Source: an optimization exercise on an open RTL-to-GDS flow (aim: small area and a short achievable clock period). Production flows keep margins and buffers that such runs may drop.
Function was checked by simulation only, so behaviour that the tests miss may differ from the original.
Not every run is shown, and edits may drop behaviour that the tests do not exercise.

--- design.v ---
`timescale 1ns / 1ps
module Full_Adder( A, B, Cin, Sum, Cout);
	input  A, B, Cin;
	output Sum, Cout;	
	wire w;
	assign w = A ^ B;
	assign Sum = w ^ Cin;
	assign Cout = (A & B) | (w & Cin); 
endmodule
`timescale 1ns / 1ps
module Add( A, B, Cin, Sum, Cout);
	input  [15:0]  A, B;
	input  Cin;
	output [15:0] Sum; 
	output Cout;	
	wire[15:0] tSum, tCin;
	Full_Adder zero    (.A(A[0]), .B(B[0]), .Cin(Cin),     .Sum(tSum[0]), .Cout(tCin[1]));
	Full_Adder first   (.A(A[1]), .B(B[1]), .Cin(tCin[1]), .Sum(tSum[1]), .Cout(tCin[2]));
	Full_Adder second  (.A(A[2]), .B(B[2]), .Cin(tCin[2]), .Sum(tSum[2]), .Cout(tCin[3]));
	Full_Adder third   (.A(A[3]), .B(B[3]), .Cin(tCin[3]), .Sum(tSum[3]), .Cout(tCin[4]));
	Full_Adder fourth  (.A(A[4]), .B(B[4]), .Cin(tCin[4]), .Sum(tSum[4]), .Cout(tCin[5]));
	Full_Adder fifth   (.A(A[5]), .B(B[5]), .Cin(tCin[5]), .Sum(tSum[5]), .Cout(tCin[6]));
	Full_Adder sixth   (.A(A[6]), .B(B[6]), .Cin(tCin[6]), .Sum(tSum[6]), .Cout(tCin[7]));
	Full_Adder seventh (.A(A[7]), .B(B[7]), .Cin(tCin[7]), .Sum(tSum[7]), .Cout(tCin[8]));
	Full_Adder eighth     	(.A(A[8]),  .B(B[8]),  .Cin(tCin[8]),  .Sum(tSum[8]),  .Cout(tCin[9]));
	Full_Adder ninth   	 	(.A(A[9]),  .B(B[9]),  .Cin(tCin[9]),  .Sum(tSum[9]),  .Cout(tCin[10]));
	Full_Adder tenth  	 	(.A(A[10]), .B(B[10]), .Cin(tCin[10]), .Sum(tSum[10]), .Cout(tCin[11]));
	Full_Adder eleventh   	(.A(A[11]), .B(B[11]), .Cin(tCin[11]), .Sum(tSum[11]), .Cout(tCin[12]));
	Full_Adder twelveth   	(.A(A[12]), .B(B[12]), .Cin(tCin[12]), .Sum(tSum[12]), .Cout(tCin[13]));
	Full_Adder thirteenth 	(.A(A[13]), .B(B[13]), .Cin(tCin[13]), .Sum(tSum[13]), .Cout(tCin[14]));
	Full_Adder fourthteenth (.A(A[14]), .B(B[14]), .Cin(tCin[14]), .Sum(tSum[14]), .Cout(tCin[15]));
	Full_Adder fifthteenth  (.A(A[15]), .B(B[15]), .Cin(tCin[15]), .Sum(tSum[15]), .Cout(Cout));
	assign Sum = tSum;
endmodule
`timescale 1ns / 1ps
module two_comp(input [15:0] X, input neg, output reg[15:0] Y);
	always@*
		begin
			if(neg)
				Y <= ~X;
			else
				Y <= X;
		end
endmodule
`timescale 1ns / 1ps
module Add2Com( A, B, Cin, neg, Sum, Cout);
	input  [15:0]  A, B;
	input  Cin;
	input neg;
	output [15:0] Sum; 
	output Cout;	
	wire [15:0] B2C;
	wire	temp;
	two_comp one1( .X(B), .neg(neg),.Y(B2C));	
	Add Add1( .A(A), .B(B2C), .Cin(neg), .Sum(Sum), .Cout(temp));
	assign Cout = temp;
endmodule
`timescale 1ns / 1ps
module AND(input [15:0] X, input [15:0] Y, output [15:0] Z);
	assign Z = X & Y;
endmodule
`timescale 1ns / 1ps
module OR(input [15:0] X, input [15:0] Y, output [15:0] Z);
	assign Z = X | Y;
endmodule
`timescale 1ns / 1ps
module comparator( input X, input Y, output lt, output eq, output gt);	
	and and1(lt, ~X, Y);
	and and2(gt, X, ~Y);
	nor nor1(eq, lt, gt);
endmodule
`timescale 1ns / 1ps
module comparator16bit( input [15:0] X, input [15:0] Y, output lt, output eq, output gt);	
	wire [15:0] ltw,eqw,gtw;
	comparator com0(  .X(X[0]),  .Y(Y[0]),  .lt(ltw[0]),  .eq(eqw[0]),  .gt(gtw[0]));
	comparator com1(  .X(X[1]),  .Y(Y[1]),  .lt(ltw[1]),  .eq(eqw[1]),  .gt(gtw[1]));
	comparator com2(  .X(X[2]),  .Y(Y[2]),  .lt(ltw[2]),  .eq(eqw[2]),  .gt(gtw[2]));	
	comparator com3(  .X(X[3]),  .Y(Y[3]),  .lt(ltw[3]),  .eq(eqw[3]),  .gt(gtw[3]));
	comparator com4(  .X(X[4]),  .Y(Y[4]),  .lt(ltw[4]),  .eq(eqw[4]),  .gt(gtw[4]));
	comparator com5(  .X(X[5]),  .Y(Y[5]),  .lt(ltw[5]),  .eq(eqw[5]),  .gt(gtw[5]));
	comparator com6(  .X(X[6]),  .Y(Y[6]),  .lt(ltw[6]),  .eq(eqw[6]),  .gt(gtw[6]));
	comparator com7(  .X(X[7]),  .Y(Y[7]),  .lt(ltw[7]),  .eq(eqw[7]),  .gt(gtw[7]));
	comparator com8(  .X(X[8]),  .Y(Y[8]),  .lt(ltw[8]),  .eq(eqw[8]),  .gt(gtw[8]));
	comparator com9(  .X(X[9]),  .Y(Y[9]),  .lt(ltw[9]),  .eq(eqw[9]),  .gt(gtw[9]));
	comparator com10( .X(X[10]), .Y(Y[10]), .lt(ltw[10]), .eq(eqw[10]), .gt(gtw[10]));
	comparator com11( .X(X[11]), .Y(Y[11]), .lt(ltw[11]), .eq(eqw[11]), .gt(gtw[11]));
	comparator com12( .X(X[12]), .Y(Y[12]), .lt(ltw[12]), .eq(eqw[12]), .gt(gtw[12]));
	comparator com13( .X(X[13]), .Y(Y[13]), .lt(ltw[13]), .eq(eqw[13]), .gt(gtw[13]));
	comparator com14( .X(X[14]), .Y(Y[14]), .lt(ltw[14]), .eq(eqw[14]), .gt(gtw[14]));
	comparator com15( .X(X[15]), .Y(Y[15]), .lt(ltw[15]), .eq(eqw[15]), .gt(gtw[15]));
	assign eq = eqw[0] & eqw[1] & eqw[2]&eqw[3]&eqw[4]&eqw[5]&eqw[6]&eqw[7]&eqw[8]&eqw[9]&eqw[10]&eqw[11]&eqw[12]&eqw[13]&eqw[14]&eqw[15];
	assign lt = (ltw[15]) | (ltw[14] & eqw[15]) | (ltw[13] & eqw[14] & eqw[15]) | (ltw[12] & eqw[13]& eqw[14]& eqw[15])  | (ltw[11] & eqw[12]& eqw[13]& eqw[14]& eqw[15]) | (ltw[10] &  eqw[11]& eqw[12]& eqw[13]& eqw[14]&eqw[15]) | (ltw[9] & eqw[10]& eqw[11]& eqw[12]& eqw[13]& eqw[14]& eqw[15]) | (ltw[8] & eqw[9]& eqw[10]& eqw[11]& eqw[12]& eqw[13]& eqw[14]& eqw[15]) | (ltw[7]& eqw[8]& eqw[9]& eqw[10]& eqw[11]& eqw[12]& eqw[13]& eqw[14]& eqw[15]) | (ltw[6]& eqw[7]& eqw[8]& eqw[9]& eqw[10]& eqw[11]& eqw[12]& eqw[13]& eqw[14]& eqw[15]) | (ltw[5] & eqw[6]& eqw[7]& eqw[8]& eqw[9]& eqw[10]& eqw[11]& eqw[12]& eqw[13]& eqw[14]& eqw[15]) | (ltw[4] & eqw[5]& eqw[6]& eqw[7]& eqw[8]& eqw[9]& eqw[10]& eqw[11]& eqw[12]& eqw[13]& eqw[14]& eqw[15]) | (ltw[3] & eqw[4]& eqw[5]& eqw[6]& eqw[7]& eqw[8]& eqw[9]& eqw[10]& eqw[11]& eqw[12]& eqw[13]& eqw[14]& eqw[15]) | (ltw[2] &eqw[3]& eqw[4]& eqw[5]& eqw[6]& eqw[7]& eqw[8]& eqw[9]& eqw[10]& eqw[11]& eqw[12]& eqw[13]& eqw[14]& eqw[15]) | (ltw[1] & eqw[2]& eqw[3]& eqw[4]& eqw[5]& eqw[6]& eqw[7]& eqw[8]& eqw[9]& eqw[10]& eqw[11]& eqw[12]& eqw[13]& eqw[14]& eqw[15]) | (ltw[0] & eqw[1] & eqw[2]& eqw[3]& eqw[4]& eqw[5]& eqw[6]& eqw[7]& eqw[8]& eqw[9]& eqw[10]& eqw[11]& eqw[12]& eqw[13]& eqw[14]& eqw[15]);
	assign gt = (gtw[15]) | (gtw[14] & eqw[15]) | (gtw[13] & eqw[14] & eqw[15]) | (gtw[12] & eqw[13]& eqw[14]& eqw[15])  | (gtw[11] & eqw[12]& eqw[13]& eqw[14]& eqw[15]) | (gtw[10] & eqw[11]& eqw[12]& eqw[13]& eqw[14]& eqw[15]) | (gtw[9] & eqw[10]& eqw[11]& eqw[12]& eqw[13]& eqw[14]& eqw[15]) | (gtw[8] & eqw[9]& eqw[10]& eqw[11]& eqw[12]& eqw[13]& eqw[14]& eqw[15]) | (gtw[7]& eqw[8]& eqw[9]& eqw[10]& eqw[11]& eqw[12]& eqw[13]& eqw[14]& eqw[15]) | (gtw[6]& eqw[7]& eqw[8]& eqw[9]& eqw[10]& eqw[11]& eqw[12]& eqw[13]& eqw[14]& eqw[15]) | (gtw[5] & eqw[6]& eqw[7]& eqw[8]& eqw[9]& eqw[10]& eqw[11]& eqw[12]& eqw[13]& eqw[14]& eqw[15]) | (gtw[4] & eqw[5]& eqw[6]& eqw[7]& eqw[8]& eqw[9]& eqw[10]& eqw[11]& eqw[12]& eqw[13]& eqw[14]& eqw[15]) | (gtw[3] & eqw[4]& eqw[5]& eqw[6]& eqw[7]& eqw[8]& eqw[9]& eqw[10]& eqw[11]& eqw[12]& eqw[13]& eqw[14]& eqw[15]) | (gtw[2] & eqw[3]& eqw[4]& eqw[5]& eqw[6]& eqw[7]& eqw[8]& eqw[9]& eqw[10]& eqw[11]& eqw[12]& eqw[13]& eqw[14]& eqw[15]) | (gtw[1] & eqw[2]& eqw[3]& eqw[4]& eqw[5]& eqw[6]& eqw[7]& eqw[8]& eqw[9]& eqw[10]& eqw[11]& eqw[12]& eqw[13]& eqw[14]& eqw[15]) | (gtw[0] & eqw[1] & eqw[2]& eqw[3]& eqw[4]& eqw[5]& eqw[6]& eqw[7]& eqw[8]& eqw[9]& eqw[10]& eqw[11]& eqw[12]& eqw[13]& eqw[14]& eqw[15]);
endmodule
`timescale 1ns / 1ps
module MUX(input select, input[1:0] in, output out);
	wire [1:0] d;
	not not1(nselect, select);
	and and1(d[0], select, in[0]);
	and and2(d[1], nselect, in[1]);
	or or1(out,d[0], d[1]);
endmodule
`timescale 1ns / 1ps
module MUX_16bit(input select, input[15:0] X, input[15:0] Y, output[15:0] Z);
	MUX MUX0 (.select(select), .in({X[0], Y[0]}),  .out(Z[0]));
	MUX MUX1 (.select(select), .in({X[1], Y[1]}),  .out(Z[1]));
	MUX MUX2 (.select(select), .in({X[2], Y[2]}),  .out(Z[2]));
	MUX MUX3 (.select(select), .in({X[3], Y[3]}),  .out(Z[3]));
	MUX MUX4 (.select(select), .in({X[4], Y[4]}),  .out(Z[4]));
	MUX MUX5 (.select(select), .in({X[5], Y[5]}),  .out(Z[5]));
	MUX MUX6 (.select(select), .in({X[6], Y[6]}),  .out(Z[6]));
	MUX MUX7 (.select(select), .in({X[7], Y[7]}),  .out(Z[7]));
	MUX MUX8 (.select(select), .in({X[8], Y[8]}),  .out(Z[8]));
	MUX MUX9 (.select(select), .in({X[9], Y[9]}),  .out(Z[9]));
	MUX MUX10(.select(select), .in({X[10],Y[10]}), .out(Z[10]));
	MUX MUX11(.select(select), .in({X[11],Y[11]}), .out(Z[11]));
	MUX MUX12(.select(select), .in({X[12],Y[12]}), .out(Z[12]));
	MUX MUX13(.select(select), .in({X[13],Y[13]}), .out(Z[13]));
	MUX MUX14(.select(select), .in({X[14],Y[14]}), .out(Z[14]));
	MUX MUX15(.select(select), .in({X[15],Y[15]}), .out(Z[15]));
endmodule
`timescale 1ns / 1ps
module mux16x16x1(select, A,B,C,D,E,F,G,H,I,J,K,L,M,N,O,P, Z);
	input [3:0] select;
	input [15:0] A,B,C,D,E,F,G,H,I,J,K,L,M,N,O,P;
	output [15:0] Z;
	wire [15:0] w1,w2,w3,w4,w5,w6,w7,w8,w9,w10,w11,w12,w13,w14;
	MUX_16bit MUX1(.select(select[0]), .X(A), .Y(B), .Z(w1));
	MUX_16bit MUX2(.select(select[0]), .X(C), .Y(D), .Z(w2));
	MUX_16bit MUX3(.select(select[0]), .X(E), .Y(F), .Z(w3));
	MUX_16bit MUX4(.select(select[0]), .X(G), .Y(H), .Z(w4));
	MUX_16bit MUX5(.select(select[0]), .X(I), .Y(J), .Z(w5));
	MUX_16bit MUX6(.select(select[0]), .X(K), .Y(L), .Z(w6));
	MUX_16bit MUX7(.select(select[0]), .X(M), .Y(N), .Z(w7));
	MUX_16bit MUX8(.select(select[0]), .X(O), .Y(P), .Z(w8));
	MUX_16bit MUX9 (.select(select[1]), .X(w1), .Y(w2), .Z(w9));
	MUX_16bit MUX10(.select(select[1]), .X(w3), .Y(w4), .Z(w10));
	MUX_16bit MUX11(.select(select[1]), .X(w5), .Y(w6), .Z(w11));
	MUX_16bit MUX12(.select(select[1]), .X(w7), .Y(w8), .Z(w12));
	MUX_16bit MUX13(.select(select[2]), .X(w9), .Y(w10), .Z(w13));
	MUX_16bit MUX14(.select(select[2]), .X(w11), .Y(w12), .Z(w14));
	MUX_16bit MUX15(.select(select[3]), .X(w13), .Y(w14), .Z(Z));
endmodule
`timescale 1ns / 1ps
module dff( clk, data, reset, q );
	input clk, data, reset;
	output reg q;
	always@(posedge clk)
	begin
		q <= data;
		if(reset)
			q <= 0;
	end
endmodule
`timescale 1ns / 1ps
module register16bit( clk, reset, D, select, Q);
	input clk, reset, select;
	input  [15:0] D;
	output [15:0] Q;
	wire 	 [15:0] Z;
	MUX_16bit MUX1( .select(select), .X(Q), .Y(D), .Z(Z) );
	dff d0 ( .clk(clk), .reset(reset), .data(Z[0]),  .q(Q[0]) );
	dff d1 ( .clk(clk), .reset(reset), .data(Z[1]),  .q(Q[1]) );
	dff d2 ( .clk(clk), .reset(reset), .data(Z[2]),  .q(Q[2]) );
	dff d3 ( .clk(clk), .reset(reset), .data(Z[3]),  .q(Q[3]) );
	dff d4 ( .clk(clk), .reset(reset), .data(Z[4]),  .q(Q[4]) );
	dff d5 ( .clk(clk), .reset(reset), .data(Z[5]),  .q(Q[5]) );
	dff d6 ( .clk(clk), .reset(reset), .data(Z[6]),  .q(Q[6]) );
	dff d7 ( .clk(clk), .reset(reset), .data(Z[7]),  .q(Q[7]) );
	dff d8 ( .clk(clk), .reset(reset), .data(Z[8]),  .q(Q[8]) );	
	dff d9 ( .clk(clk), .reset(reset), .data(Z[9]),  .q(Q[9]) );
	dff d10( .clk(clk), .reset(reset), .data(Z[10]), .q(Q[10]) );	
	dff d11( .clk(clk), .reset(reset), .data(Z[11]), .q(Q[11]) );	
	dff d12( .clk(clk), .reset(reset), .data(Z[12]), .q(Q[12]) );	
	dff d13( .clk(clk), .reset(reset), .data(Z[13]), .q(Q[13]) );
	dff d14( .clk(clk), .reset(reset), .data(Z[14]), .q(Q[14]) );	
	dff d15( .clk(clk), .reset(reset), .data(Z[15]), .q(Q[15]) );
endmodule
`timescale 1ns / 1ps
module Decoder4t16(
    input E,
    input [3:0] S,
    output [15:0] D
    );
	assign D = (E) ? (1 << S) : 16'b0 ;
endmodule
`timescale 1ns / 1ps
module reg_file( A, B, C, Aaddr, Baddr, Caddr, load, clear, clk, r1, r2, r3 );
	input  load, clk, clear;
	input  [15:0] C;
	input  [3:0] Aaddr, Baddr, Caddr;
	output [15:0] A, B, r1,r2,r3;
	wire [15:0] regOut1,regOut2,regOut3,regOut4,regOut5,regOut6,regOut7,regOut8,regOut9,regOut10,regOut11,regOut12,regOut13,regOut14,regOut15,regOut16;
	wire [15:0] slt;
	Decoder4t16 dec(.E(load), .S(Caddr), .D(slt));
	register16bit reg1 ( .clk(clk), .reset(clear), .D(C), .select(slt[0]),  .Q(regOut1 ));
	register16bit reg2 ( .clk(clk), .reset(clear), .D(C), .select(slt[1]),  .Q(regOut2 ));
	register16bit reg3 ( .clk(clk), .reset(clear), .D(C), .select(slt[2]),  .Q(regOut3 ));
	register16bit reg4 ( .clk(clk), .reset(clear), .D(C), .select(slt[3]),  .Q(regOut4 ));
	register16bit reg5 ( .clk(clk), .reset(clear), .D(C), .select(slt[4]),  .Q(regOut5 ));
	register16bit reg6 ( .clk(clk), .reset(clear), .D(C), .select(slt[5]),  .Q(regOut6 ));
	register16bit reg7 ( .clk(clk), .reset(clear), .D(C), .select(slt[6]),  .Q(regOut7 ));
	register16bit reg8 ( .clk(clk), .reset(clear), .D(C), .select(slt[7]),  .Q(regOut8 ));
	register16bit reg9 ( .clk(clk), .reset(clear), .D(C), .select(slt[8]),  .Q(regOut9 ));
	register16bit reg10( .clk(clk), .reset(clear), .D(C), .select(slt[9]),  .Q(regOut10));
	register16bit reg11( .clk(clk), .reset(clear), .D(C), .select(slt[10]), .Q(regOut11));
	register16bit reg12( .clk(clk), .reset(clear), .D(C), .select(slt[11]), .Q(regOut12));
	register16bit reg13( .clk(clk), .reset(clear), .D(C), .select(slt[12]), .Q(regOut13));
	register16bit reg14( .clk(clk), .reset(clear), .D(C), .select(slt[13]), .Q(regOut14));
	register16bit reg15( .clk(clk), .reset(clear), .D(C), .select(slt[14]), .Q(regOut15));
	register16bit reg16( .clk(clk), .reset(clear), .D(C), .select(slt[15]), .Q(regOut16));
	mux16x16x1 muxA(.select(Aaddr), .A(regOut1),.B(regOut2),.C(regOut3),.D(regOut4),.E(regOut5),.F(regOut6),.G(regOut7),.H(regOut8),.I(regOut9),.J(regOut10),.K(regOut11),.L(regOut12),.M(regOut13),.N(regOut14),.O(regOut15),.P(regOut16), .Z(A));
	mux16x16x1 muxB(.select(Baddr), .A(regOut1),.B(regOut2),.C(regOut3),.D(regOut4),.E(regOut5),.F(regOut6),.G(regOut7),.H(regOut8),.I(regOut9),.J(regOut10),.K(regOut11),.L(regOut12),.M(regOut13),.N(regOut14),.O(regOut15),.P(regOut16), .Z(B));
	assign r1 = regOut2;
	assign r2 = regOut3;
	assign r3 = regOut4;
endmodule
`timescale 1ns / 1ps
module ControlUnit(
	input [3:0] controlop,
	output reg [2:0] ALUop,
	output reg jump, regdest, Regwrite, ALUsrc, branch, memread, memwrite, memtoreg
	);
	always @ (controlop)
	begin
	case (controlop)
			0:  
			begin
				ALUop = 2;
				jump = 0;
				regdest = 1;
				Regwrite = 1;
				ALUsrc = 0;
				branch=0;
				memread=0;
				memwrite=0;
				memtoreg=0;
			end
			1:  
			begin
				ALUop=3;
				jump=0;
				regdest=1;
				Regwrite=1;
				ALUsrc=0;
				branch=0;
				memread=0;
				memwrite=0;
				memtoreg=0;
			end
	2:  
			begin
				ALUop=0;
				jump=0;
				regdest=1;
				Regwrite=1;
				ALUsrc=0;
				branch=0;
				memread=0;
				memwrite=0;
				memtoreg=0;
			end
	3:  
			begin
				ALUop=0;
				jump=0;
				regdest=0;
				Regwrite=1;
				ALUsrc=1;
				branch=0;
				memread=0;
				memwrite=0;
				memtoreg=0;
			end
			6:  
			begin
				ALUop=1;
				jump=0;
				regdest=1;
				Regwrite=1;
				ALUsrc=0;
				branch=0;
				memread=0;
				memwrite=0;
				memtoreg=0;
			end
			7:  
			begin
				ALUop=4;
				jump=0;
				regdest=1;
				Regwrite=1;
				ALUsrc=0;
				branch=0;
				memread=0;
				memwrite=0;
				memtoreg=0;
			end
			8:  
			begin
				ALUop=0;
				jump=0;
				regdest=0;
				Regwrite=1;
				ALUsrc=1;
				branch=0;
				memread=1;
				memwrite=0;
				memtoreg=1;
			end
			10:  
			begin
				ALUop=0;
				jump=0;
				regdest=0;
				Regwrite=0;
				ALUsrc=1;
				branch=0;
				memread=0;
				memwrite=1;
				memtoreg=1;
			end
			14:  
			begin
				ALUop=5;
				jump=0;
				regdest=0;
				Regwrite=0;
				ALUsrc=0;
				branch=1;
				memread=0;
				memwrite=0;
				memtoreg=0;
			end
		  15:  
			begin
				ALUop=0;
				jump=1;
				regdest=0;
				Regwrite=0;
				ALUsrc=1;
				branch=0;
				memread=0;
				memwrite=0;
				memtoreg=0;
			end
			default:
			begin
				ALUop=0;
				jump=0;
				regdest=0;
				Regwrite=0;
				ALUsrc=0;
				branch=0;
				memread=0;
				memwrite=0;
				memtoreg=0;
			end
		  endcase
	end
endmodule
`timescale 1ns / 1ps
module alu(clk,X, Y, out, Cin, Cout, lt, eq, gt, V, opcod);
	input  [15:0] X, Y;
	input  [2:0] opcod;
	input  Cin,clk;
	output [15:0] out;
	output Cout, lt, eq, gt, V;
	wire [16:0] add, sub, andL, orL;
	reg [16:0] temp;
	Add2Com add1( .A(X), .B(Y), .Cin(Cin), .neg(1'b0), .Sum(add[15:0]), .Cout(add[16]));
	Add2Com sub1(.A(X), .B(Y), .Cin(1'b1), .neg(1'b1), .Sum(sub[15:0]), .Cout(sub[16]));
	OR or1(.X(X), .Y(Y), .Z(orL));
	AND and1(.X(X), .Y(Y), .Z(andL));
	comparator16bit com1( .X(X), .Y(Y), .lt(lt), .eq(eq), .gt(gt));	
	always @(*)
	begin
		case(opcod)
			0: temp = add;
			1: temp = sub;
			2: temp = andL;
			3: temp = orL;
			4: begin
				if(lt)
					temp = 1;
				else 
					temp = 0;
				end
			5: temp = 0;
			default: temp = 8;
		endcase
	end
	assign out  = temp[15:0];
	assign Cout = temp[16];
endmodule
`timescale 1ns / 1ps
module Data_Memory( clk, clear, MemWrite, MemRead, Address, WriteData, ReadData );
	input  clk, clear, MemWrite, MemRead;
	input  [15:0] WriteData;
	input  [15:0] Address;
	output reg[15:0] ReadData;
	reg[15:0]d_mm[0:15];
	always@(posedge clk)
	begin
		if(clear) begin
			d_mm[0]  <= 16'h0001;
			d_mm[1]  <= 16'h0004;
			d_mm[2]  <= 16'h0006;
			d_mm[3]  <= 16'h0004;
			d_mm[4]  <= 16'h0005;
			d_mm[5]  <= 16'h0006;
			d_mm[6]  <= 16'h0001;
			d_mm[7]  <= 16'h0001;
			d_mm[8]  <= 16'h0001;
			d_mm[9]  <= 16'h0001;
			d_mm[10] <= 16'h0001;
			d_mm[11] <= 16'h0001;
			d_mm[12] <= 16'h0001;
			d_mm[13] <= 16'h0001;
			d_mm[14] <= 16'h0001;
			d_mm[15] <= 16'h0001;
		end
		else if(MemWrite)
			d_mm[Address[3:0]] <= WriteData;
	end
	always@(*)
		ReadData = d_mm[Address[3:0]];
endmodule
`timescale 1ns / 1ps
module MIPS(
	 input clk, clear,
	 input [15:0] instr,
	 output reg [3:0] PC,
	 output[15:0] R1, R2, R3
	 );
	 wire[2:0] ALUop;
	 wire RegWrite, ALUsrc, RegDst, MemtoReg, MemWrite, MemRead, Branch, Jump,lt,eq,gt,Cout;
	 wire[15:0] instruction, Zw, Rw, Zwrite,out, memOut,A,B;
	 always@(posedge clk)
	 begin
		if(clear)
			PC <= 0;
		else if(Jump == 1'b1)
			PC <= instruction[3:0];
		else if(Branch == 1'b1 && eq == 1'b0)
			PC <= instruction[3:0];
		else
			PC <= PC + 1;
	 end
	 assign instruction = instr;
	 ControlUnit CU1(.controlop(instruction[15:12]), .ALUop(ALUop),.jump(Jump), .regdest(RegDst), .Regwrite(RegWrite), .ALUsrc(ALUsrc), .branch(Branch), .memread(MemRead), .memwrite(MemWrite), .memtoreg(MemtoReg));
	 MUX_16bit muxtop1(.select(RegDst), .X({12'b0,instruction[7:4]}), .Y({12'b0,instruction[3:0]}), .Z(Zwrite));
	 reg_file reg1( .A(A), .B(B), .C(memOut), .Aaddr(instruction[11:8]), .Baddr(instruction[7:4]), .Caddr(Zwrite[3:0]), .load(RegWrite), .clear(clear), .clk(clk), .r1(R1), .r2(R2), .r3(R3) );
	 MUX_16bit muxtop2(.select(ALUsrc), .X(B), .Y({12'b0,instruction[3:0]}), .Z(Zw));
	 alu alu1(.clk(clk), .X(A), .Y(Zw), .out(out), .Cin(1'b0), .Cout(Cout), .lt(lt), .eq(eq), .gt(gt), .V(), .opcod(ALUop));
	 Data_Memory DM1( .clk(clk), .clear(clear), .MemWrite(MemWrite), .MemRead(MemRead), .Address(out), .WriteData(B), .ReadData(Rw));
	 MUX_16bit muxtop3(.select(MemtoReg), .X(out), .Y(Rw), .Z(memOut));
endmodule
--- run.sh ---
#!/bin/bash
# synth_recipe.tcl (not shown) runs the flow's synth.tcl, then flattens the netlist and writes it again
# the make line also repeats each setting of config.mk as NAME=value (left out here)
make -C /OpenROAD-flow-scripts/flow DESIGN_CONFIG=/design/flow/config.mk WORK_HOME=/design/flow/orfs CLKGATE_MAP_FILE= SYNTH_SCRIPT=/design/flow/synth_recipe.tcl finish
--- config.mk ---
export PLATFORM = sky130hd
export DESIGN_NAME = MIPS
export DESIGN_NICKNAME = MIPS
export VERILOG_FILES = /design/flow/design.v
export SDC_FILE = /design/flow/constraint.sdc
export NUM_CORES = 4
export LEC_CHECK = 0
export CAP_MARGIN = 20
export CORE_MARGIN = 2
export CORE_UTILIZATION = 40
export SLEW_MARGIN = 20
--- constraint.sdc ---
create_clock -name core_clock -period 9.0 [get_ports {clk}]
set_input_delay 1.8000 -clock core_clock [delete_from_list [all_inputs] [get_ports {clk}]]
set_output_delay 1.8000 -clock core_clock [all_outputs]
set_load 0.01 [all_outputs]
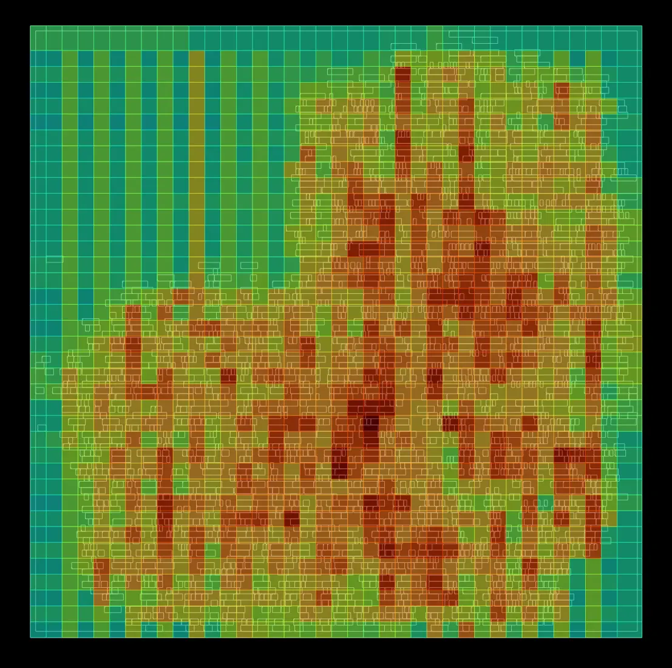
Figure 1: run 1, congestion heat map.
grt peak-use layer: met2
GR met3 Demand/Resource: 5.462%
met1 usage: 33.71%
met2 Use GR: 37.80%
drt wl/cell: 24.84 um

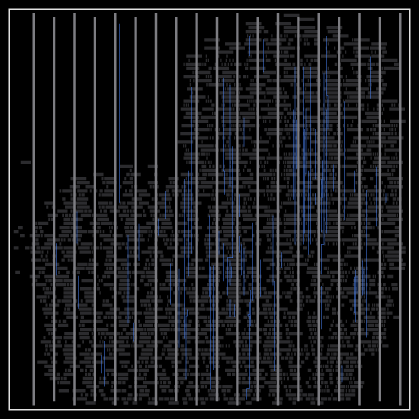
Figure 2: run 1, met4 routing.
Drawn at 1.5 px/um. Supply wires on this layer in gray.
longest straight run: 119 um
wire length on this layer: 3150 um
nets with wire on the layer: 48
share of all routed wire: 3.6%
main direction: vertical

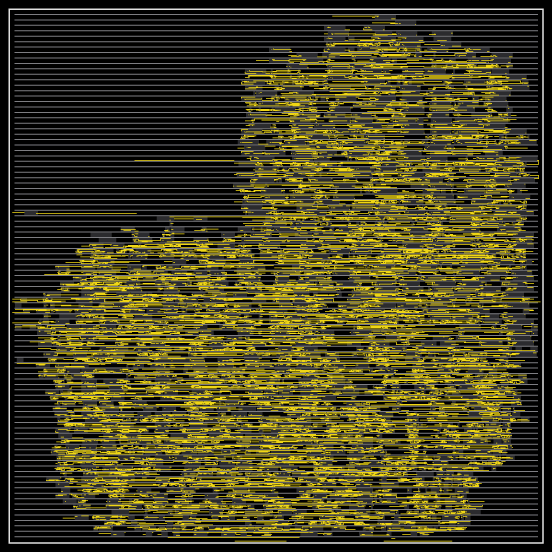
Figure 3: run 1, met1 routing.
Drawn at 2 px/um. Supply wires on this layer in gray.
share of all routed wire: 42%
longest straight run: 167 um
wire length on this layer: 36.7 mm
nets with wire on the layer: 2573
vias: 21.23k
drt total wl: 87.77 mm

==> impl_metrics.yaml, run 1 <==
global_route:
  grt-ovfl-total: 0
  gr-usage-all-layers_pct: 24.42
  grt_start_max_net_pins: 165
  grt_pass1_vias: 20410
  grt_first_pass_wirelength_mm: 130.6
  antenna_found_initial: 0
placed_design:
  placed_cells: 3430
  post-place-ws_ns: -0.7140
  port_buffers: 69
  dp_hpwl_mm: 57.72
  place_area_um2: 29130
  gp_congestion: 0.9162
timing:
  min_period_ns: 8.816
  period_share_pct: 97.96
  worst_slack_ns: 0.1839
  clock_skew_ns: 0.04187
  relSlewSlack_pct: 31.45
  final-hold-violation-count: 0
  fin_setup_tns_ns: 0
  whs_ns: 0.4993
  worst_pin_slew_ns: 1.021
  rsz0062_at_grt: "yes"
  slew_viol_final: 0
  fmax_ghz: 0.1134
  setup_viol: 0
yosys:
  synth.area.top_cells: "edfxtp_1 (28%), dfxtp_1 (19%), mux4_2 (12%)"
  synthDistinctLibCells: 66
  yosysTopAreaCellShare_pct: 27.98
  synth_ff_type: "dfxtp_1"
  synth_seq_cells: 516
  ys_async_sr_fraction_pct: 0
  syn_nets: 2735
  seq_area_frac_synth_pct: 46.93
  synth_common_cells: "nand2_1 (287), nor2_1 (282), o21ai_0 (274), dfxtp_1 (260), nand3b_1 (259)"
  synth-edff-count: 256
  synthCells: 2625
  postSynthAreaPerCell_um2: 10.47
  ys_warn_count: 9
  yosysMostFrequentCell: "nand2_1"
  netlist_area_um2: 27470
  yosys.area.top_type: "edfxtp_1"
cells_and_area:
  fin_area_um2: 31030
  multi_input_area_um2: 13220
  fillers: 6244
  final_util_pct: 45.40
  num-multi-input-gates: 1781
  area_growth_pct: 12.95
  seq_area_share_pct: 41.55
  seq_cells: 516
  layout.nonclk_buf_share_pct: 6.185
  layout-drive-gt1-share_pct: 17.62
  n_all_inverters: 45
  instances_no_fill: 3533
  buffers: 211
  seqCellArea_um2: 12890
  fin_nets: 2720
  nClkBuffers: 78
  clock_area_share_pct: 5.556
  diodes: 0
  largestClassByArea: "multi-input gates"
  multi_input_area_share_pct: 42.60
route:
  dr.pass1.iters: 6
  route.met2.wl_mm: 39.46
  wl_met3_mm: 8.458
  wl_met1_mm: 36.70
  vias_per_cell: 6.008
  top_layer_used: "met4"
  drt_iter0_markers: 2673
  drc: 0
  antenna_left: 0
clocking:
  cts.sink_count: 516
  clock_latency_ns: 0.64
  ctsHoldBuffers: 0
  htree_levels: 2
  cts_tree: "built"
  cts_buffer_depth: 3
  ctsResizeCount: 2
  postCtsSetupRepairBufs: 0
  cts-root-buf: "clkbuf_16"
  cts_buffers: 55
  path_clk_slew_ns: 0.06
critical_path:
  max_stage_delay_ns: 0.53
  worstSetupEndpointType: "flip-flop"
  crit_cells: 29
  cp_max_fo: 8
  cp.buffers_inverters: 3
  crit_path_top_delay_cell: "fa_2"
  timing.critical_path.mode_cell: "fa_2"
  critical_path_arrival_ns: 9.32
  path_delay_family: "adder cells"
  critPathKind: "input port to flip-flop"
  critPathLaunchType: "input port"
  r2r_cells: 28
  rrSetupSlack_ns: 1.12
  crit_start: "instr[4]"
  required_ns: 9.50
outcome:
  status: "complete, no violations"
floorplanning:
  dieWidth_um: 266.1
  fp.dieArea_um2: 70800
  die_height_um: 266.1
  taps: 882
  ioPinCount: 70
  num_rows: 96
  core_area_um2: 68350
  start_util_pct: 40.20
job:
  drv_cap: 0
worst_hold_path:
  min_path_type: "flip-flop to flip-flop"
  min_path_cells: 2
[run 1: placed cells by master, fill, tap and decap left out, types with 6 or more instances in the layout]
cell type          n
clkbuf_1          17
a21oi_1           74
or2_2             13
nand4_1           25
clkdlybuf4s50_1   59
nand3_1           80
clkinv_2           6
edfxtp_1         256
clkinv_1           9
dfxtp_1          260
ha_1              62
nand3b_1         259
o21ai_1           25
nand2b_1          19
and3_1            12
o22ai_1           28
buf_4            132
buf_12             8
o21ai_0          262
a311oi_1           8
mux2i_1           45
inv_1             37
o21ai_2           28
o21a_1            10
mux4_2           146
clkbuf_16         58
or3_1             12
nor2_1           281
nand2_1          285
fa_2              27
[run 1: cell families after synthesis]
group,after synthesis,share of synthesized area [%]
buffers and inverters,328,5.684
flip-flops,516,46.93
adder cells (fa/ha/maj),92,4.955
XOR/XNOR,3,0.09565
multiplexers,191,13.61
AND/OR/NAND/NOR,1009,18.67
AO/OA/AOI/OAI,486,10.06
--- run 2 (diff from run 1) ---
--- a/design.v
+++ b/design.v
@@ -429,30 +429,82 @@
 `timescale 1ns / 1ps
 module MIPS(
-	 input clk, clear,
-	 input [15:0] instr,
-	 output reg [3:0] PC,
-	 output[15:0] R1, R2, R3
-	 );
-	 wire[2:0] ALUop;
-	 wire RegWrite, ALUsrc, RegDst, MemtoReg, MemWrite, MemRead, Branch, Jump,lt,eq,gt,Cout;
-	 wire[15:0] instruction, Zw, Rw, Zwrite,out, memOut,A,B;
-	 always@(posedge clk)
-	 begin
-		if(clear)
-			PC <= 0;
-		else if(Jump == 1'b1)
-			PC <= instruction[3:0];
-		else if(Branch == 1'b1 && eq == 1'b0)
-			PC <= instruction[3:0];
+	input clk, clear,
+	input [15:0] instr,
+	output reg [3:0] PC,
+	output [15:0] R1, R2, R3
+	);
+	wire [3:0] op  = instr[15:12];
+	wire [3:0] rs  = instr[11:8];
+	wire [3:0] rt  = instr[7:4];
+	wire [3:0] rd  = instr[3:0];
+	wire [3:0] imm = instr[3:0];
+	wire [15:0] rq [0:15];    
+	wire [15:0] mq [0:15];    
+	wire [15:0] A = rq[rs];
+	wire [15:0] B = rq[rt];
+	wire [3:0] maddr = A[3:0] + imm;
+	wire [15:0] mrd = mq[maddr];
+	wire is_addi = (op == 4'd3);
+	wire is_lw   = (op == 4'd8);
+	wire is_sw   = (op == 4'd10);
+	wire is_bne  = (op == 4'd14);
+	wire is_j    = (op == 4'd15);
+	wire rwe = (op == 4'd0) | (op == 4'd1) | (op == 4'd2) | is_addi |
+	           (op == 4'd6) | (op == 4'd7) | is_lw;
+	wire [3:0] waddr = (is_addi | is_lw) ? rt : rd;
+	wire [15:0] sum  = A + (is_addi ? {12'b0, imm} : B);
+	wire [16:0] diff = {1'b0, A} - {1'b0, B};
+	wire lt = diff[16];
+	reg [15:0] res;
+	always @(*) begin
+		case (op)
+			4'd0: res = A & B;
+			4'd1: res = A | B;
+			4'd6: res = diff[15:0];
+			4'd7: res = {15'b0, lt};
+			4'd8: res = mrd;
+			default: res = sum;
+		endcase
+	end
+	wire [15:0] wd = clear ? 16'b0 : res;
+	wire [15:0] dz = B & {16{~clear}};
+	wire [15:0] d1 = B | {16{clear}};
+	function [15:0] dinit(input integer w);
+		case (w)
+			0: dinit = 16'h0001;
+			1: dinit = 16'h0004;
+			2: dinit = 16'h0006;
+			3: dinit = 16'h0004;
+			4: dinit = 16'h0005;
+			5: dinit = 16'h0006;
+			default: dinit = 16'h0001;
+		endcase
+	endfunction
+	genvar i;
+	generate
+		for (i = 0; i < 16; i = i + 1) begin : g
+			reg [15:0] r;
+			reg [15:0] m;
+			always @(posedge clk)
+				if (clear || (rwe && waddr == i))
+					r <= wd;
+			always @(posedge clk)
+				if (clear || (is_sw && maddr == i))
+					m <= (dinit(i) & d1) | (~dinit(i) & dz);
+			assign rq[i] = r;
+			assign mq[i] = m;
+		end
+	endgenerate
+	wire taken = is_j | (is_bne & (A != B));
+	always @(posedge clk) begin
+		if (clear)
+			PC <= 4'd0;
+		else if (taken)
+			PC <= instr[3:0];
 		else
-			PC <= PC + 1;
-	 end
-	 assign instruction = instr;
-	 ControlUnit CU1(.controlop(instruction[15:12]), .ALUop(ALUop),.jump(Jump), .regdest(RegDst), .Regwrite(RegWrite), .ALUsrc(ALUsrc), .branch(Branch), .memread(MemRead), .memwrite(MemWrite), .memtoreg(MemtoReg));
-	 MUX_16bit muxtop1(.select(RegDst), .X({12'b0,instruction[7:4]}), .Y({12'b0,instruction[3:0]}), .Z(Zwrite));
-	 reg_file reg1( .A(A), .B(B), .C(memOut), .Aaddr(instruction[11:8]), .Baddr(instruction[7:4]), .Caddr(Zwrite[3:0]), .load(RegWrite), .clear(clear), .clk(clk), .r1(R1), .r2(R2), .r3(R3) );
-	 MUX_16bit muxtop2(.select(ALUsrc), .X(B), .Y({12'b0,instruction[3:0]}), .Z(Zw));
-	 alu alu1(.clk(clk), .X(A), .Y(Zw), .out(out), .Cin(1'b0), .Cout(Cout), .lt(lt), .eq(eq), .gt(gt), .V(), .opcod(ALUop));
-	 Data_Memory DM1( .clk(clk), .clear(clear), .MemWrite(MemWrite), .MemRead(MemRead), .Address(out), .WriteData(B), .ReadData(Rw));
-	 MUX_16bit muxtop3(.select(MemtoReg), .X(out), .Y(Rw), .Z(memOut));
+			PC <= PC + 4'd1;
+	end
+	assign R1 = rq[1];
+	assign R2 = rq[2];
+	assign R3 = rq[3];
 endmodule
--- a/config.mk
+++ b/config.mk
@@ -8,4 +8,5 @@
 export CAP_MARGIN = 20
 export CORE_MARGIN = 2
-export CORE_UTILIZATION = 40
+export CORE_UTILIZATION = 65
+export SETUP_SLACK_MARGIN = 3
 export SLEW_MARGIN = 20
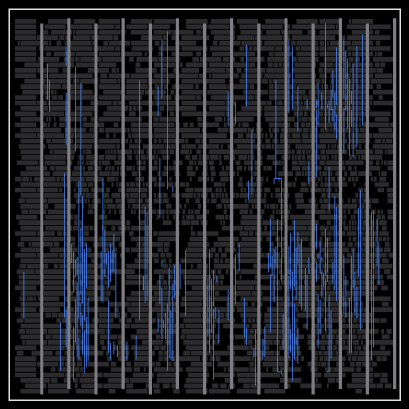
Figure 4: run 2, met4 routing.
Drawn at 2 px/um. Supply wires on this layer in gray.
nets with wire on the layer: 118
share of all routed wire: 5.3%
longest straight run: 120 um
main direction: vertical
drt total wl: 81.01 mm
vias: 18.62k

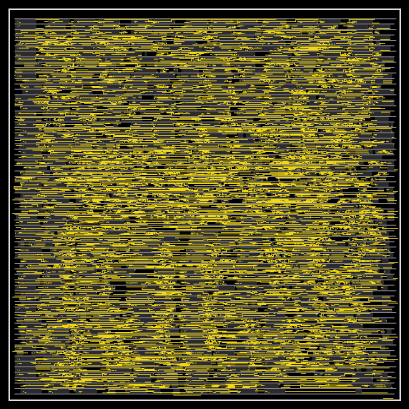
Figure 5: run 2, met1 routing.
Drawn at 2 px/um. Supply wires on this layer in gray.
main direction: horizontal
longest straight run: 59.0 um
wire length on this layer: 29.0 mm
share of all routed wire: 36%
nets with wire on the layer: 1890

==> run 2 against run 1 <==
Sequential share of layout area increased by 14 points. Non-clock buffer count decreased by 35. Largest cell class is now flip-flops and latches.
==> impl_metrics.yaml, run 2 <==
outcome:
  status: "complete, no violations"
timing:
  worst_pin_slew_ns: 1.151
  clock_skew_ns: 0.02788
  fmax_ghz: 0.1665
  final-hold-violation-count: 0
  slew_viol_final: 0
  rsz0062_at_grt: "yes"
  relSlewSlack_pct: 23.11
  whs_ns: 0.6180
  period_share_pct: 66.75
  setup_viol: 0
  min_period_ns: 6.008
cells_and_area:
  seqCellArea_um2: 15450
  area_growth_pct: 17.53
  fin_area_um2: 27790
  final_cell_mix: "edfxtp_1 (512), a22oi_1 (239), nand2_1 (98), a21oi_1 (91), nor2_1 (89)"
  clock_area_share_pct: 6.142
  seq_cells: 516
  final_util_pct: 77.93
  multi_input_area_share_pct: 29.38
  n_all_inverters: 57
  seq_area_share_pct: 55.62
  nClkBuffers: 62
  multi_input_area_um2: 8164
  largestClassByArea: "flip-flops and latches"
  instances_no_fill: 2421
  fillers: 2079
  diodes: 0
  layout.nonclk_buf_share_pct: 6.016
  buffers: 176
  fin_nets: 2006
route:
  vias_per_cell: 7.692
  dr.pass1.iters: 9
  drc: 0
  post_drt_wl_per_cell_um: 33.46
  antenna_left: 0
  drt_iter0_markers: 3435
floorplanning:
  num_rows: 69
  die_height_um: 194.7
  fp.dieArea_um2: 37910
  core_area_um2: 35660
  dieWidth_um: 194.7
critical_path:
  rrSetupSlack_ns: 4.21
  cp_max_fo: 10
  required_ns: 9.34
  critPathKind: "input port to flip-flop"
  critical_path_arrival_ns: 6.35
  worstSetupEndpointType: "flip-flop"
  critPathLaunchType: "input port"
  r2r_cells: 15
  crit_start: "instr[8]"
job:
  drv_cap: 0
yosys:
  seq_area_frac_synth_pct: 65.37
  ys_async_sr_fraction_pct: 0
  synth_xor_area_share_pct: 1.434
  synth_compound_area_share_pct: 17.91
  synth_seq_cells: 516
  netlist_area_um2: 23640
  yosys.area.top_type: "edfxtp_1"
  yosysMostFrequentCell: "edfxtp_1"
  synth_common_cells: "edfxtp_1 (512), a22oi_1 (240), nand2_1 (113), nor2_1 (108), a21oi_1 (96)"
  synth_top_family_by_area: "compound AO/OA/AOI/OAI gates"
  synth_ff_type: "edfxtp_1"
  synthDistinctLibCells: 73
  synthMuxAreaShare_pct: 0.5398
  yosysTopAreaCellShare_pct: 65.03
  synth-edff-count: 512
  syn_nets: 1875
  synthAdderAreaFrac_pct: 3.853
  synthCells: 1786
  ys_warn_count: 1
placed_design:
  dp_hpwl_mm: 48.90
  place_area_um2: 25140
  post-place-ws_ns: 1.166
  placed_cells: 2279
clocking:
  cts_tree: "built"
  ctsHoldBuffers: 0
  clock_latency_ns: 0.62
  cts_buffer_depth: 3
  cts.sink_count: 516
  cts-root-buf: "clkbuf_16"
global_route:
  grt_start_max_net_pins: 38
  grt_pass1_vias: 17760
  grt_first_pass_wirelength_mm: 116.6
  grt-ovfl-total: 0
  gr-usage-all-layers_pct: 42.36
  antenna_found_initial: 1
worst_hold_path:
  min_path_cells: 2
  min_path_type: "flip-flop to flip-flop"
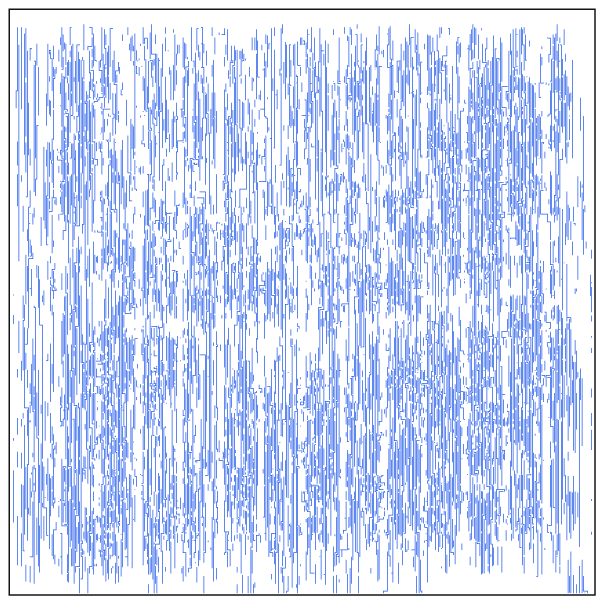
Figure 6: run 2, signal wires on met2.
Drawn at 3 px/um.
main direction: vertical
longest straight run: 77.2 um
met2 Use GR: 59.68%

run 2: cell count changes after synthesis, sizes merged, moves of 174 or more:
cell / change
dfxtp: -256
nand2: -174
edfxtp: +256
o21ai: -271
nor2: -175
nand3b: -249
a22oi: +240
run 2: per-layer routing:
metal / GRT usage [%] / routed length (um) / part of all wire [%]
met5: 0 / 0 / 0
met4: 19.03 / 4280 / 5.3
met1: 61.50 / 29020 / 36
met3: 12.46 / 13480 / 17
met2: 59.68 / 34230 / 42
run 2: critical path, stage by stage:
cell and delay [ns]:
clkbuf_4 0.20, nand2b_4 0.20, nor2_2 0.10, a22o_1 0.24, a221oi_1 0.25, nand3_1 0.19, o22a_2 0.30, inv_1 0.17
fa_2 0.53, buf_4 0.18, and2_2 0.26, and3_4 0.22, a2111oi_4 0.33, nand3_2 0.15, mux2i_1 0.18, o31ai_1 0.08
a211o_1 0.31, a311oi_2 0.28, a211oi_2 0.13, buf_2 0.24
run 2: what timing repair did:
action	CTS	global route
gates cloned	0	1
pin swaps	10	20
setup buffers	11	31
resized for setup	100	75
setup endpoints to repair	512	336
--- run 3 (diff from run 2) ---
--- a/config.mk
+++ b/config.mk
@@ -9,4 +9,4 @@
 export CORE_MARGIN = 2
 export CORE_UTILIZATION = 65
-export SETUP_SLACK_MARGIN = 3
+export SETUP_SLACK_MARGIN = 4.2
 export SLEW_MARGIN = 20
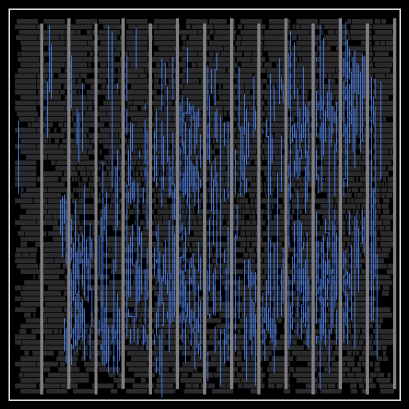
Figure 7: run 3, met4 routing.
Drawn at 2 px/um. Supply wires on this layer in gray.
wire length on this layer: 8680 um
share of all routed wire: 9.0%
main direction: vertical
nets with wire on the layer: 278

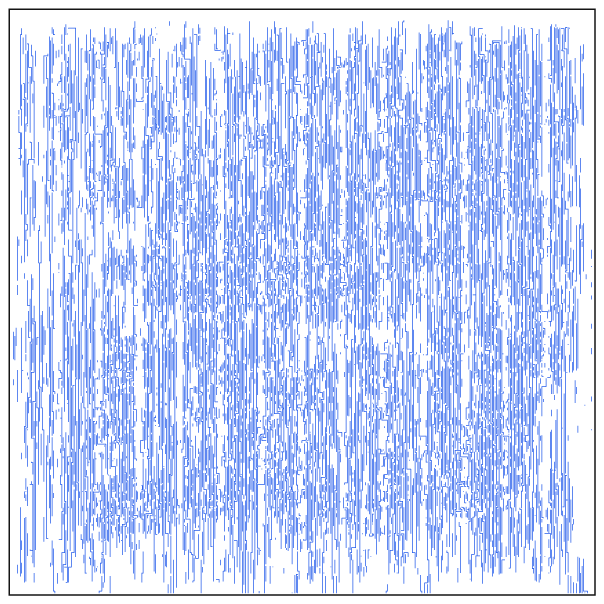
Figure 8: run 3, signal wires on met2.
Drawn at 3 px/um.
share of all routed wire: 40%
wire length on this layer: 39.1 mm
nets with wire on the layer: 1980
main direction: vertical
longest straight run: 72.1 um

==> run 3 against run 2 <==
Sequential share of layout area is 5.6 points lower. Synthesized area unchanged. Still clean. Flip-flop and latch count unchanged. Final area grew 11%. Die area stayed put. Clock-buffer cell count decreased by 2. First-iteration DRC count increased by 41%.
==> impl_metrics.yaml, run 3 <==
floorplanning:
  die_height_um: 194.7
  core_area_um2: 35660
  dieWidth_um: 194.7
  ioPinCount: 70
  fp.dieArea_um2: 37910
  start_util_pct: 66.31
critical_path:
  required_ns: 9.45
  cp_max_fo: 16
  worstSetupEndpointType: "flip-flop"
  crit_start: "instr[9]"
  r2r_cells: 19
global_route:
  grt_start_max_net_pins: 38
  grt-ovfl-total: 0
  grt_first_pass_wirelength_mm: 129.6
  grt_pass1_vias: 19550
  antenna_found_initial: 1
  gr-usage-all-layers_pct: 47.47
cells_and_area:
  layout-drive-gt1-share_pct: 28.95
  fin_nets: 2172
  layout_commonest_cell: "edfxtp_1"
  multi_input_area_um2: 9474
  area_growth_pct: 30.81
  fillers: 1530
  final_cell_mix: "edfxtp_1 (512), a22oi_1 (233), buf_4 (172), a21oi_1 (82), nand2_1 (73)"
  seqCellArea_um2: 15450
  diodes: 0
  fin_area_um2: 30930
timing:
  clock_skew_ns: 0.02627
  fin_setup_tns_ns: 0
  fmax_ghz: 0.1664
  whs_ns: 0.6582
  worst_slack_ns: 2.989
  slew_viol_final: 0
  final-hold-violation-count: 0
  worst_pin_slew_ns: 1.238
  min_period_ns: 6.011
  relSlewSlack_pct: 16.60
  rsz0062_at_grt: "yes"
  period_share_pct: 66.79
yosys:
  netlist_area_um2: 23640
  ys_async_sr_fraction_pct: 0
  yosys.area_share.simple_pct: 8.303
  synth-edff-count: 512
  synthAdderAreaFrac_pct: 3.853
  yosysTopAreaCellShare_pct: 65.03
  synth_ff_type: "edfxtp_1"
  synth_top_family_by_area: "compound AO/OA/AOI/OAI gates"
  synthMuxAreaShare_pct: 0.5398
  synth_common_cells: "edfxtp_1 (512), a22oi_1 (240), nand2_1 (113), nor2_1 (108), a21oi_1 (96)"
  synthDistinctLibCells: 73
  yosys.area.top_type: "edfxtp_1"
  postSynthAreaPerCell_um2: 13.24
  synth_compound_area_share_pct: 17.91
clocking:
  ctsResizeCount: 327
  htree_levels: 2
  path_clk_slew_ns: 0.06
  postCtsSetupRepairBufs: 147
  cts_tree: "built"
  cts_buffer_depth: 3
  clock_latency_ns: 0.62
  cts-root-buf: "clkbuf_16"
placed_design:
  post-place-ws_ns: 1.009
  gp_congestion: 0.9680
  dp_hpwl_mm: 49.72
  port_buffers: 69
route:
  drc: 0
  vias_per_cell: 8.160
  via_count: 21090
  dr.pass1.iters: 13
  drt_iter0_markers: 4840
  antenna_left: 0
worst_hold_path:
  min_path_cells: 2
  min_path_type: "flip-flop to flip-flop"
job:
  drv_cap: 0
outcome:
  status: "complete, no violations"
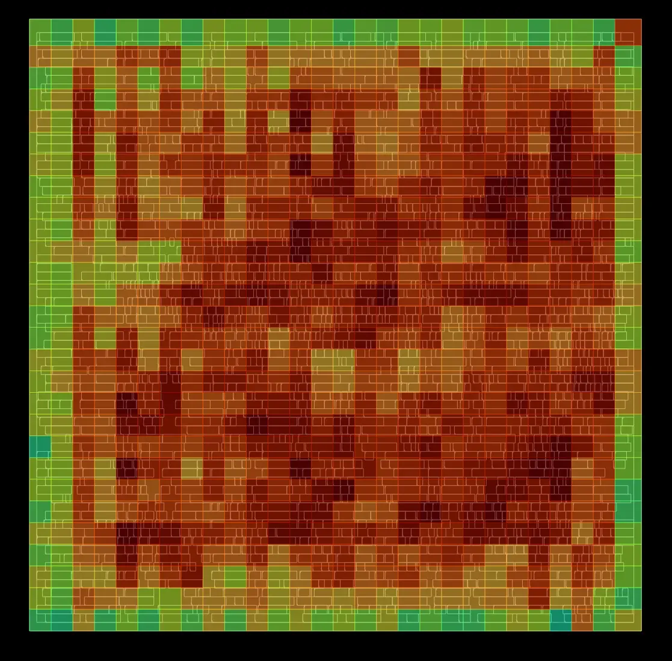
Figure 9: run 3, congestion heat map.
Util after Layout: 86.74%
drt wl/cell: 37.47 um
met2 Use GR: 66.85%

## run 3: cell counts after synthesis
No cell type changed its count.
## run 3: layout make-up
type,count,share of cell area (%)
clock buffers,60,4.305
clock inverters,34,1.109
inverters,57,0.7080
multi-input cells,1125,30.63
flip-flops and latches,516,49.97
well taps,461,1.865
repair buffers,332,11.41
## run 3: critical path, stage by stage
cell	delay [ns]
buf_12	0.12
or2_4	0.31
nor2_4	0.29
a22oi_1	0.12
nand3_1	0.14
o22a_4	0.18
ha_4	0.15
inv_2	0.04
fa_2	0.68
buf_4	0.19
nor2b_1	0.57
a22oi_1	0.23
o211ai_1	0.48
buf_4	0.21
nand2_1	0.06
nor2_1	0.15
nor4_2	0.08
o41a_1	0.15
a221oi_4	0.30
buf_12	0.19
## run 3: metal layers
layer	up-vias	wire, um	global-route usage (%)
li1	7803	-	-
met1	9787	30650	63.45
met2	2660	39080	66.85
met3	839	18410	18.88
met4	4	8682	26.10
met5	-	38	0
--- run 4 (diff from run 3) ---
--- a/config.mk
+++ b/config.mk
@@ -8,5 +8,4 @@
 export CAP_MARGIN = 20
 export CORE_MARGIN = 2
-export CORE_UTILIZATION = 65
-export SETUP_SLACK_MARGIN = 4.2
+export CORE_UTILIZATION = 40
 export SLEW_MARGIN = 20
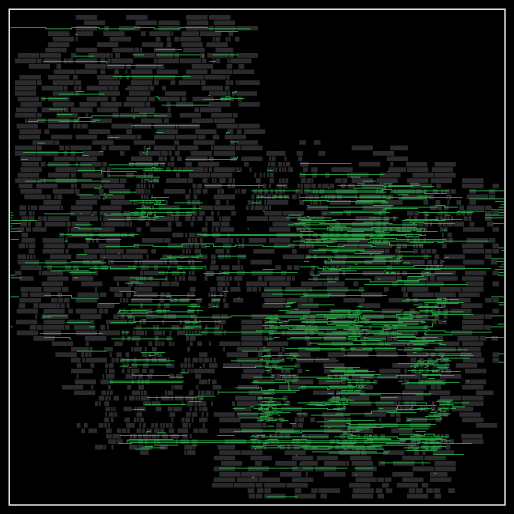
Figure 10: run 4, metal 3.
Drawn at 2 px/um.
nets with wire on the layer: 336
longest straight run: 139 um
share of all routed wire: 12%
main direction: horizontal

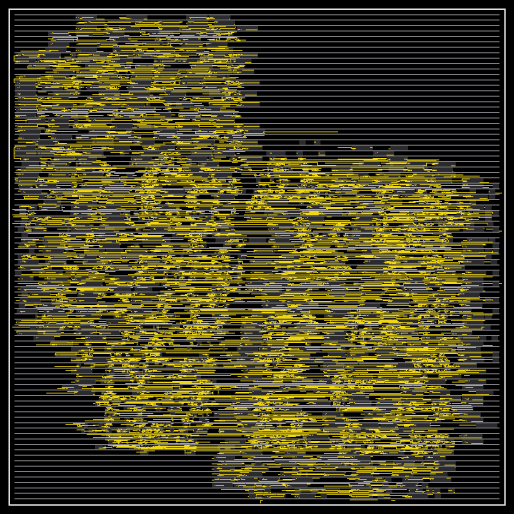
Figure 11: run 4, met1 routing.
Drawn at 2 px/um. Supply wires on this layer in gray.
nets with wire on the layer: 1849
main direction: horizontal
wire length on this layer: 32.6 mm
share of all routed wire: 39%
longest straight run: 100 um
met1 usage: 36.32%
drt total wl: 83.78 mm
vias: 17.78k

==> run 4 against run 3 <==
Still clean. Worst setup slack lost 1.7 ns. Core utilization shrank 40 points. Highest routed layer unchanged.
==> impl_metrics.yaml, run 4 <==
outcome:
  status: "complete, no violations"
critical_path:
  critPathKind: "input port to flip-flop"
  worstSetupEndpointType: "flip-flop"
  crit_chain: "clkdlybuf4s50_1, nand2b_1, nor3_2, a22oi_1, nand3_1, o22a_1, inv_1, o21ai_0, ha_1, a211oi_1, o21ai_0, o211ai_1, a211oi_1, a2111oi_0, o21bai_1, a21oi_1, xnor2_1, a221oi_2, buf_4"
  max_stage_delay_ns: 0.97
  crit_cells: 19
  cp.buffers_inverters: 3
  r2r_cells: 17
  path_delay_family: "compound AO/OA/AOI/OAI gates"
  critical_path_arrival_ns: 8.13
  required_ns: 9.44
  critPathLaunchType: "input port"
  cp_max_fo: 16
route:
  post_drt_wl_per_cell_um: 30.87
  antenna_left: 0
  vias_per_cell: 6.550
  dr.pass1.iters: 8
  drc: 0
cells_and_area:
  diodes: 0
  instances_no_fill: 2714
  area_growth_pct: 15.95
  layout-drive-gt1-share_pct: 10.56
  fin_nets: 1987
  fin_area_um2: 27410
  final_cell_mix: "edfxtp_1 (512), a22oi_1 (240), nand2_1 (107), nor2_1 (98), a21oi_1 (96)"
  layout_commonest_cell: "edfxtp_1"
timing:
  worst_pin_slew_ns: 1.220
  slew_viol_final: 0
  fin_setup_tns_ns: 0
  final-hold-violation-count: 0
  setup_viol: 0
  fmax_ghz: 0.1300
  relSlewSlack_pct: 18.25
  period_share_pct: 85.47
  whs_ns: 0.6521
clocking:
  path_clk_slew_ns: 0.06
  ctsHoldBuffers: 0
  cts-root-buf: "clkbuf_16"
  htree_levels: 2
  cts_tree: "built"
  ctsResizeCount: 0
  cts_buffer_depth: 3
  clock_latency_ns: 0.63
  postCtsSetupRepairBufs: 0
yosys:
  yosysTopAreaCellShare_pct: 65.03
  synthDistinctLibCells: 73
  synth-edff-count: 512
  ys_async_sr_fraction_pct: 0
  synthCells: 1786
  seq_area_frac_synth_pct: 65.37
  synth_common_cells: "edfxtp_1 (512), a22oi_1 (240), nand2_1 (113), nor2_1 (108), a21oi_1 (96)"
  ys_warn_count: 1
  yosysMostFrequentCell: "edfxtp_1"
  synth_seq_cells: 516
  synth.area.top_cells: "edfxtp_1 (65%), a22oi_1 (7.6%), ha_1 (3.6%)"
floorplanning:
  start_util_pct: 40.29
  core_area_um2: 58690
  ioPinCount: 70
  dieWidth_um: 247.1
  fp.dieArea_um2: 61070
  num_rows: 89
placed_design:
  port_buffers: 69
  place_area_um2: 25650
  placed_cells: 2616
  dp_hpwl_mm: 53.66
worst_hold_path:
  min_path_type: "flip-flop to flip-flop"
  min_path_cells: 2
global_route:
  grt_pass1_vias: 16920
  grt_first_pass_wirelength_mm: 118.1
  antenna_found_initial: 0
  grt-ovfl-total: 0
  grt_start_max_net_pins: 38
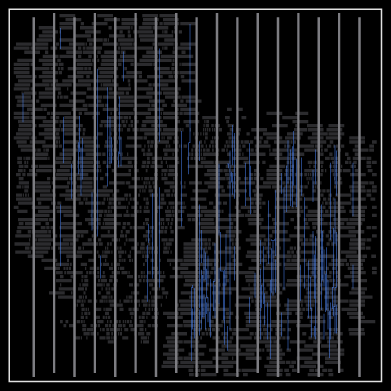
Figure 12: run 4, met4 routing.
Drawn at 1.5 px/um. Supply wires on this layer in gray.
nets with wire on the layer: 67
longest straight run: 119 um
wire length on this layer: 3850 um
share of all routed wire: 4.6%

## run 4: cell counts after synthesis
Identical to the previous run, type by type.
## run 4: cell type report
type | instances | area [um^2] | area share (%)
Multi-Input combinational cell | 1114 | 7682 | 28.03
Clock inverter | 29 | 320.3 | 1.168
Timing Repair Buffer | 157 | 1371 | 5.003
Inverter | 57 | 214.0 | 0.7805
Clock buffer | 68 | 1403 | 5.117
Sequential cell | 516 | 15450 | 56.38
Tap cell | 773 | 967.2 | 3.528
## run 4: path summary, 6_finish.rpt
kind                  start     endpoint  slack (ns)
hold reg to reg       PC[0]        PC[0]        0.65
setup reg to reg  g[1].r[1]  g[10].r[15]        3.76
hold / removal        PC[0]        PC[0]        0.65
setup / recovery   instr[6]  g[10].r[15]        1.31
## run 4: cell families after synthesis
group,share of synthesized area [%]
buffers and inverters,2.593
muxes,0.5398
xor gates and xnor gates,1.434
and+or+nand+nor,8.303
AOI/OAI and AO/OA,17.91
adders and majority gates,3.853
DFF,65.37
## run 4: per-layer routing
metal  wire length (um)  GRT usage, %  up-vias
met5                127         1.552        -
met4               3846         11.34        2
met3              10120         6.935      283
met2              37080         41.30     1330
met1              32600         36.32     8767
li1                   -             -     7395
--- run 5 (diff from run 4) ---
--- a/design.v
+++ b/design.v
@@ -428,4 +428,40 @@
 endmodule
 `timescale 1ns / 1ps
+module aoi222(input a0, a1, b0, b1, c0, c1, output y);
+	assign y = ~((a0 & a1) | (b0 & b1) | (c0 & c1));
+endmodule
+module nand2m(input a, b, output y);
+	assign y = ~(a & b);
+endmodule
+module and3m(input a, b, c, output y);
+	assign y = a & b & c;
+endmodule
+module nand4m(input a, b, c, d, output y);
+	assign y = ~(a & b & c & d);
+endmodule
+module mux16oh(input [15:0] d, input [15:0] s, output y);
+	wire [4:0] t;
+	wire t15, x;
+	aoi222 u0(d[0],  s[0],  d[1],  s[1],  d[2],  s[2],  t[0]);
+	aoi222 u1(d[3],  s[3],  d[4],  s[4],  d[5],  s[5],  t[1]);
+	aoi222 u2(d[6],  s[6],  d[7],  s[7],  d[8],  s[8],  t[2]);
+	aoi222 u3(d[9],  s[9],  d[10], s[10], d[11], s[11], t[3]);
+	aoi222 u4(d[12], s[12], d[13], s[13], d[14], s[14], t[4]);
+	nand2m u5(d[15], s[15], t15);
+	and3m  v0(t[0], t[1], t[2], x);
+	nand4m v1(x, t[3], t[4], t15, y);
+endmodule
+module rdport(input [255:0] q, input [15:0] s, output [15:0] y);
+	genvar b, w;
+	generate
+		for (b = 0; b < 16; b = b + 1) begin : bit_
+			wire [15:0] col;
+			for (w = 0; w < 16; w = w + 1) begin : w_
+				assign col[w] = q[16*w + b];
+			end
+			mux16oh m(.d(col), .s(s), .y(y[b]));
+		end
+	endgenerate
+endmodule
 module MIPS(
 	input clk, clear,
@@ -439,34 +475,63 @@
 	wire [3:0] rd  = instr[3:0];
 	wire [3:0] imm = instr[3:0];
-	wire [15:0] rq [0:15];    
-	wire [15:0] mq [0:15];    
-	wire [15:0] A = rq[rs];
-	wire [15:0] B = rq[rt];
-	wire [3:0] maddr = A[3:0] + imm;
-	wire [15:0] mrd = mq[maddr];
+	wire [255:0] rq;    
+	wire [255:0] mq;    
+	wire [15:0] sA, sB, sM;
+	wire [15:0] A, B, mrd;
+	genvar i;
+	generate
+		for (i = 0; i < 16; i = i + 1) begin : dec
+			assign sA[i] = (rs == i);
+			assign sB[i] = (rt == i);
+			wire [3:0] tgt = i - imm;
+			assign sM[i] = (A[3:0] == tgt);
+		end
+	endgenerate
+	rdport pa(.q(rq), .s(sA), .y(A));
+	rdport pb(.q(rq), .s(sB), .y(B));
+	rdport pm(.q(mq), .s(sM), .y(mrd));
+	wire is_and  = (op == 4'd0);
+	wire is_or   = (op == 4'd1);
+	wire is_add  = (op == 4'd2);
 	wire is_addi = (op == 4'd3);
+	wire is_sub  = (op == 4'd6);
+	wire is_slt  = (op == 4'd7);
 	wire is_lw   = (op == 4'd8);
 	wire is_sw   = (op == 4'd10);
 	wire is_bne  = (op == 4'd14);
 	wire is_j    = (op == 4'd15);
-	wire rwe = (op == 4'd0) | (op == 4'd1) | (op == 4'd2) | is_addi |
-	           (op == 4'd6) | (op == 4'd7) | is_lw;
+	wire rwe = is_and | is_or | is_add | is_addi | is_sub | is_slt | is_lw;
 	wire [3:0] waddr = (is_addi | is_lw) ? rt : rd;
-	wire [15:0] sum  = A + (is_addi ? {12'b0, imm} : B);
-	wire [16:0] diff = {1'b0, A} - {1'b0, B};
-	wire lt = diff[16];
-	reg [15:0] res;
-	always @(*) begin
-		case (op)
-			4'd0: res = A & B;
-			4'd1: res = A | B;
-			4'd6: res = diff[15:0];
-			4'd7: res = {15'b0, lt};
-			4'd8: res = mrd;
-			default: res = sum;
-		endcase
-	end
-	wire [15:0] wd = clear ? 16'b0 : res;
-	wire [15:0] dz = B & {16{~clear}};
+	wire sub = op[2];
+	wire [15:0] Y = (is_addi ? {12'b0, imm} : B) ^ {16{sub}};
+	wire [15:0] g0 = A & Y;
+	wire [15:0] p0 = A ^ Y;
+	wire [15:0] G [0:4];
+	wire [15:0] P [0:4];
+	assign G[0] = g0 | {15'b0, p0[0] & sub};
+	assign P[0] = p0;
+	genvar l, k;
+	generate
+		for (l = 0; l < 4; l = l + 1) begin : lv
+			for (k = 0; k < 16; k = k + 1) begin : b
+				if (k >= (1 << l)) begin
+					assign G[l+1][k] = G[l][k] | (P[l][k] & G[l][k - (1 << l)]);
+					assign P[l+1][k] = P[l][k] & P[l][k - (1 << l)];
+				end else begin
+					assign G[l+1][k] = G[l][k];
+					assign P[l+1][k] = P[l][k];
+				end
+			end
+		end
+	endgenerate
+	wire [15:0] s = p0 ^ {G[4][14:0], sub};
+	wire lt = ~G[4][15];    
+	wire nc = ~clear;
+	wire [15:0] wd = ({16{is_and & nc}} & (A & B))
+	               | ({16{is_or  & nc}} & (A | B))
+	               | ({16{(is_add | is_addi | is_sub) & nc}} & s)
+	               | ({16{is_slt & nc}} & {15'b0, lt})
+	               | ({16{is_lw  & nc}} & mrd);
+	wire [15:0] dz = B & {16{nc}};
 	wire [15:0] d1 = B | {16{clear}};
 	function [15:0] dinit(input integer w);
@@ -481,5 +546,4 @@
 		endcase
 	endfunction
-	genvar i;
 	generate
 		for (i = 0; i < 16; i = i + 1) begin : g
@@ -490,8 +554,8 @@
 					r <= wd;
 			always @(posedge clk)
-				if (clear || (is_sw && maddr == i))
+				if (clear || (is_sw && sM[i]))
 					m <= (dinit(i) & d1) | (~dinit(i) & dz);
-			assign rq[i] = r;
-			assign mq[i] = m;
+			assign rq[16*i +: 16] = r;
+			assign mq[16*i +: 16] = m;
 		end
 	endgenerate
@@ -505,6 +569,6 @@
 			PC <= PC + 4'd1;
 	end
-	assign R1 = rq[1];
-	assign R2 = rq[2];
-	assign R3 = rq[3];
+	assign R1 = rq[31:16];
+	assign R2 = rq[47:32];
+	assign R3 = rq[63:48];
 endmodule
--- a/config.mk
+++ b/config.mk
@@ -8,4 +8,8 @@
 export CAP_MARGIN = 20
 export CORE_MARGIN = 2
-export CORE_UTILIZATION = 40
+export CORE_UTILIZATION = 65
+export CTS_BUF_LIST = sky130_fd_sc_hd__clkbuf_4
+export SETUP_SLACK_MARGIN = 4
 export SLEW_MARGIN = 20
+export SYNTH_HIERARCHICAL = 1
+export SYNTH_MINIMUM_KEEP_SIZE = 0
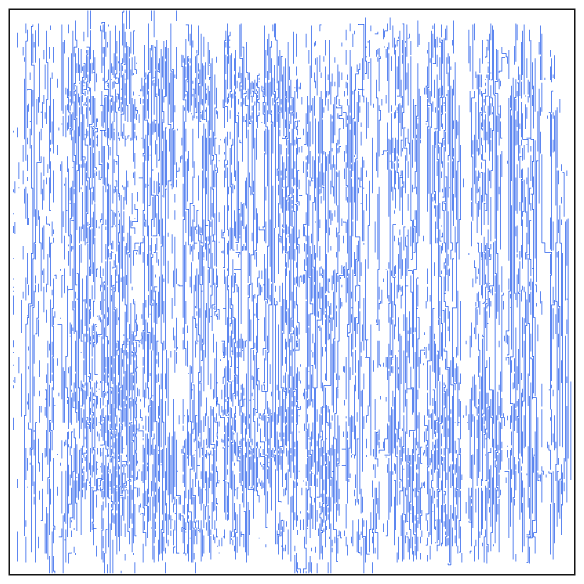
Figure 13: run 5, signal wires on met2.
Drawn at 3 px/um.
main direction: vertical
longest straight run: 93.0 um
wire length on this layer: 30.7 mm
share of all routed wire: 51%

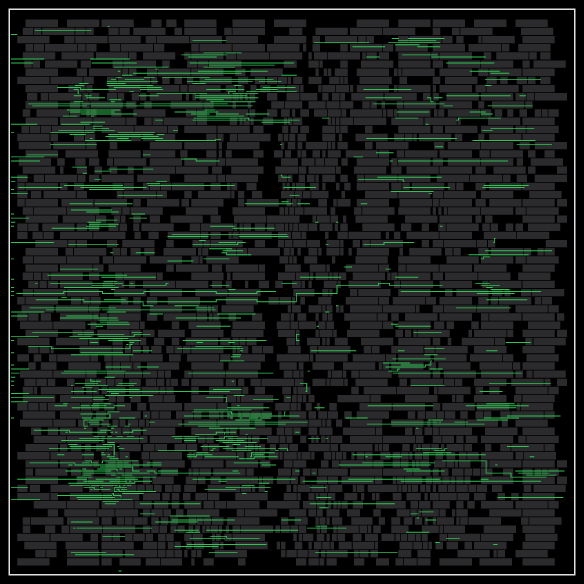
Figure 14: run 5, metal 3.
Drawn at 3 px/um.
wire length on this layer: 5800 um
nets with wire on the layer: 353
longest straight run: 53.6 um
main direction: horizontal

==> run 5 against run 4 <==
Sequential share of layout area grew 1.7 points. Worst hold slack lost 0.12 ns. Core utilization grew 33 points. Critical path depth shrank 1. Highest routed layer is now met4.
==> impl_metrics.yaml, run 5 <==
outcome:
  status: "complete, no violations"
yosys:
  seq_area_frac_synth_pct: 70.21
  synth_common_cells: "edfxtp_1 (512), a222oi_1 (241), nor2_1 (95), nand2_1 (85), ha_1 (58)"
  postSynthAreaPerCell_um2: 15.40
  ys_warn_count: 7
  synth_top_family_by_area: "compound AO/OA/AOI/OAI gates"
  yosys.area.top_type: "edfxtp_1"
  synth_seq_cells: 516
  synthCells: 1429
  synth-edff-count: 512
  ys_async_sr_fraction_pct: 0
  synthAdderAreaFrac_pct: 3.388
  netlist_area_um2: 22010
  yosysTopAreaCellShare_pct: 69.85
  synthMuxAreaShare_pct: 0.5968
  synth_ff_type: "edfxtp_1"
  yosysMostFrequentCell: "edfxtp_1"
  synth.area.top_cells: "edfxtp_1 (70%), a222oi_1 (11%), ha_1 (3.3%)"
  syn_nets: 1506
  yosys.area_share.simple_pct: 7.890
  synthDistinctLibCells: 44
critical_path:
  crit_chain: "buf_12, nand2b_4, nor2_4, buf_4, a222oi_1, and3_1, nand4_1, xnor2_1, nor2_1, ha_4, a21o_1, a21o_1, a21oi_2, o211ai_4, a221oi_2, xor2_1, o21ai_4, clkbuf_16"
  path_delay_family: "compound AO/OA/AOI/OAI gates"
  critPathLaunchType: "input port"
  cp.buffers_inverters: 3
  r2r_end: "g[12].r[15]"
  rrSetupSlack_ns: 4.86
  critPathKind: "input port to flip-flop"
  crit_start: "instr[4]"
  endpoint: "g[12].r[15]"
  r2r-start: "g[3].r[2]"
  critical_path_arrival_ns: 5.66
  worstSetupEndpointType: "flip-flop"
  required_ns: 9.56
  crit_path_top_delay_cell: "a222oi_1"
global_route:
  use_met3_pct: 6.682
  grt_start_max_net_pins: 59
  grt-ovfl-total: 0
  antenna_found_initial: 1
  gr-usage-all-layers_pct: 33.42
  grt_busiest_layer: "met2"
worst_hold_path:
  hold_end: "PC[0]"
  min-delay-start: "PC[0]"
  min_path_type: "flip-flop to flip-flop"
timing:
  period_share_pct: 56.67
  rsz0062_at_grt: "yes"
  setup_viol: 0
  slew_viol_final: 0
  fmax_ghz: 0.1961
  min_period_ns: 5.100
  final-hold-violation-count: 0
clocking:
  cts.sink_count: 516
  path_clk_slew_ns: 0.07
  cts_buffers: 117
  cts_buffer_depth: 3
  cts-root-buf: "clkbuf_4"
  ctsResizeCount: 103
  clock_latency_ns: 0.83
floorplanning:
  fp.dieArea_um2: 35350
  start_util_pct: 65.81
  num_rows: 67
  die_height_um: 188.0
  core_area_um2: 33450
  ioPinCount: 70
route:
  vias_per_cell: 7.029
  dr.pass1.iters: 9
  drt_iter0_markers: 2681
  wl_met1_mm: 22.02
  wl_met3_mm: 5.804
  drc: 0
  top_layer_used: "met4"
  via_count: 15760
cells_and_area:
  final_util_pct: 79.55
  final_cell_mix: "edfxtp_1 (512), a222oi_1 (241), clkbuf_4 (181), buf_4 (97), nand2_1 (77)"
placed_design:
  gp_congestion: 0.9486
  post-place-ws_ns: 1.577
  port_buffers: 69
job:
  drv_cap: 0
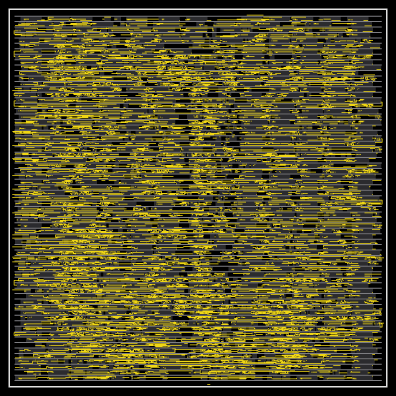
Figure 15: run 5, met1 routing.
Drawn at 2 px/um. Supply wires on this layer in gray.
longest straight run: 45.1 um
main direction: horizontal
nets with wire on the layer: 1697
wire length on this layer: 22.0 mm
share of all routed wire: 36%
drt total wl: 60.58 mm
met1 usage: 42.57%

## run 5: cell types whose count changed in the layout (fill, tap and decap cells not counted), moves of 47 or more
cell and delta:
a21oi_1 -78, nand3_1 -47, a222oi_1 +224, clkbuf_4 +181
clkbuf_16 -52, a22oi_1 -231
## run 5: layout make-up
| type | instances | area, um^2 | share of cell area (%) |
|---|---|---|---|
| Clock inverter | 30 | 206.4 | 0.7759 |
| Tap cell | 448 | 560.5 | 2.107 |
| Antenna cell | 1 | 2.502 | 0.009405 |
| Clock buffer | 181 | 1359 | 5.107 |
| Inverter | 49 | 183.9 | 0.6913 |
| Multi-Input combinational cell | 839 | 7171 | 26.95 |
| Timing Repair Buffer | 178 | 1669 | 6.273 |
| Sequential cell | 516 | 15450 | 58.09 |
## run 5: per-stage QoR
stage / hold slack, ns / cells / cell area, um^2
2_1_floorplan: 0.5306 / 1429 / 22490
3_3_place_gp: 0.5246 / 1948 / 23800
3_5_place_dp: 0.5161 / 1948 / 23800
4_1_cts: 0.5314 / 2199 / 26000
5_1_grt: 0.5631 / 2242 / 26610
6_report: 0.5352 / 2242 / 26610
--- run 6 (diff from run 5) ---
--- a/design.v
+++ b/design.v
@@ -434,13 +434,35 @@
 	assign y = ~(a & b);
 endmodule
-module and3m(input a, b, c, output y);
-	assign y = a & b & c;
+module nand3m(input a, b, c, output y);
+	assign y = ~(a & b & c);
 endmodule
 module nand4m(input a, b, c, d, output y);
 	assign y = ~(a & b & c & d);
 endmodule
-module mux16oh(input [15:0] d, input [15:0] s, output y);
-	wire [4:0] t;
-	wire t15, x;
+module nor2m(input a, b, output y);
+	assign y = ~(a | b);
+endmodule
+module or2m(input a, b, output y);
+	assign y = a | b;
+endmodule
+module xor2m(input a, b, output y);
+	assign y = a ^ b;
+endmodule
+module nand2bm(input an, b, output y);
+	assign y = an | ~b;
+endmodule
+module nor2bm(input a, bn, output y);
+	assign y = ~a & bn;
+endmodule
+module oai21m(input a1, a2, b1, output y);
+	assign y = ~((a1 | a2) & b1);
+endmodule
+module aoi21m(input a1, a2, b1, output y);
+	assign y = ~((a1 & a2) | b1);
+endmodule
+module mux2im(input a0, a1, s, output y);
+	assign y = ~(s ? a1 : a0);
+endmodule
+module mux16t(input [15:0] d, input [15:0] s, output [5:0] t);
 	aoi222 u0(d[0],  s[0],  d[1],  s[1],  d[2],  s[2],  t[0]);
 	aoi222 u1(d[3],  s[3],  d[4],  s[4],  d[5],  s[5],  t[1]);
@@ -448,19 +470,29 @@
 	aoi222 u3(d[9],  s[9],  d[10], s[10], d[11], s[11], t[3]);
 	aoi222 u4(d[12], s[12], d[13], s[13], d[14], s[14], t[4]);
-	nand2m u5(d[15], s[15], t15);
-	and3m  v0(t[0], t[1], t[2], x);
-	nand4m v1(x, t[3], t[4], t15, y);
+	nand2m u5(d[15], s[15], t[5]);
 endmodule
-module rdport(input [255:0] q, input [15:0] s, output [15:0] y);
-	genvar b, w;
-	generate
-		for (b = 0; b < 16; b = b + 1) begin : bit_
-			wire [15:0] col;
-			for (w = 0; w < 16; w = w + 1) begin : w_
-				assign col[w] = q[16*w + b];
-			end
-			mux16oh m(.d(col), .s(s), .y(y[b]));
-		end
-	endgenerate
+module mux16oh(input [15:0] d, input [15:0] s, output yn);
+	wire [5:0] t;
+	wire x0, x1;
+	mux16t m(.d(d), .s(s), .t(t));
+	nand3m v0(t[0], t[1], t[2], x0);
+	nand3m v1(t[3], t[4], t[5], x1);
+	nor2m  w0(x0, x1, yn);
+endmodule
+module mux16ohx(input [15:0] d, input [15:0] s, input xn, output yn);
+	wire [5:0] t;
+	wire x0, x1;
+	mux16t m(.d(d), .s(s), .t(t));
+	nand3m v0(t[0], t[1], t[2], x0);
+	nand4m v1(t[3], t[4], t[5], xn, x1);
+	nor2m  w0(x0, x1, yn);
+endmodule
+module mux16wb(input [15:0] d, input [15:0] s, input alun, output y);
+	wire [5:0] t;
+	wire x0, x1;
+	mux16t m(.d(d), .s(s), .t(t));
+	nand3m v0(t[0], t[1], t[2], x0);
+	nand4m v1(t[3], t[4], t[5], alun, x1);
+	or2m   w0(x0, x1, y);
 endmodule
 module MIPS(
@@ -475,20 +507,5 @@
 	wire [3:0] rd  = instr[3:0];
 	wire [3:0] imm = instr[3:0];
-	wire [255:0] rq;    
-	wire [255:0] mq;    
-	wire [15:0] sA, sB, sM;
-	wire [15:0] A, B, mrd;
-	genvar i;
-	generate
-		for (i = 0; i < 16; i = i + 1) begin : dec
-			assign sA[i] = (rs == i);
-			assign sB[i] = (rt == i);
-			wire [3:0] tgt = i - imm;
-			assign sM[i] = (A[3:0] == tgt);
-		end
-	endgenerate
-	rdport pa(.q(rq), .s(sA), .y(A));
-	rdport pb(.q(rq), .s(sB), .y(B));
-	rdport pm(.q(mq), .s(sM), .y(mrd));
+	wire nc = ~clear;
 	wire is_and  = (op == 4'd0);
 	wire is_or   = (op == 4'd1);
@@ -503,36 +520,125 @@
 	wire rwe = is_and | is_or | is_add | is_addi | is_sub | is_slt | is_lw;
 	wire [3:0] waddr = (is_addi | is_lw) ? rt : rd;
-	wire sub = op[2];
-	wire [15:0] Y = (is_addi ? {12'b0, imm} : B) ^ {16{sub}};
-	wire [15:0] g0 = A & Y;
-	wire [15:0] p0 = A ^ Y;
-	wire [15:0] G [0:4];
-	wire [15:0] P [0:4];
-	assign G[0] = g0 | {15'b0, p0[0] & sub};
-	assign P[0] = p0;
-	genvar l, k;
+	wire sub = op[2];    
+	wire [15:0] r [0:15];    
+	wire [15:0] m [0:15];    
+	wire [15:0] sA, sB, mhit, sM, An, Bn, A, Bx, wd, alun;
+	genvar i, b;
+	generate
+		for (i = 0; i < 16; i = i + 1) begin : dec
+			assign sA[i] = (rs == i);
+			assign sB[i] = (rt == i);
+			wire [3:0] tgt = i - imm;
+			assign mhit[i] = (A[3:0] == tgt);
+			assign sM[i] = mhit[i] & is_lw & nc;
+		end
+		for (b = 0; b < 16; b = b + 1) begin : rp
+			wire [15:0] rc, mc;
+			for (i = 0; i < 16; i = i + 1) begin : w_
+				assign rc[i] = r[i][b];
+				assign mc[i] = m[i][b];
+			end
+			mux16oh pa(.d(rc), .s(sA), .yn(An[b]));
+			mux16oh pb(.d(rc), .s(sB), .yn(Bn[b]));
+			mux16wb pm(.d(mc), .s(sM), .alun(alun[b]), .y(wd[b]));
+		end
+	endgenerate
+	assign A  = ~An;
+	assign Bx = ~Bn;    
+	wire [15:0] e0, e1;    
+	generate
+		for (b = 0; b < 16; b = b + 1) begin : ye
+			if (b < 4) begin : lo
+				assign e0[b] = is_addi ? ~imm[b] : sub;
+				assign e1[b] = is_addi ? ~imm[b] : ~sub;
+			end else begin : hi
+				assign e0[b] = is_addi | sub;
+				assign e1[b] = is_addi | ~sub;
+			end
+		end
+	endgenerate
+	wire [15:0] Yn, p, g0, t0;
+	wire [15:0] g1n, t1n, g2, t2, g3n, t3n, g4;
 	generate
-		for (l = 0; l < 4; l = l + 1) begin : lv
-			for (k = 0; k < 16; k = k + 1) begin : b
-				if (k >= (1 << l)) begin
-					assign G[l+1][k] = G[l][k] | (P[l][k] & G[l][k - (1 << l)]);
-					assign P[l+1][k] = P[l][k] & P[l][k - (1 << l)];
-				end else begin
-					assign G[l+1][k] = G[l][k];
-					assign P[l+1][k] = P[l][k];
+		for (b = 0; b < 16; b = b + 1) begin : l0
+			mux2im uy(~e0[b], ~e1[b], Bn[b], Yn[b]);    
+			xor2m  up(An[b], Yn[b], p[b]);              
+			if (b == 0) begin : c0
+				assign g0[0] = (~An[0] & ~Yn[0]) | ((~An[0] | ~Yn[0]) & sub);
+				assign t0[0] = 1'b0;
+			end else begin : cn
+				nor2m  ug(An[b], Yn[b], g0[b]);     
+				nand2m ut(An[b], Yn[b], t0[b]);     
+			end
+		end
+		for (b = 0; b < 16; b = b + 1) begin : l1
+			if (b >= 1) begin : c
+				aoi21m ug(t0[b], g0[b-1], g0[b], g1n[b]);
+				if (b >= 2) begin : t
+					nand2m ut(t0[b], t0[b-1], t1n[b]);
+				end else begin : tz
+					assign t1n[b] = 1'b1;
+				end
+			end else begin : p_
+				assign g1n[b] = ~g0[b];
+				assign t1n[b] = 1'b1;
+			end
+		end
+		for (b = 0; b < 16; b = b + 1) begin : l2
+			if (b >= 2) begin : c
+				oai21m ug(t1n[b], g1n[b-2], g1n[b], g2[b]);
+				if (b >= 4) begin : t
+					nor2m ut(t1n[b], t1n[b-2], t2[b]);
+				end else begin : tz
+					assign t2[b] = 1'b0;
+				end
+			end else begin : p_
+				assign g2[b] = ~g1n[b];
+				assign t2[b] = 1'b0;
+			end
+		end
+		for (b = 0; b < 16; b = b + 1) begin : l3
+			if (b >= 4) begin : c
+				aoi21m ug(t2[b], g2[b-4], g2[b], g3n[b]);
+				if (b >= 8) begin : t
+					nand2m ut(t2[b], t2[b-4], t3n[b]);
+				end else begin : tz
+					assign t3n[b] = 1'b1;
 				end
+			end else begin : p_
+				assign g3n[b] = ~g2[b];
+				assign t3n[b] = 1'b1;
+			end
+		end
+		for (b = 0; b < 16; b = b + 1) begin : l4
+			if (b >= 8) begin : c
+				oai21m ug(t3n[b], g3n[b-8], g3n[b], g4[b]);
+			end else begin : p_
+				assign g4[b] = ~g3n[b];
 			end
 		end
 	endgenerate
-	wire [15:0] s = p0 ^ {G[4][14:0], sub};
-	wire lt = ~G[4][15];    
-	wire nc = ~clear;
-	wire [15:0] wd = ({16{is_and & nc}} & (A & B))
-	               | ({16{is_or  & nc}} & (A | B))
-	               | ({16{(is_add | is_addi | is_sub) & nc}} & s)
-	               | ({16{is_slt & nc}} & {15'b0, lt})
-	               | ({16{is_lw  & nc}} & mrd);
-	wire [15:0] dz = B & {16{nc}};
-	wire [15:0] d1 = B | {16{clear}};
+	wire [15:0] c = {g4[14:0], sub};
+	wire lt = ~g4[15];    
+	wire sel_as  = (is_add | is_addi | is_sub) & nc;
+	wire sel_and = is_and & nc;
+	wire sel_or  = is_or & nc;
+	wire sel_slt = is_slt & nc;
+	wire [15:0] lg = ({16{sel_and}} & (A & Bx)) | ({16{sel_or}} & (A | Bx));
+	wire [15:0] xv = ({16{sel_as}} &  p) | lg;    
+	wire [15:0] yv = ({16{sel_as}} & ~p) | lg;    
+	wire alun0;
+	generate
+		for (b = 0; b < 16; b = b + 1) begin : fin
+			if (b == 0) begin : b0
+				mux2im um(xv[b], yv[b], c[b], alun0);
+			end else begin : bn
+				mux2im um(xv[b], yv[b], c[b], alun[b]);
+			end
+		end
+	endgenerate
+	assign alun[0] = alun0 & ~(sel_slt & lt);
+	wire [15:0] dz = Bx & {16{nc}};
+	wire [15:0] d1 = Bx | {16{clear}};
 	function [15:0] dinit(input integer w);
 		case (w)
@@ -548,17 +654,17 @@
 	generate
 		for (i = 0; i < 16; i = i + 1) begin : g
-			reg [15:0] r;
-			reg [15:0] m;
+			reg [15:0] rr;
+			reg [15:0] mm;
 			always @(posedge clk)
 				if (clear || (rwe && waddr == i))
-					r <= wd;
+					rr <= wd;
 			always @(posedge clk)
-				if (clear || (is_sw && sM[i]))
-					m <= (dinit(i) & d1) | (~dinit(i) & dz);
-			assign rq[16*i +: 16] = r;
-			assign mq[16*i +: 16] = m;
+				if (clear || (is_sw && mhit[i]))
+					mm <= (dinit(i) & d1) | (~dinit(i) & dz);
+			assign r[i] = rr;
+			assign m[i] = mm;
 		end
 	endgenerate
-	wire taken = is_j | (is_bne & (A != B));
+	wire taken = is_j | (is_bne & (An != Bn));
 	always @(posedge clk) begin
 		if (clear)
@@ -569,6 +675,6 @@
 			PC <= PC + 4'd1;
 	end
-	assign R1 = rq[31:16];
-	assign R2 = rq[47:32];
-	assign R3 = rq[63:48];
+	assign R1 = r[1];
+	assign R2 = r[2];
+	assign R3 = r[3];
 endmodule
--- a/config.mk
+++ b/config.mk
@@ -10,5 +10,5 @@
 export CORE_UTILIZATION = 65
 export CTS_BUF_LIST = sky130_fd_sc_hd__clkbuf_4
-export SETUP_SLACK_MARGIN = 4
+export SETUP_SLACK_MARGIN = 4.5
 export SLEW_MARGIN = 20
 export SYNTH_HIERARCHICAL = 1
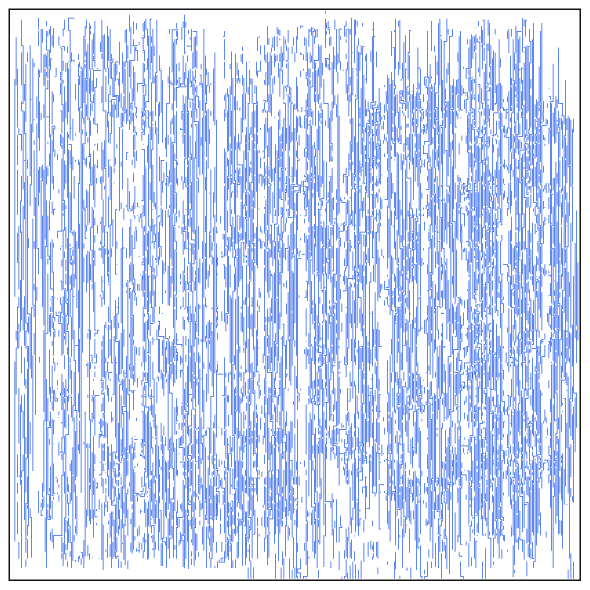
Figure 16: run 6, signal wires on met2.
Drawn at 3 px/um.
nets with wire on the layer: 1762
wire length on this layer: 36.6 mm
longest straight run: 127 um
main direction: vertical

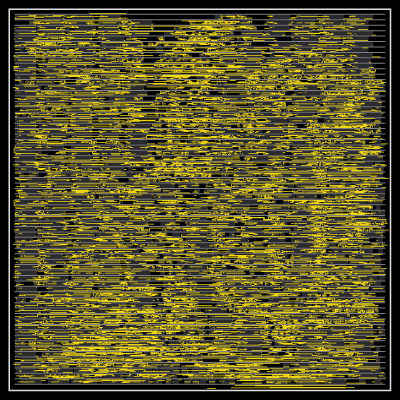
Figure 17: run 6, met1 routing.
Drawn at 2 px/um. Supply wires on this layer in gray.
share of all routed wire: 32%
longest straight run: 67.6 um
nets with wire on the layer: 1852
wire length on this layer: 25.5 mm
drt total wl: 79.86 mm
vias: 18.32k

==> run 6 against run 5 <==
Still clean. Via count rose by 16%. Synthesized area rose by 2.0%. Critical path depth fell by 2. Largest cell class unchanged.
==> impl_metrics.yaml, run 6 <==
yosys:
  synth-edff-count: 512
  synth_xor_area_share_pct: 1.778
  postSynthAreaPerCell_um2: 14.72
  yosysMostFrequentCell: "edfxtp_1"
  netlist_area_um2: 22450
  synth_top_family_by_area: "compound AO/OA/AOI/OAI gates"
  synthAdderAreaFrac_pct: 2.229
  ys_warn_count: 7
  yosys.area_share.simple_pct: 8.878
  synth_compound_area_share_pct: 15.05
  synthCells: 1525
  ys_async_sr_fraction_pct: 0
  synthDistinctLibCells: 48
  synth_common_cells: "edfxtp_1 (512), a222oi_1 (240), nand2_1 (143), nor2_1 (123), nand3_1 (85)"
  synthMuxAreaShare_pct: 2.001
  seq_area_frac_synth_pct: 68.84
  syn_nets: 1583
  yosys.area.top_type: "edfxtp_1"
  synth_ff_type: "edfxtp_1"
  synth.area.top_cells: "edfxtp_1 (68%), a222oi_1 (11%), nand2_1 (2.4%)"
  yosysTopAreaCellShare_pct: 68.48
worst_hold_path:
  min_path_type: "flip-flop to flip-flop"
  min-delay-start: "PC[0]"
  min_path_cells: 2
critical_path:
  critPathLaunchType: "input port"
  crit_path_top_delay_cell: "a222oi_1"
  critical_path_arrival_ns: 5.49
  path_delay_family: "simple AND/OR/NAND/NOR gates"
  r2r-start: "g[2].rr[3]"
  worstSetupEndpointType: "flip-flop"
  required_ns: 9.58
  r2r_cells: 12
  endpoint: "g[9].rr[0]"
  rrSetupSlack_ns: 4.98
  crit_cells: 16
  max_stage_delay_ns: 0.68
  cp.buffers_inverters: 4
  r2r_end: "g[9].rr[0]"
  cp_max_fo: 8
  crit_start: "instr[11]"
  critPathKind: "input port to flip-flop"
  crit_chain: "buf_12, nand2b_4, nor2_4, a222oi_1, nand3_1, nor2_4, buf_12, xnor2_4, xnor2_2, nand2_2, nor2_4, buf_12, a222oi_1, nand4_1, buf_6, or2_4"
floorplanning:
  dieWidth_um: 189.8
  fp.dieArea_um2: 36040
  num_rows: 68
  die_height_um: 189.8
  start_util_pct: 65.48
  ioPinCount: 70
clocking:
  path_clk_slew_ns: 0.06
  cts.sink_count: 516
  htree_levels: 3
  cts_tree: "built"
  cts_buffers: 119
  clock_latency_ns: 0.89
  cts_buffer_depth: 3
  cts-root-buf: "clkbuf_4"
cells_and_area:
  seqCellArea_um2: 15450
  instances_no_fill: 2434
  layout-drive-gt1-share_pct: 31.21
  fin_area_um2: 28410
  final_cell_mix: "edfxtp_1 (512), a222oi_1 (240), clkbuf_4 (179), buf_4 (144), nand2_1 (131)"
  area_growth_pct: 26.53
  reg_top3: "g.mm (256), g.rr (256), PC (4)"
  multi_input_area_um2: 8056
  layout_commonest_cell: "edfxtp_1"
  fin_nets: 1943
route:
  wl_met1_mm: 25.49
  route.met2.wl_mm: 36.58
  vias_per_cell: 7.528
  top_layer_used: "met4"
  drc: 0
  antenna_left: 0
  dr.pass1.iters: 14
  drt_iter0_markers: 3613
  wl_met3_mm: 11.63
global_route:
  grt_pass1_vias: 17570
  grt_busiest_layer: "met2"
  gr-usage-all-layers_pct: 43.06
  grt_start_max_net_pins: 63
  use_met3_pct: 12.82
  grt-ovfl-total: 0
  grt_util_met1_pct: 54.09
  antenna_found_initial: 5
  grt_first_pass_wirelength_mm: 111.8
timing:
  worst_slack_ns: 4.085
  slew_viol_final: 0
  rsz0062_at_grt: "yes"
  fin_setup_tns_ns: 0
  whs_ns: 0.6248
  setup_viol: 0
  period_share_pct: 54.61
  worst_pin_slew_ns: 1.151
  clock_skew_ns: 0.06553
  final-hold-violation-count: 0
  min_period_ns: 4.915
  relSlewSlack_pct: 23.24
  fmax_ghz: 0.2034
placed_design:
  post-place-ws_ns: 2.162
  gp_congestion: 0.9622
  dp_hpwl_mm: 45.96
  port_buffers: 69
  place_area_um2: 24270
  placed_cells: 2032
job:
  drv_cap: 0
outcome:
  status: "complete, no violations"
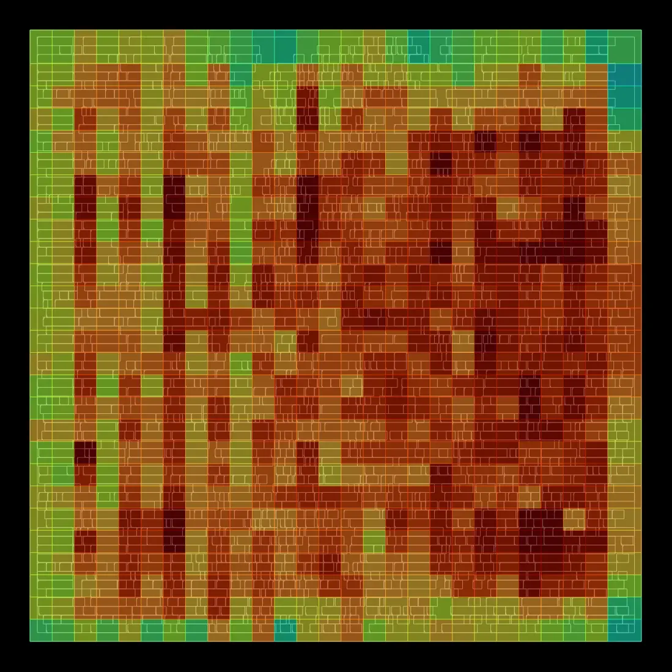
Figure 18: run 6, congestion heat map.
met2 Use GR: 66.79%
drt wl/cell: 32.81 um
Util after Layout: 82.85%

==> run 6: changes by cell type after synthesis, sizes merged, moves of 17 or more <==
cell | before | now
nand4 | 53 | 20
a31o | 0 | 17
mux2i | 12 | 40
and3 | 52 | 1
nor2 | 95 | 123
a21o | 26 | 5
ha | 58 | 40
nand3 | 10 | 85
nand2 | 85 | 143
==> run 6: worst reg2reg max path: stages, from the launching register on <==
cell and delay [ns]:
edfxtp_1 0.51, a222oi_1 0.45, nand3_2 0.21, nor2_4 0.29, xor2_4 0.31, buf_6 0.17, xnor2_4 0.14, nor2_4 0.09
buf_12 0.15, a222oi_1 0.69, nand4_1 0.23, buf_6 0.19, or2_4 0.28
==> run 6: final cells by class <==
| class | instances | share of cell area [%] |
|---|---|---|
| inverter | 46 | 0.6210 |
| clock inverter | 31 | 0.6166 |
| antenna | 5 | 0.04405 |
| tap | 455 | 2.004 |
| clock buffer | 179 | 4.730 |
| sequential | 516 | 54.40 |
| multi-input combinational | 942 | 28.36 |
| timing repair buffer | 260 | 9.219 |
==> run 6: what timing repair did <==
action                     4_1_cts  5_1_grt
resized for setup              193       35
pin swaps                      102       53
hold buffers                     0        0
setup buffers                  147       32
cloned                           4        3
setup endpoints to repair      555      307
--- run 7 (diff from run 6) ---
--- a/config.mk
+++ b/config.mk
@@ -10,5 +10,5 @@
 export CORE_UTILIZATION = 65
 export CTS_BUF_LIST = sky130_fd_sc_hd__clkbuf_4
-export SETUP_SLACK_MARGIN = 4.5
+export SETUP_SLACK_MARGIN = 4
 export SLEW_MARGIN = 20
 export SYNTH_HIERARCHICAL = 1
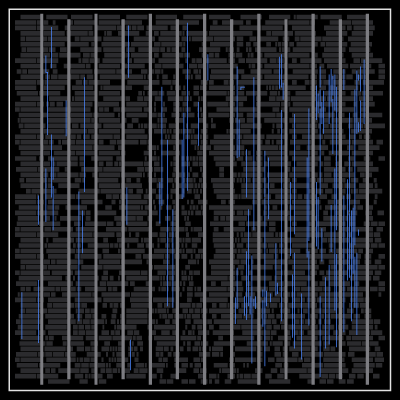
Figure 19: run 7, met4 routing.
Drawn at 2 px/um. Supply wires on this layer in gray.
share of all routed wire: 4.6%
wire length on this layer: 3060 um
nets with wire on the layer: 81
main direction: vertical

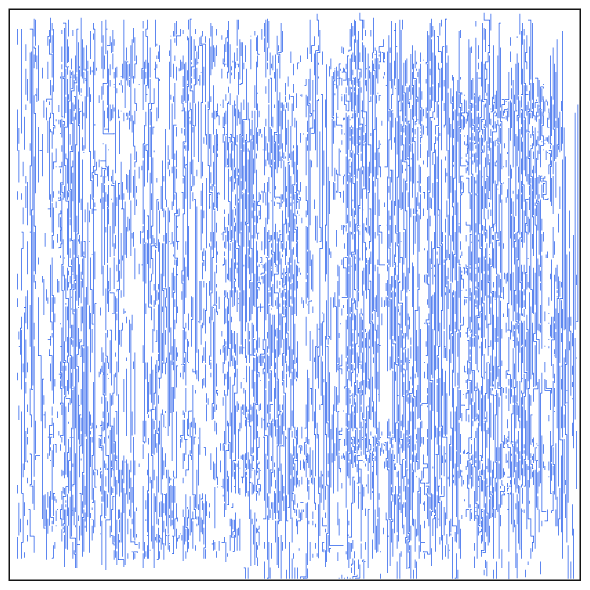
Figure 20: run 7, signal wires on met2.
Drawn at 3 px/um.
longest straight run: 83.8 um
wire length on this layer: 32.5 mm
main direction: vertical
nets with wire on the layer: 1619
share of all routed wire: 49%

==> run 7 against run 6 <==
Flip-flop and latch count is the same. Clock skew shrank 0.026 ns. Highest routed layer is now met5. Critical path depth grew 1. Global-route usage shrank 5.7 points.
==> impl_metrics.yaml, run 7 <==
route:
  wl_met3_mm: 7.657
  vias_per_cell: 7.239
  drt_wl_total_mm: 66.78
  top_layer_used: "met5"
  antenna_left: 0
  dr.pass1.iters: 14
  drt_iter0_markers: 2734
  via_count: 16690
  wl_met1_mm: 23.50
  route.met2.wl_mm: 32.54
  post_drt_wl_per_cell_um: 28.97
  drc: 0
cells_and_area:
  reg_top3: "g.mm (256), g.rr (256), PC (4)"
  num-multi-input-gates: 937
  layout.nonclk_buf_share_pct: 4.682
  fillers: 2091
  fin_area_um2: 26370
  largestClassByArea: "flip-flops and latches"
  buffers: 136
  final_cell_mix: "edfxtp_1 (512), a222oi_1 (240), clkbuf_4 (172), nand2_1 (138), nand3_1 (85)"
  seq_cells: 516
  seqCellArea_um2: 15450
  layout_commonest_cell: "edfxtp_1"
  diodes: 1
  clock_area_share_pct: 5.845
  fin_nets: 1814
  nClkBuffers: 172
  area_growth_pct: 17.48
  layout-drive-gt1-share_pct: 22.34
  multi_input_area_share_pct: 28.04
  multi_input_area_um2: 7395
  final_util_pct: 76.92
  n_all_inverters: 46
  seq_area_share_pct: 58.60
  instances_no_fill: 2305
critical_path:
  r2r_end: "g[10].rr[3]"
  critical_path_arrival_ns: 5.59
  crit_start: "instr[7]"
  critPathKind: "input port to flip-flop"
  r2r_cells: 11
  r2r-start: "g[2].rr[2]"
  endpoint: "g[3].rr[14]"
  worstSetupEndpointType: "flip-flop"
  cp_max_fo: 16
  critPathLaunchType: "input port"
  rrSetupSlack_ns: 5.28
  required_ns: 9.54
worst_hold_path:
  min_path_type: "flip-flop to flip-flop"
  min_path_cells: 2
  hold_end: "PC[0]"
  min-delay-start: "PC[0]"
floorplanning:
  num_rows: 68
  dieWidth_um: 189.8
  core_area_um2: 34290
  ioPinCount: 70
  start_util_pct: 65.48
  fp.dieArea_um2: 36040
  die_height_um: 189.8
  taps: 455
yosys:
  synth_seq_cells: 516
  syn_nets: 1583
  synth_top_family_by_area: "compound AO/OA/AOI/OAI gates"
  synthCells: 1525
  yosysTopAreaCellShare_pct: 68.48
  yosys.area_share.simple_pct: 8.878
  seq_area_frac_synth_pct: 68.84
  synthAdderAreaFrac_pct: 2.229
  postSynthAreaPerCell_um2: 14.72
  netlist_area_um2: 22450
  ys_warn_count: 7
  synth.area.top_cells: "edfxtp_1 (68%), a222oi_1 (11%), nand2_1 (2.4%)"
  synthDistinctLibCells: 48
  synth-edff-count: 512
  synth_compound_area_share_pct: 15.05
  ys_async_sr_fraction_pct: 0
  synthMuxAreaShare_pct: 2.001
  synth_ff_type: "edfxtp_1"
  yosys.area.top_type: "edfxtp_1"
  synth_xor_area_share_pct: 1.778
  yosysMostFrequentCell: "edfxtp_1"
  synth_common_cells: "edfxtp_1 (512), a222oi_1 (240), nand2_1 (143), nor2_1 (123), nand3_1 (85)"
global_route:
  use_met3_pct: 8.467
  grt-ovfl-total: 0
  grt_start_max_net_pins: 63
  gr-usage-all-layers_pct: 37.34
  grt_pass1_vias: 16040
  grt_busiest_layer: "met2"
  antenna_found_initial: 2
  grt_first_pass_wirelength_mm: 98.39
  grt_util_met1_pct: 47.53
  met2_usage_pct: 61.34
clocking:
  cts_buffer_depth: 3
  cts-root-buf: "clkbuf_4"
  htree_levels: 3
  postCtsSetupRepairBufs: 19
  cts_tree: "built"
  ctsHoldBuffers: 0
  ctsResizeCount: 113
  cts_buffers: 119
  clock_latency_ns: 0.83
  path_clk_slew_ns: 0.07
  cts.sink_count: 516
timing:
  slew_viol_final: 0
  worst_slack_ns: 3.956
  setup_viol: 0
  final-hold-violation-count: 0
  fmax_ghz: 0.1983
  worst_pin_slew_ns: 1.113
  fin_setup_tns_ns: 0
  clock_skew_ns: 0.03940
  rsz0062_at_grt: "no"
  period_share_pct: 56.04
  min_period_ns: 5.044
  relSlewSlack_pct: 25.78
  whs_ns: 0.6208
placed_design:
  dp_hpwl_mm: 43.39
  placed_cells: 2059
  port_buffers: 69
  post-place-ws_ns: 2.041
  place_area_um2: 24060
  gp_congestion: 0.9614
outcome:
  status: "complete, no violations"
job:
  drv_cap: 0
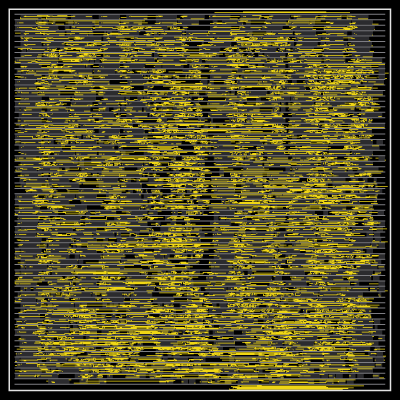
Figure 21: run 7, met1 routing.
Drawn at 2 px/um. Supply wires on this layer in gray.
nets with wire on the layer: 1741
share of all routed wire: 35%

run 7: changes by cell type in the layout (fill, tap and decap cells not counted), moves of 9 or more:
| cell | change |
|---|---|
| buf_4 | -83 |
| buf_12 | -27 |
| nor2_1 | +23 |
| buf_6 | -20 |
| nor2_4 | -15 |
| clkinv_1 | +9 |
| nor3_4 | -9 |
| xnor2_1 | +9 |
run 7: per-module statistics from Yosys (local to each module, per instance), excerpt:
module | flops+latches | area (um^2) | cells | copies in the design
aoi222 | 0 | 10.01 | 1 | 240
MIPS | 516 | 18100 | 932 | 1
aoi21m | 0 | 8.758 | 1 | 27
nor2m | 0 | 3.754 | 1 | 59
or2m | 0 | 6.256 | 1 | 16
xor2m | 0 | 8.758 | 1 | 16
mux2im | 0 | 10.01 | 1 | 32
run 7: worst max-delay path, cell delays in order:
cell and delay [ns]:
clkdlybuf4s15_1 0.31, or2_4 0.25, buf_4 0.14, nor2_4 0.08, buf_4 0.16, a222oi_1 0.26, nand3_1 0.30, nor2_4 0.28
mux2i_1 0.33, nand2_1 0.15, a21oi_2 0.24, inv_1 0.13, a21oi_2 0.26, o21ai_1 0.16, mux2i_1 0.24, nand4_1 0.12
or2_4 0.36
--- run 8 (diff from run 7) ---
--- a/config.mk
+++ b/config.mk
@@ -8,7 +8,9 @@
 export CAP_MARGIN = 20
 export CORE_MARGIN = 2
-export CORE_UTILIZATION = 65
-export CTS_BUF_LIST = sky130_fd_sc_hd__clkbuf_4
-export SETUP_SLACK_MARGIN = 4
+export CORE_UTILIZATION = 55
+export CTS_BUF_LIST = sky130_fd_sc_hd__clkbuf_8
+export CTS_CLUSTER_DIAMETER = 50
+export CTS_CLUSTER_SIZE = 16
+export SETUP_SLACK_MARGIN = 4.4
 export SLEW_MARGIN = 20
 export SYNTH_HIERARCHICAL = 1
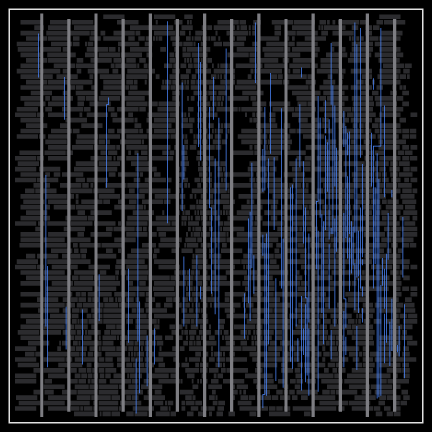
Figure 22: run 8, met4 routing.
Drawn at 2 px/um. Supply wires on this layer in gray.
nets with wire on the layer: 97
longest straight run: 124 um
vias: 17.27k
drt total wl: 80.59 mm

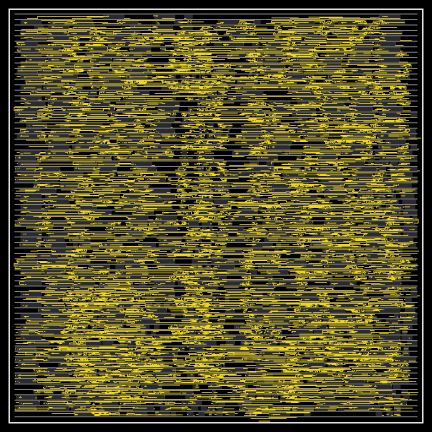
Figure 23: run 8, met1 routing.
Drawn at 2 px/um. Supply wires on this layer in gray.
wire length on this layer: 28.1 mm
main direction: horizontal
met1 usage: 47.05%

==> run 8 against run 7 <==
Worst hold slack worse by 0.014 ns. Synthesized cell count unchanged. Critical path depth rose by 1. Final area rose by 8.1%. Synthesized area unchanged. Global-route usage rose by 0.065 points. Largest cell class unchanged.
==> impl_metrics.yaml, run 8 <==
cells_and_area:
  seq_cells: 516
  num-multi-input-gates: 950
  nClkBuffers: 47
  area_growth_pct: 27.00
  fillers: 2679
  n_all_inverters: 46
  layout.nonclk_buf_share_pct: 10.45
  diodes: 3
  seqCellArea_um2: 15450
  instances_no_fill: 2411
  seq_area_share_pct: 54.20
  largestClassByArea: "flip-flops and latches"
  buffers: 291
  final_cell_mix: "edfxtp_1 (512), a222oi_1 (240), buf_4 (152), nand2_1 (127), nand3_1 (80)"
  multi_input_area_um2: 8335
global_route:
  antenna_found_initial: 5
  grt_first_pass_wirelength_mm: 111.5
  grt_start_max_net_pins: 63
  gr-usage-all-layers_pct: 37.40
worst_hold_path:
  hold_end: "PC[0]"
  min_path_type: "flip-flop to flip-flop"
  min-delay-start: "PC[0]"
yosys:
  synth_top_family_by_area: "compound AO/OA/AOI/OAI gates"
  synth_ff_type: "edfxtp_1"
  synth_xor_area_share_pct: 1.778
  ys_async_sr_fraction_pct: 0
  synthDistinctLibCells: 48
  postSynthAreaPerCell_um2: 14.72
  synth-edff-count: 512
  synth_seq_cells: 516
  ys_warn_count: 7
  yosys.area.top_type: "edfxtp_1"
  syn_nets: 1583
  synthAdderAreaFrac_pct: 2.229
  synthMuxAreaShare_pct: 2.001
  yosysMostFrequentCell: "edfxtp_1"
  synthCells: 1525
  seq_area_frac_synth_pct: 68.84
floorplanning:
  ioPinCount: 70
  num_rows: 74
  taps: 532
  fp.dieArea_um2: 42450
  start_util_pct: 55.36
  core_area_um2: 40550
outcome:
  status: "complete, no violations"
timing:
  slew_viol_final: 0
  fin_setup_tns_ns: 0
  period_share_pct: 54.25
  relSlewSlack_pct: 22.57
  final-hold-violation-count: 0
  setup_viol: 0
  rsz0062_at_grt: "yes"
  clock_skew_ns: 0.03099
  whs_ns: 0.6068
route:
  vias_per_cell: 7.164
  dr.pass1.iters: 10
placed_design:
  port_buffers: 69
  placed_cells: 2114
  gp_congestion: 0.9150
critical_path:
  cp_max_fo: 8
  max_stage_delay_ns: 0.61
  r2r_end: "g[11].rr[2]"
  critPathKind: "input port to flip-flop"
  required_ns: 9.39
  rrSetupSlack_ns: 5.22
  r2r-start: "g[3].rr[3]"
  critical_path_arrival_ns: 5.27
  cp.buffers_inverters: 7
  crit_chain: "buf_12, nand2b_4, nor3_4, buf_12, buf_8, a222oi_1, nand3_1, nor2_4, buf_12, xor2_4, buf_12, xnor2_4, nor3_4, buf_12, a222oi_1, nand3_2, buf_6, or2_4"
  r2r_cells: 13
  worstSetupEndpointType: "flip-flop"
clocking:
  cts_tree: "built"
  path_clk_slew_ns: 0.09
  cts_buffers: 46
  cts-root-buf: "clkbuf_8"
  ctsHoldBuffers: 0
  cts.sink_count: 516
job:
  drv_cap: 0
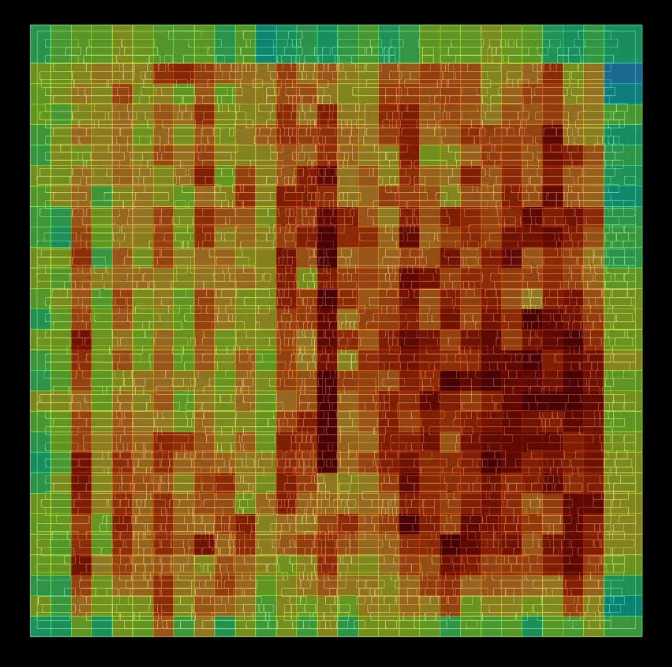
Figure 24: run 8, congestion heat map.
drt wl/cell: 33.42 um
GR met3 Demand/Resource: 9.587%
met2 Use GR: 59.56%
Util after Layout: 70.31%

run 8: cell counts after synthesis:
No cell type changed its count.
run 8: what timing repair did:
action	in CTS	in global routing
setup endpoints to repair	644	328
setup buffers	164	41
gates cloned	11	4
resized for setup	236	62
pin swaps	120	43
run 8: metrics by stage:
stage | cell area, um^2 | setup slack, ns | utilization, %
2_1_floorplan | 23020 | 4.230 | -
3_3_place_gp | 24370 | 2.224 | 60.09
3_5_place_dp | 24400 | 2.213 | 60.16
4_1_cts | 27720 | 4.294 | 68.36
5_1_grt | 28500 | 4.079 | 70.29
6_report | 28510 | 4.118 | 70.31
run 8: routing by layer:
metal	vias to the layer above	GRT usage, %	wire length (um)
li1	7152	-	-
met1	8629	47.05	28130
met2	1225	59.56	37990
met3	265	9.587	9328
met4	2	20.61	5129
met5	-	0	13
run 8: how the worst max path moves through the flow:
| stage | startpoint | end | depth (start not counted) |
|---|---|---|---|
| after floorplan | instr[10] | g[0].mm[0] | 9 |
| final | instr[10] | g[11].rr[2] | 18 |
| after global placement | instr[5] | g[0].rr[12] | 16 |
| after CTS | instr[10] | g[1].rr[12] | 20 |
| after global routing | instr[10] | g[8].rr[8] | 19 |
| after detailed placement | instr[10] | g[2].rr[2] | 13 |
--- run 9 (diff from run 8) ---
==> flow/run.sh (new file) <==
#!/bin/bash
# Layout flow: the standard ORFS flow (standard.sh, unchanged synthesis),
# with the port buffers made from sky130_fd_sc_hd__buf_1 (resized later where timing needs it) instead of the
# buffer ORFS picks by default (a delay cell). Every input and output port
# still gets its own buffer. The whole make output goes to standard_flow.log.
set -euo pipefail
bash standard.sh "BUFFER_PORTS_ARGS=-buffer_cell sky130_fd_sc_hd__buf_1" finish > standard_flow.log 2>&1
==> standard.sh (new file) <==
#!/bin/bash
# synth_recipe.tcl (not shown) runs the flow's synth.tcl, then flattens the netlist and writes it again
# the make line also repeats each setting of config.mk as NAME=value (left out here)
make -C /OpenROAD-flow-scripts/flow DESIGN_CONFIG=/design/flow/config.mk WORK_HOME=/design/flow/orfs CLKGATE_MAP_FILE= SYNTH_SCRIPT=/design/flow/synth_recipe.tcl "${@:-finish}"
--- a/config.mk
+++ b/config.mk
@@ -8,9 +8,9 @@
 export CAP_MARGIN = 20
 export CORE_MARGIN = 2
-export CORE_UTILIZATION = 55
+export CORE_UTILIZATION = 65
 export CTS_BUF_LIST = sky130_fd_sc_hd__clkbuf_8
 export CTS_CLUSTER_DIAMETER = 50
 export CTS_CLUSTER_SIZE = 16
-export SETUP_SLACK_MARGIN = 4.4
+export SETUP_SLACK_MARGIN = 4
 export SLEW_MARGIN = 20
 export SYNTH_HIERARCHICAL = 1
removed: run.sh
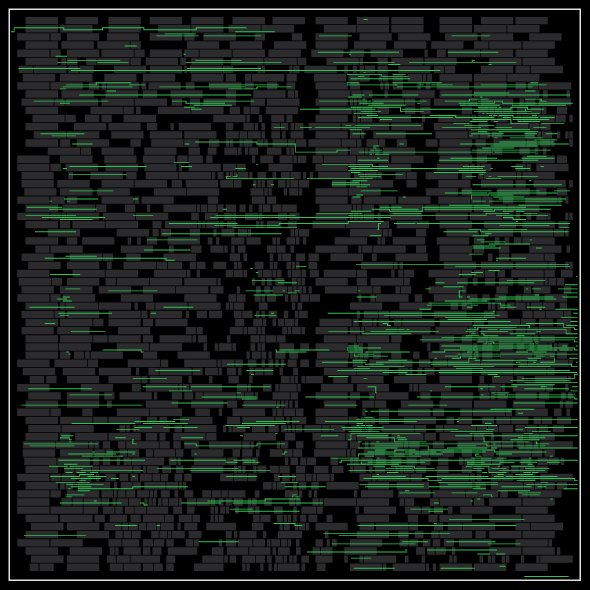
Figure 25: run 9, metal 3.
Drawn at 3 px/um.
wire length on this layer: 7980 um
nets with wire on the layer: 369
drt total wl: 66.38 mm
vias: 16.11k
GR met3 Demand/Resource: 9.131%

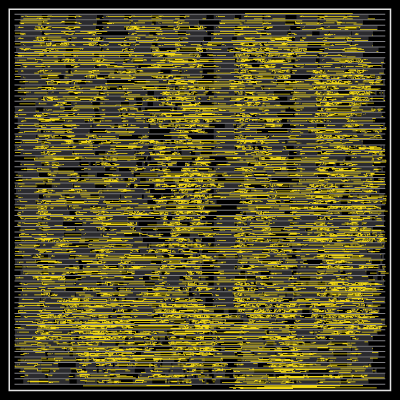
Figure 26: run 9, met1 routing.
Drawn at 2 px/um. Supply wires on this layer in gray.
nets with wire on the layer: 1678
main direction: horizontal
longest straight run: 78.7 um
share of all routed wire: 36%
wire length on this layer: 23.7 mm

==> run 9 against run 8 <==
Worst setup slack worse by 0.14 ns. Still clean. Synthesized cell count did not move. Cell count down 9.5%. Worst hold slack better by 0.0056 ns. Critical path depth down 1. Non-clock buffer count fell by 135. Final area fell by 9.8%.
==> impl_metrics.yaml, run 9 <==
yosys:
  ys_warn_count: 7
  netlist_area_um2: 22450
  postSynthAreaPerCell_um2: 14.72
  synthDistinctLibCells: 48
  yosys.area.top_type: "edfxtp_1"
  syn_nets: 1583
  synth_common_cells: "edfxtp_1 (512), a222oi_1 (240), nand2_1 (143), nor2_1 (123), nand3_1 (85)"
  synth.area.top_cells: "edfxtp_1 (68%), a222oi_1 (11%), nand2_1 (2.4%)"
  yosysMostFrequentCell: "edfxtp_1"
  ys_async_sr_fraction_pct: 0
  synth-edff-count: 512
  seq_area_frac_synth_pct: 68.84
  synthCells: 1525
  yosysTopAreaCellShare_pct: 68.48
  synth_seq_cells: 516
  synth_ff_type: "edfxtp_1"
route:
  route.met2.wl_mm: 31.67
  vias_per_cell: 7.388
  wl_met1_mm: 23.74
  antenna_left: 0
  drc: 0
  top_layer_used: "met4"
  post_drt_wl_per_cell_um: 30.44
  dr.pass1.iters: 14
  drt_iter0_markers: 2934
  wl_met3_mm: 7.978
cells_and_area:
  area_growth_pct: 14.55
  layout-drive-gt1-share_pct: 19.12
  reg_top3: "g.mm (256), g.rr (256), PC (4)"
  layout.nonclk_buf_share_pct: 4.111
  multi_input_area_share_pct: 29.26
  buffers: 156
  final_cell_mix: "edfxtp_1 (512), a222oi_1 (240), nand2_1 (139), nand3_1 (83), buf_4 (76)"
  nClkBuffers: 45
  seq_cells: 516
  fillers: 2165
  final_util_pct: 75.00
  largestClassByArea: "flip-flops and latches"
  fin_area_um2: 25720
  n_all_inverters: 46
  diodes: 0
  instances_no_fill: 2181
  seqCellArea_um2: 15450
  layout_commonest_cell: "edfxtp_1"
  seq_area_share_pct: 60.10
  num-multi-input-gates: 938
  fin_nets: 1760
  clock_area_share_pct: 3.649
  multi_input_area_um2: 7523
floorplanning:
  fp.dieArea_um2: 36040
  taps: 455
  die_height_um: 189.8
  num_rows: 68
  core_area_um2: 34290
  start_util_pct: 65.48
  dieWidth_um: 189.8
  ioPinCount: 70
worst_hold_path:
  min_path_type: "flip-flop to flip-flop"
critical_path:
  path_delay_family: "simple AND/OR/NAND/NOR gates"
  critical_path_arrival_ns: 5.39
  timing.critical_path.mode_cell: "buf_4"
  crit_path_top_delay_cell: "nor2_4"
  critPathKind: "input port to flip-flop"
  critPathLaunchType: "input port"
  cp_max_fo: 16
  crit_chain: "buf_6, nand2b_4, buf_4, nor2_4, a222oi_1, nand3_1, nor2_4, buf_12, xor2_4, buf_4, buf_4, xnor2_1, nor2_1, buf_4, a222oi_1, nand4_1, or2_4"
  worstSetupEndpointType: "flip-flop"
  cp.buffers_inverters: 6
  max_stage_delay_ns: 0.44
  required_ns: 9.36
timing:
  fin_setup_tns_ns: 0
  rsz0062_at_grt: "yes"
  min_period_ns: 5.027
  period_share_pct: 55.86
  clock_skew_ns: 0.03630
  final-hold-violation-count: 0
  whs_ns: 0.6124
  setup_viol: 0
  relSlewSlack_pct: 25.67
  worst_slack_ns: 3.973
  slew_viol_final: 0
  worst_pin_slew_ns: 1.114
  fmax_ghz: 0.1989
global_route:
  grt_pass1_vias: 15330
  grt_start_max_net_pins: 63
  grt_busiest_layer: "met2"
  grt-ovfl-total: 0
  grt_first_pass_wirelength_mm: 95.61
  antenna_found_initial: 0
placed_design:
  dp_hpwl_mm: 43.73
  gp_congestion: 1.030
  place_area_um2: 23630
  placed_cells: 2059
  post-place-ws_ns: 2.332
  port_buffers: 69
job:
  drv_cap: 0
clocking:
  cts_buffers: 44
  cts.sink_count: 516
  ctsHoldBuffers: 0
  cts_buffer_depth: 3
  cts_tree: "built"
  cts-root-buf: "clkbuf_8"
  path_clk_slew_ns: 0.09
  clock_latency_ns: 0.62
  htree_levels: 2
outcome:
  status: "complete, no violations"
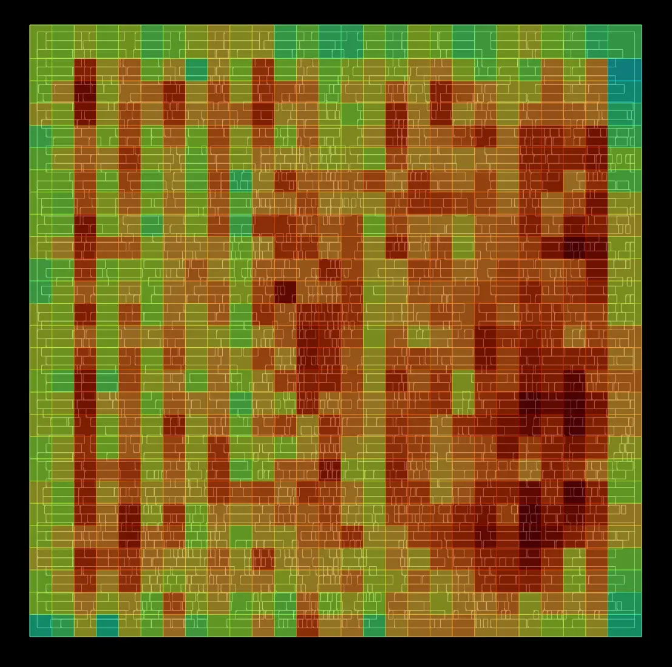
Figure 27: run 9, congestion heat map.
Global Route Usage Sum: 36.38%
met1 usage: 46.66%
met2 Use GR: 59.35%

## run 9: worst paths after layout
path                                 start          end  slack (ns)  cells past startpoint
worst max-delay path             instr[10]  g[4].rr[11]        3.97                     17
worst max register to register  g[3].rr[3]  g[4].rr[11]        5.23                     13
worst min-delay path                 PC[0]        PC[0]        0.61                      2
worst min register to register       PC[0]        PC[0]        0.61                      2
## run 9: what timing repair did
item | in CTS | in global routing
pin swaps | 11 | 25
gates cloned | 0 | 1
resized for setup | 109 | 69
setup buffers | 27 | 24
setup endpoints to repair | 417 | 355
hold endpoints to repair | 0 | 0
## run 9: kinds of logic (layout without fill, tap and decap cells)
group | after synthesis | count (layout) | synth area share [%]
flip-flops | 516 | 516 | 68.84
AND/OR/NAND/NOR | 443 | 444 | 8.878
AO/OA/AOI/OAI | 367 | 367 | 15.05
buffers and inverters | 72 | 272 | 1.226
multiplexers | 44 | 44 | 2.001
XOR/XNOR | 43 | 43 | 1.778
adder cells (fa/ha/maj) | 40 | 40 | 2.229

## Gallery

Met4 routing.
Drawn at 2 px/um. Supply wires on this layer in gray.
picture 1
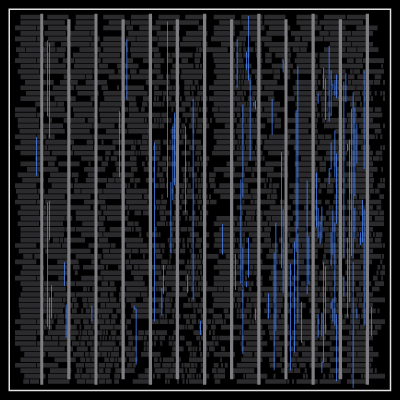
picture 2
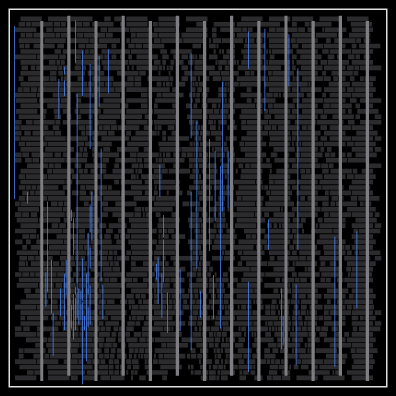
picture 3
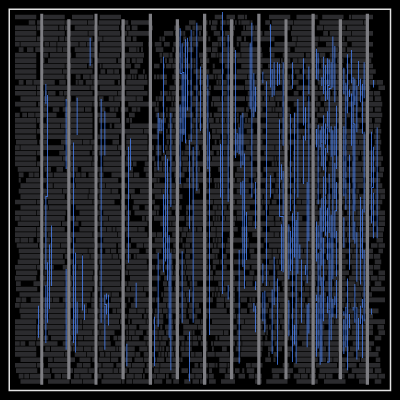
- picture 3 = run 6
- picture 1 = run 9
- picture 2 = run 5

Key to picture 3:
nets with wire on the layer: 171
longest straight run: 141 um
wire length on this layer: 6160 um
share of all routed wire: 7.7%
main direction: vertical


==> screenshots <==
Signal wires on met2.
(a)
Drawn at 2 px/um.
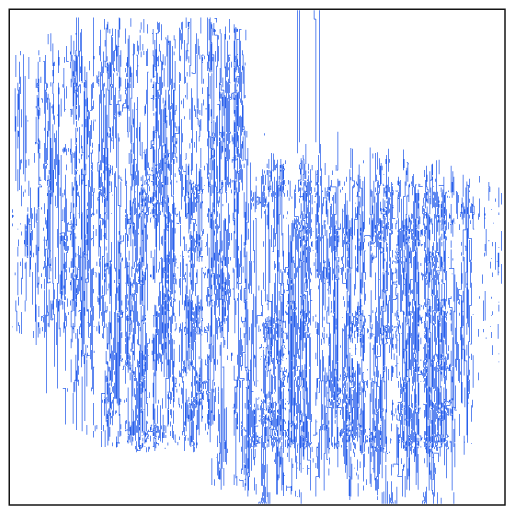
(b)
Drawn at 3 px/um.
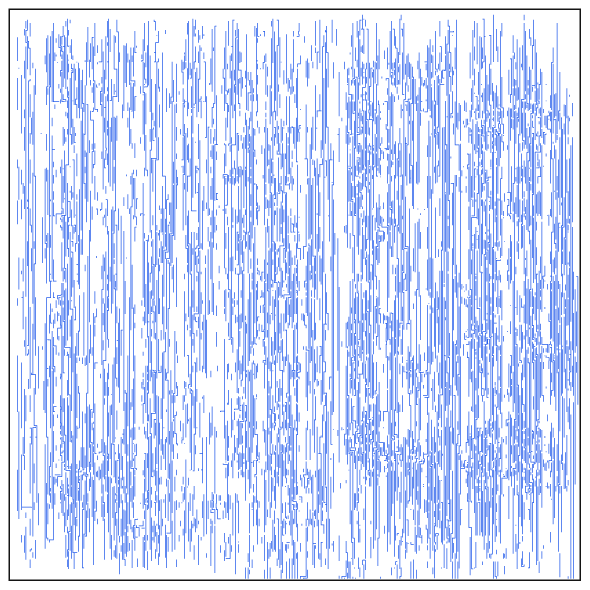
(c)
Drawn at 3 px/um.
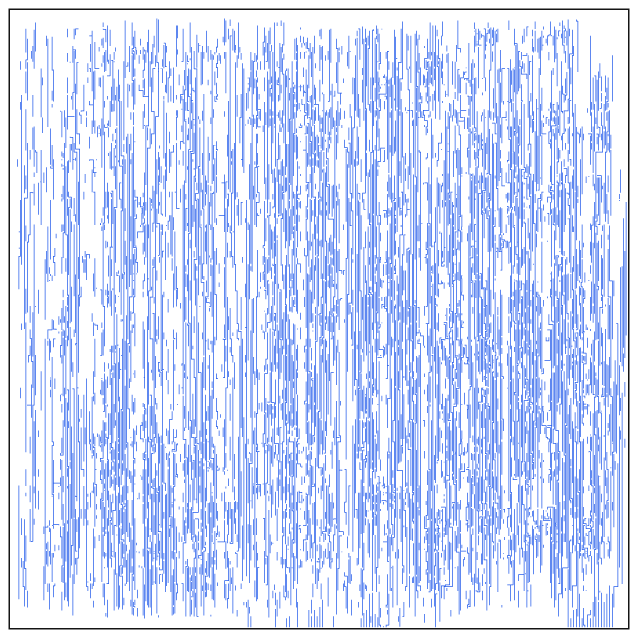
(d)
Drawn at 2 px/um.
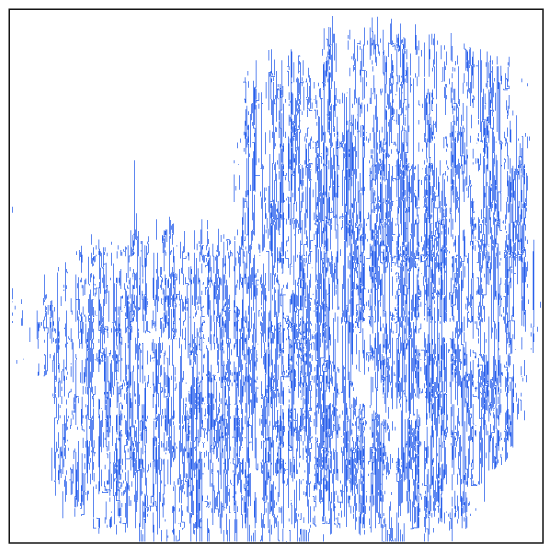
The one with the largest die is (d).
The one with the smallest die is (b).
run 1: (d)
run 9: (b)
run 8: (c)
run 4: (a)

[afterwards: timing with drivers on the ports]
How much do the figures lean on ideal ports? The routed layouts below were timed once more, with nothing changed but the port constraints. Step 1 assumes that a clkbuf_16 drives the clock port and a buf_2 every other input. Step 2 times the ports against the registers' clock, not the clock port: input delays grow and output delays shrink by t, the midpoint of the rising clock arrivals with the driver on. a / b / c = ideal / step 1 / step 2; a / b = the first two.
| run | t, ns | slack for setup (ns) | cell pins on the clock port's net |
|---|---|---|---|
| run 1 | 0.676 | 0.184 / 0.180 / -0.496 | 1 |
| run 2 | 0.659 | 2.992 / 3.020 / 2.361 | 1 |
| run 3 | 0.665 | 2.989 / 3.001 / 2.336 | 1 |
| run 4 | 0.661 | 1.308 / 1.309 / 0.647 | 1 |
| run 5 | 0.851 | 3.900 / 3.860 / 3.009 | 1 |
| run 6 | 0.907 | 4.085 / 4.062 / 3.155 | 1 |
| run 7 | 0.861 | 3.956 / 3.941 / 3.080 | 1 |
| run 8 | 0.706 | 4.118 / 3.987 / 3.281 | 1 |
| run 9 | 0.657 | 3.973 / 3.989 / 3.332 | 1 |
With both steps, setup timing fails in run 1, where it was met with ideal ports. For run 6, which loses most, drivers alone change the setup slack by -0.023 ns; drivers and shift together by -0.930 ns.
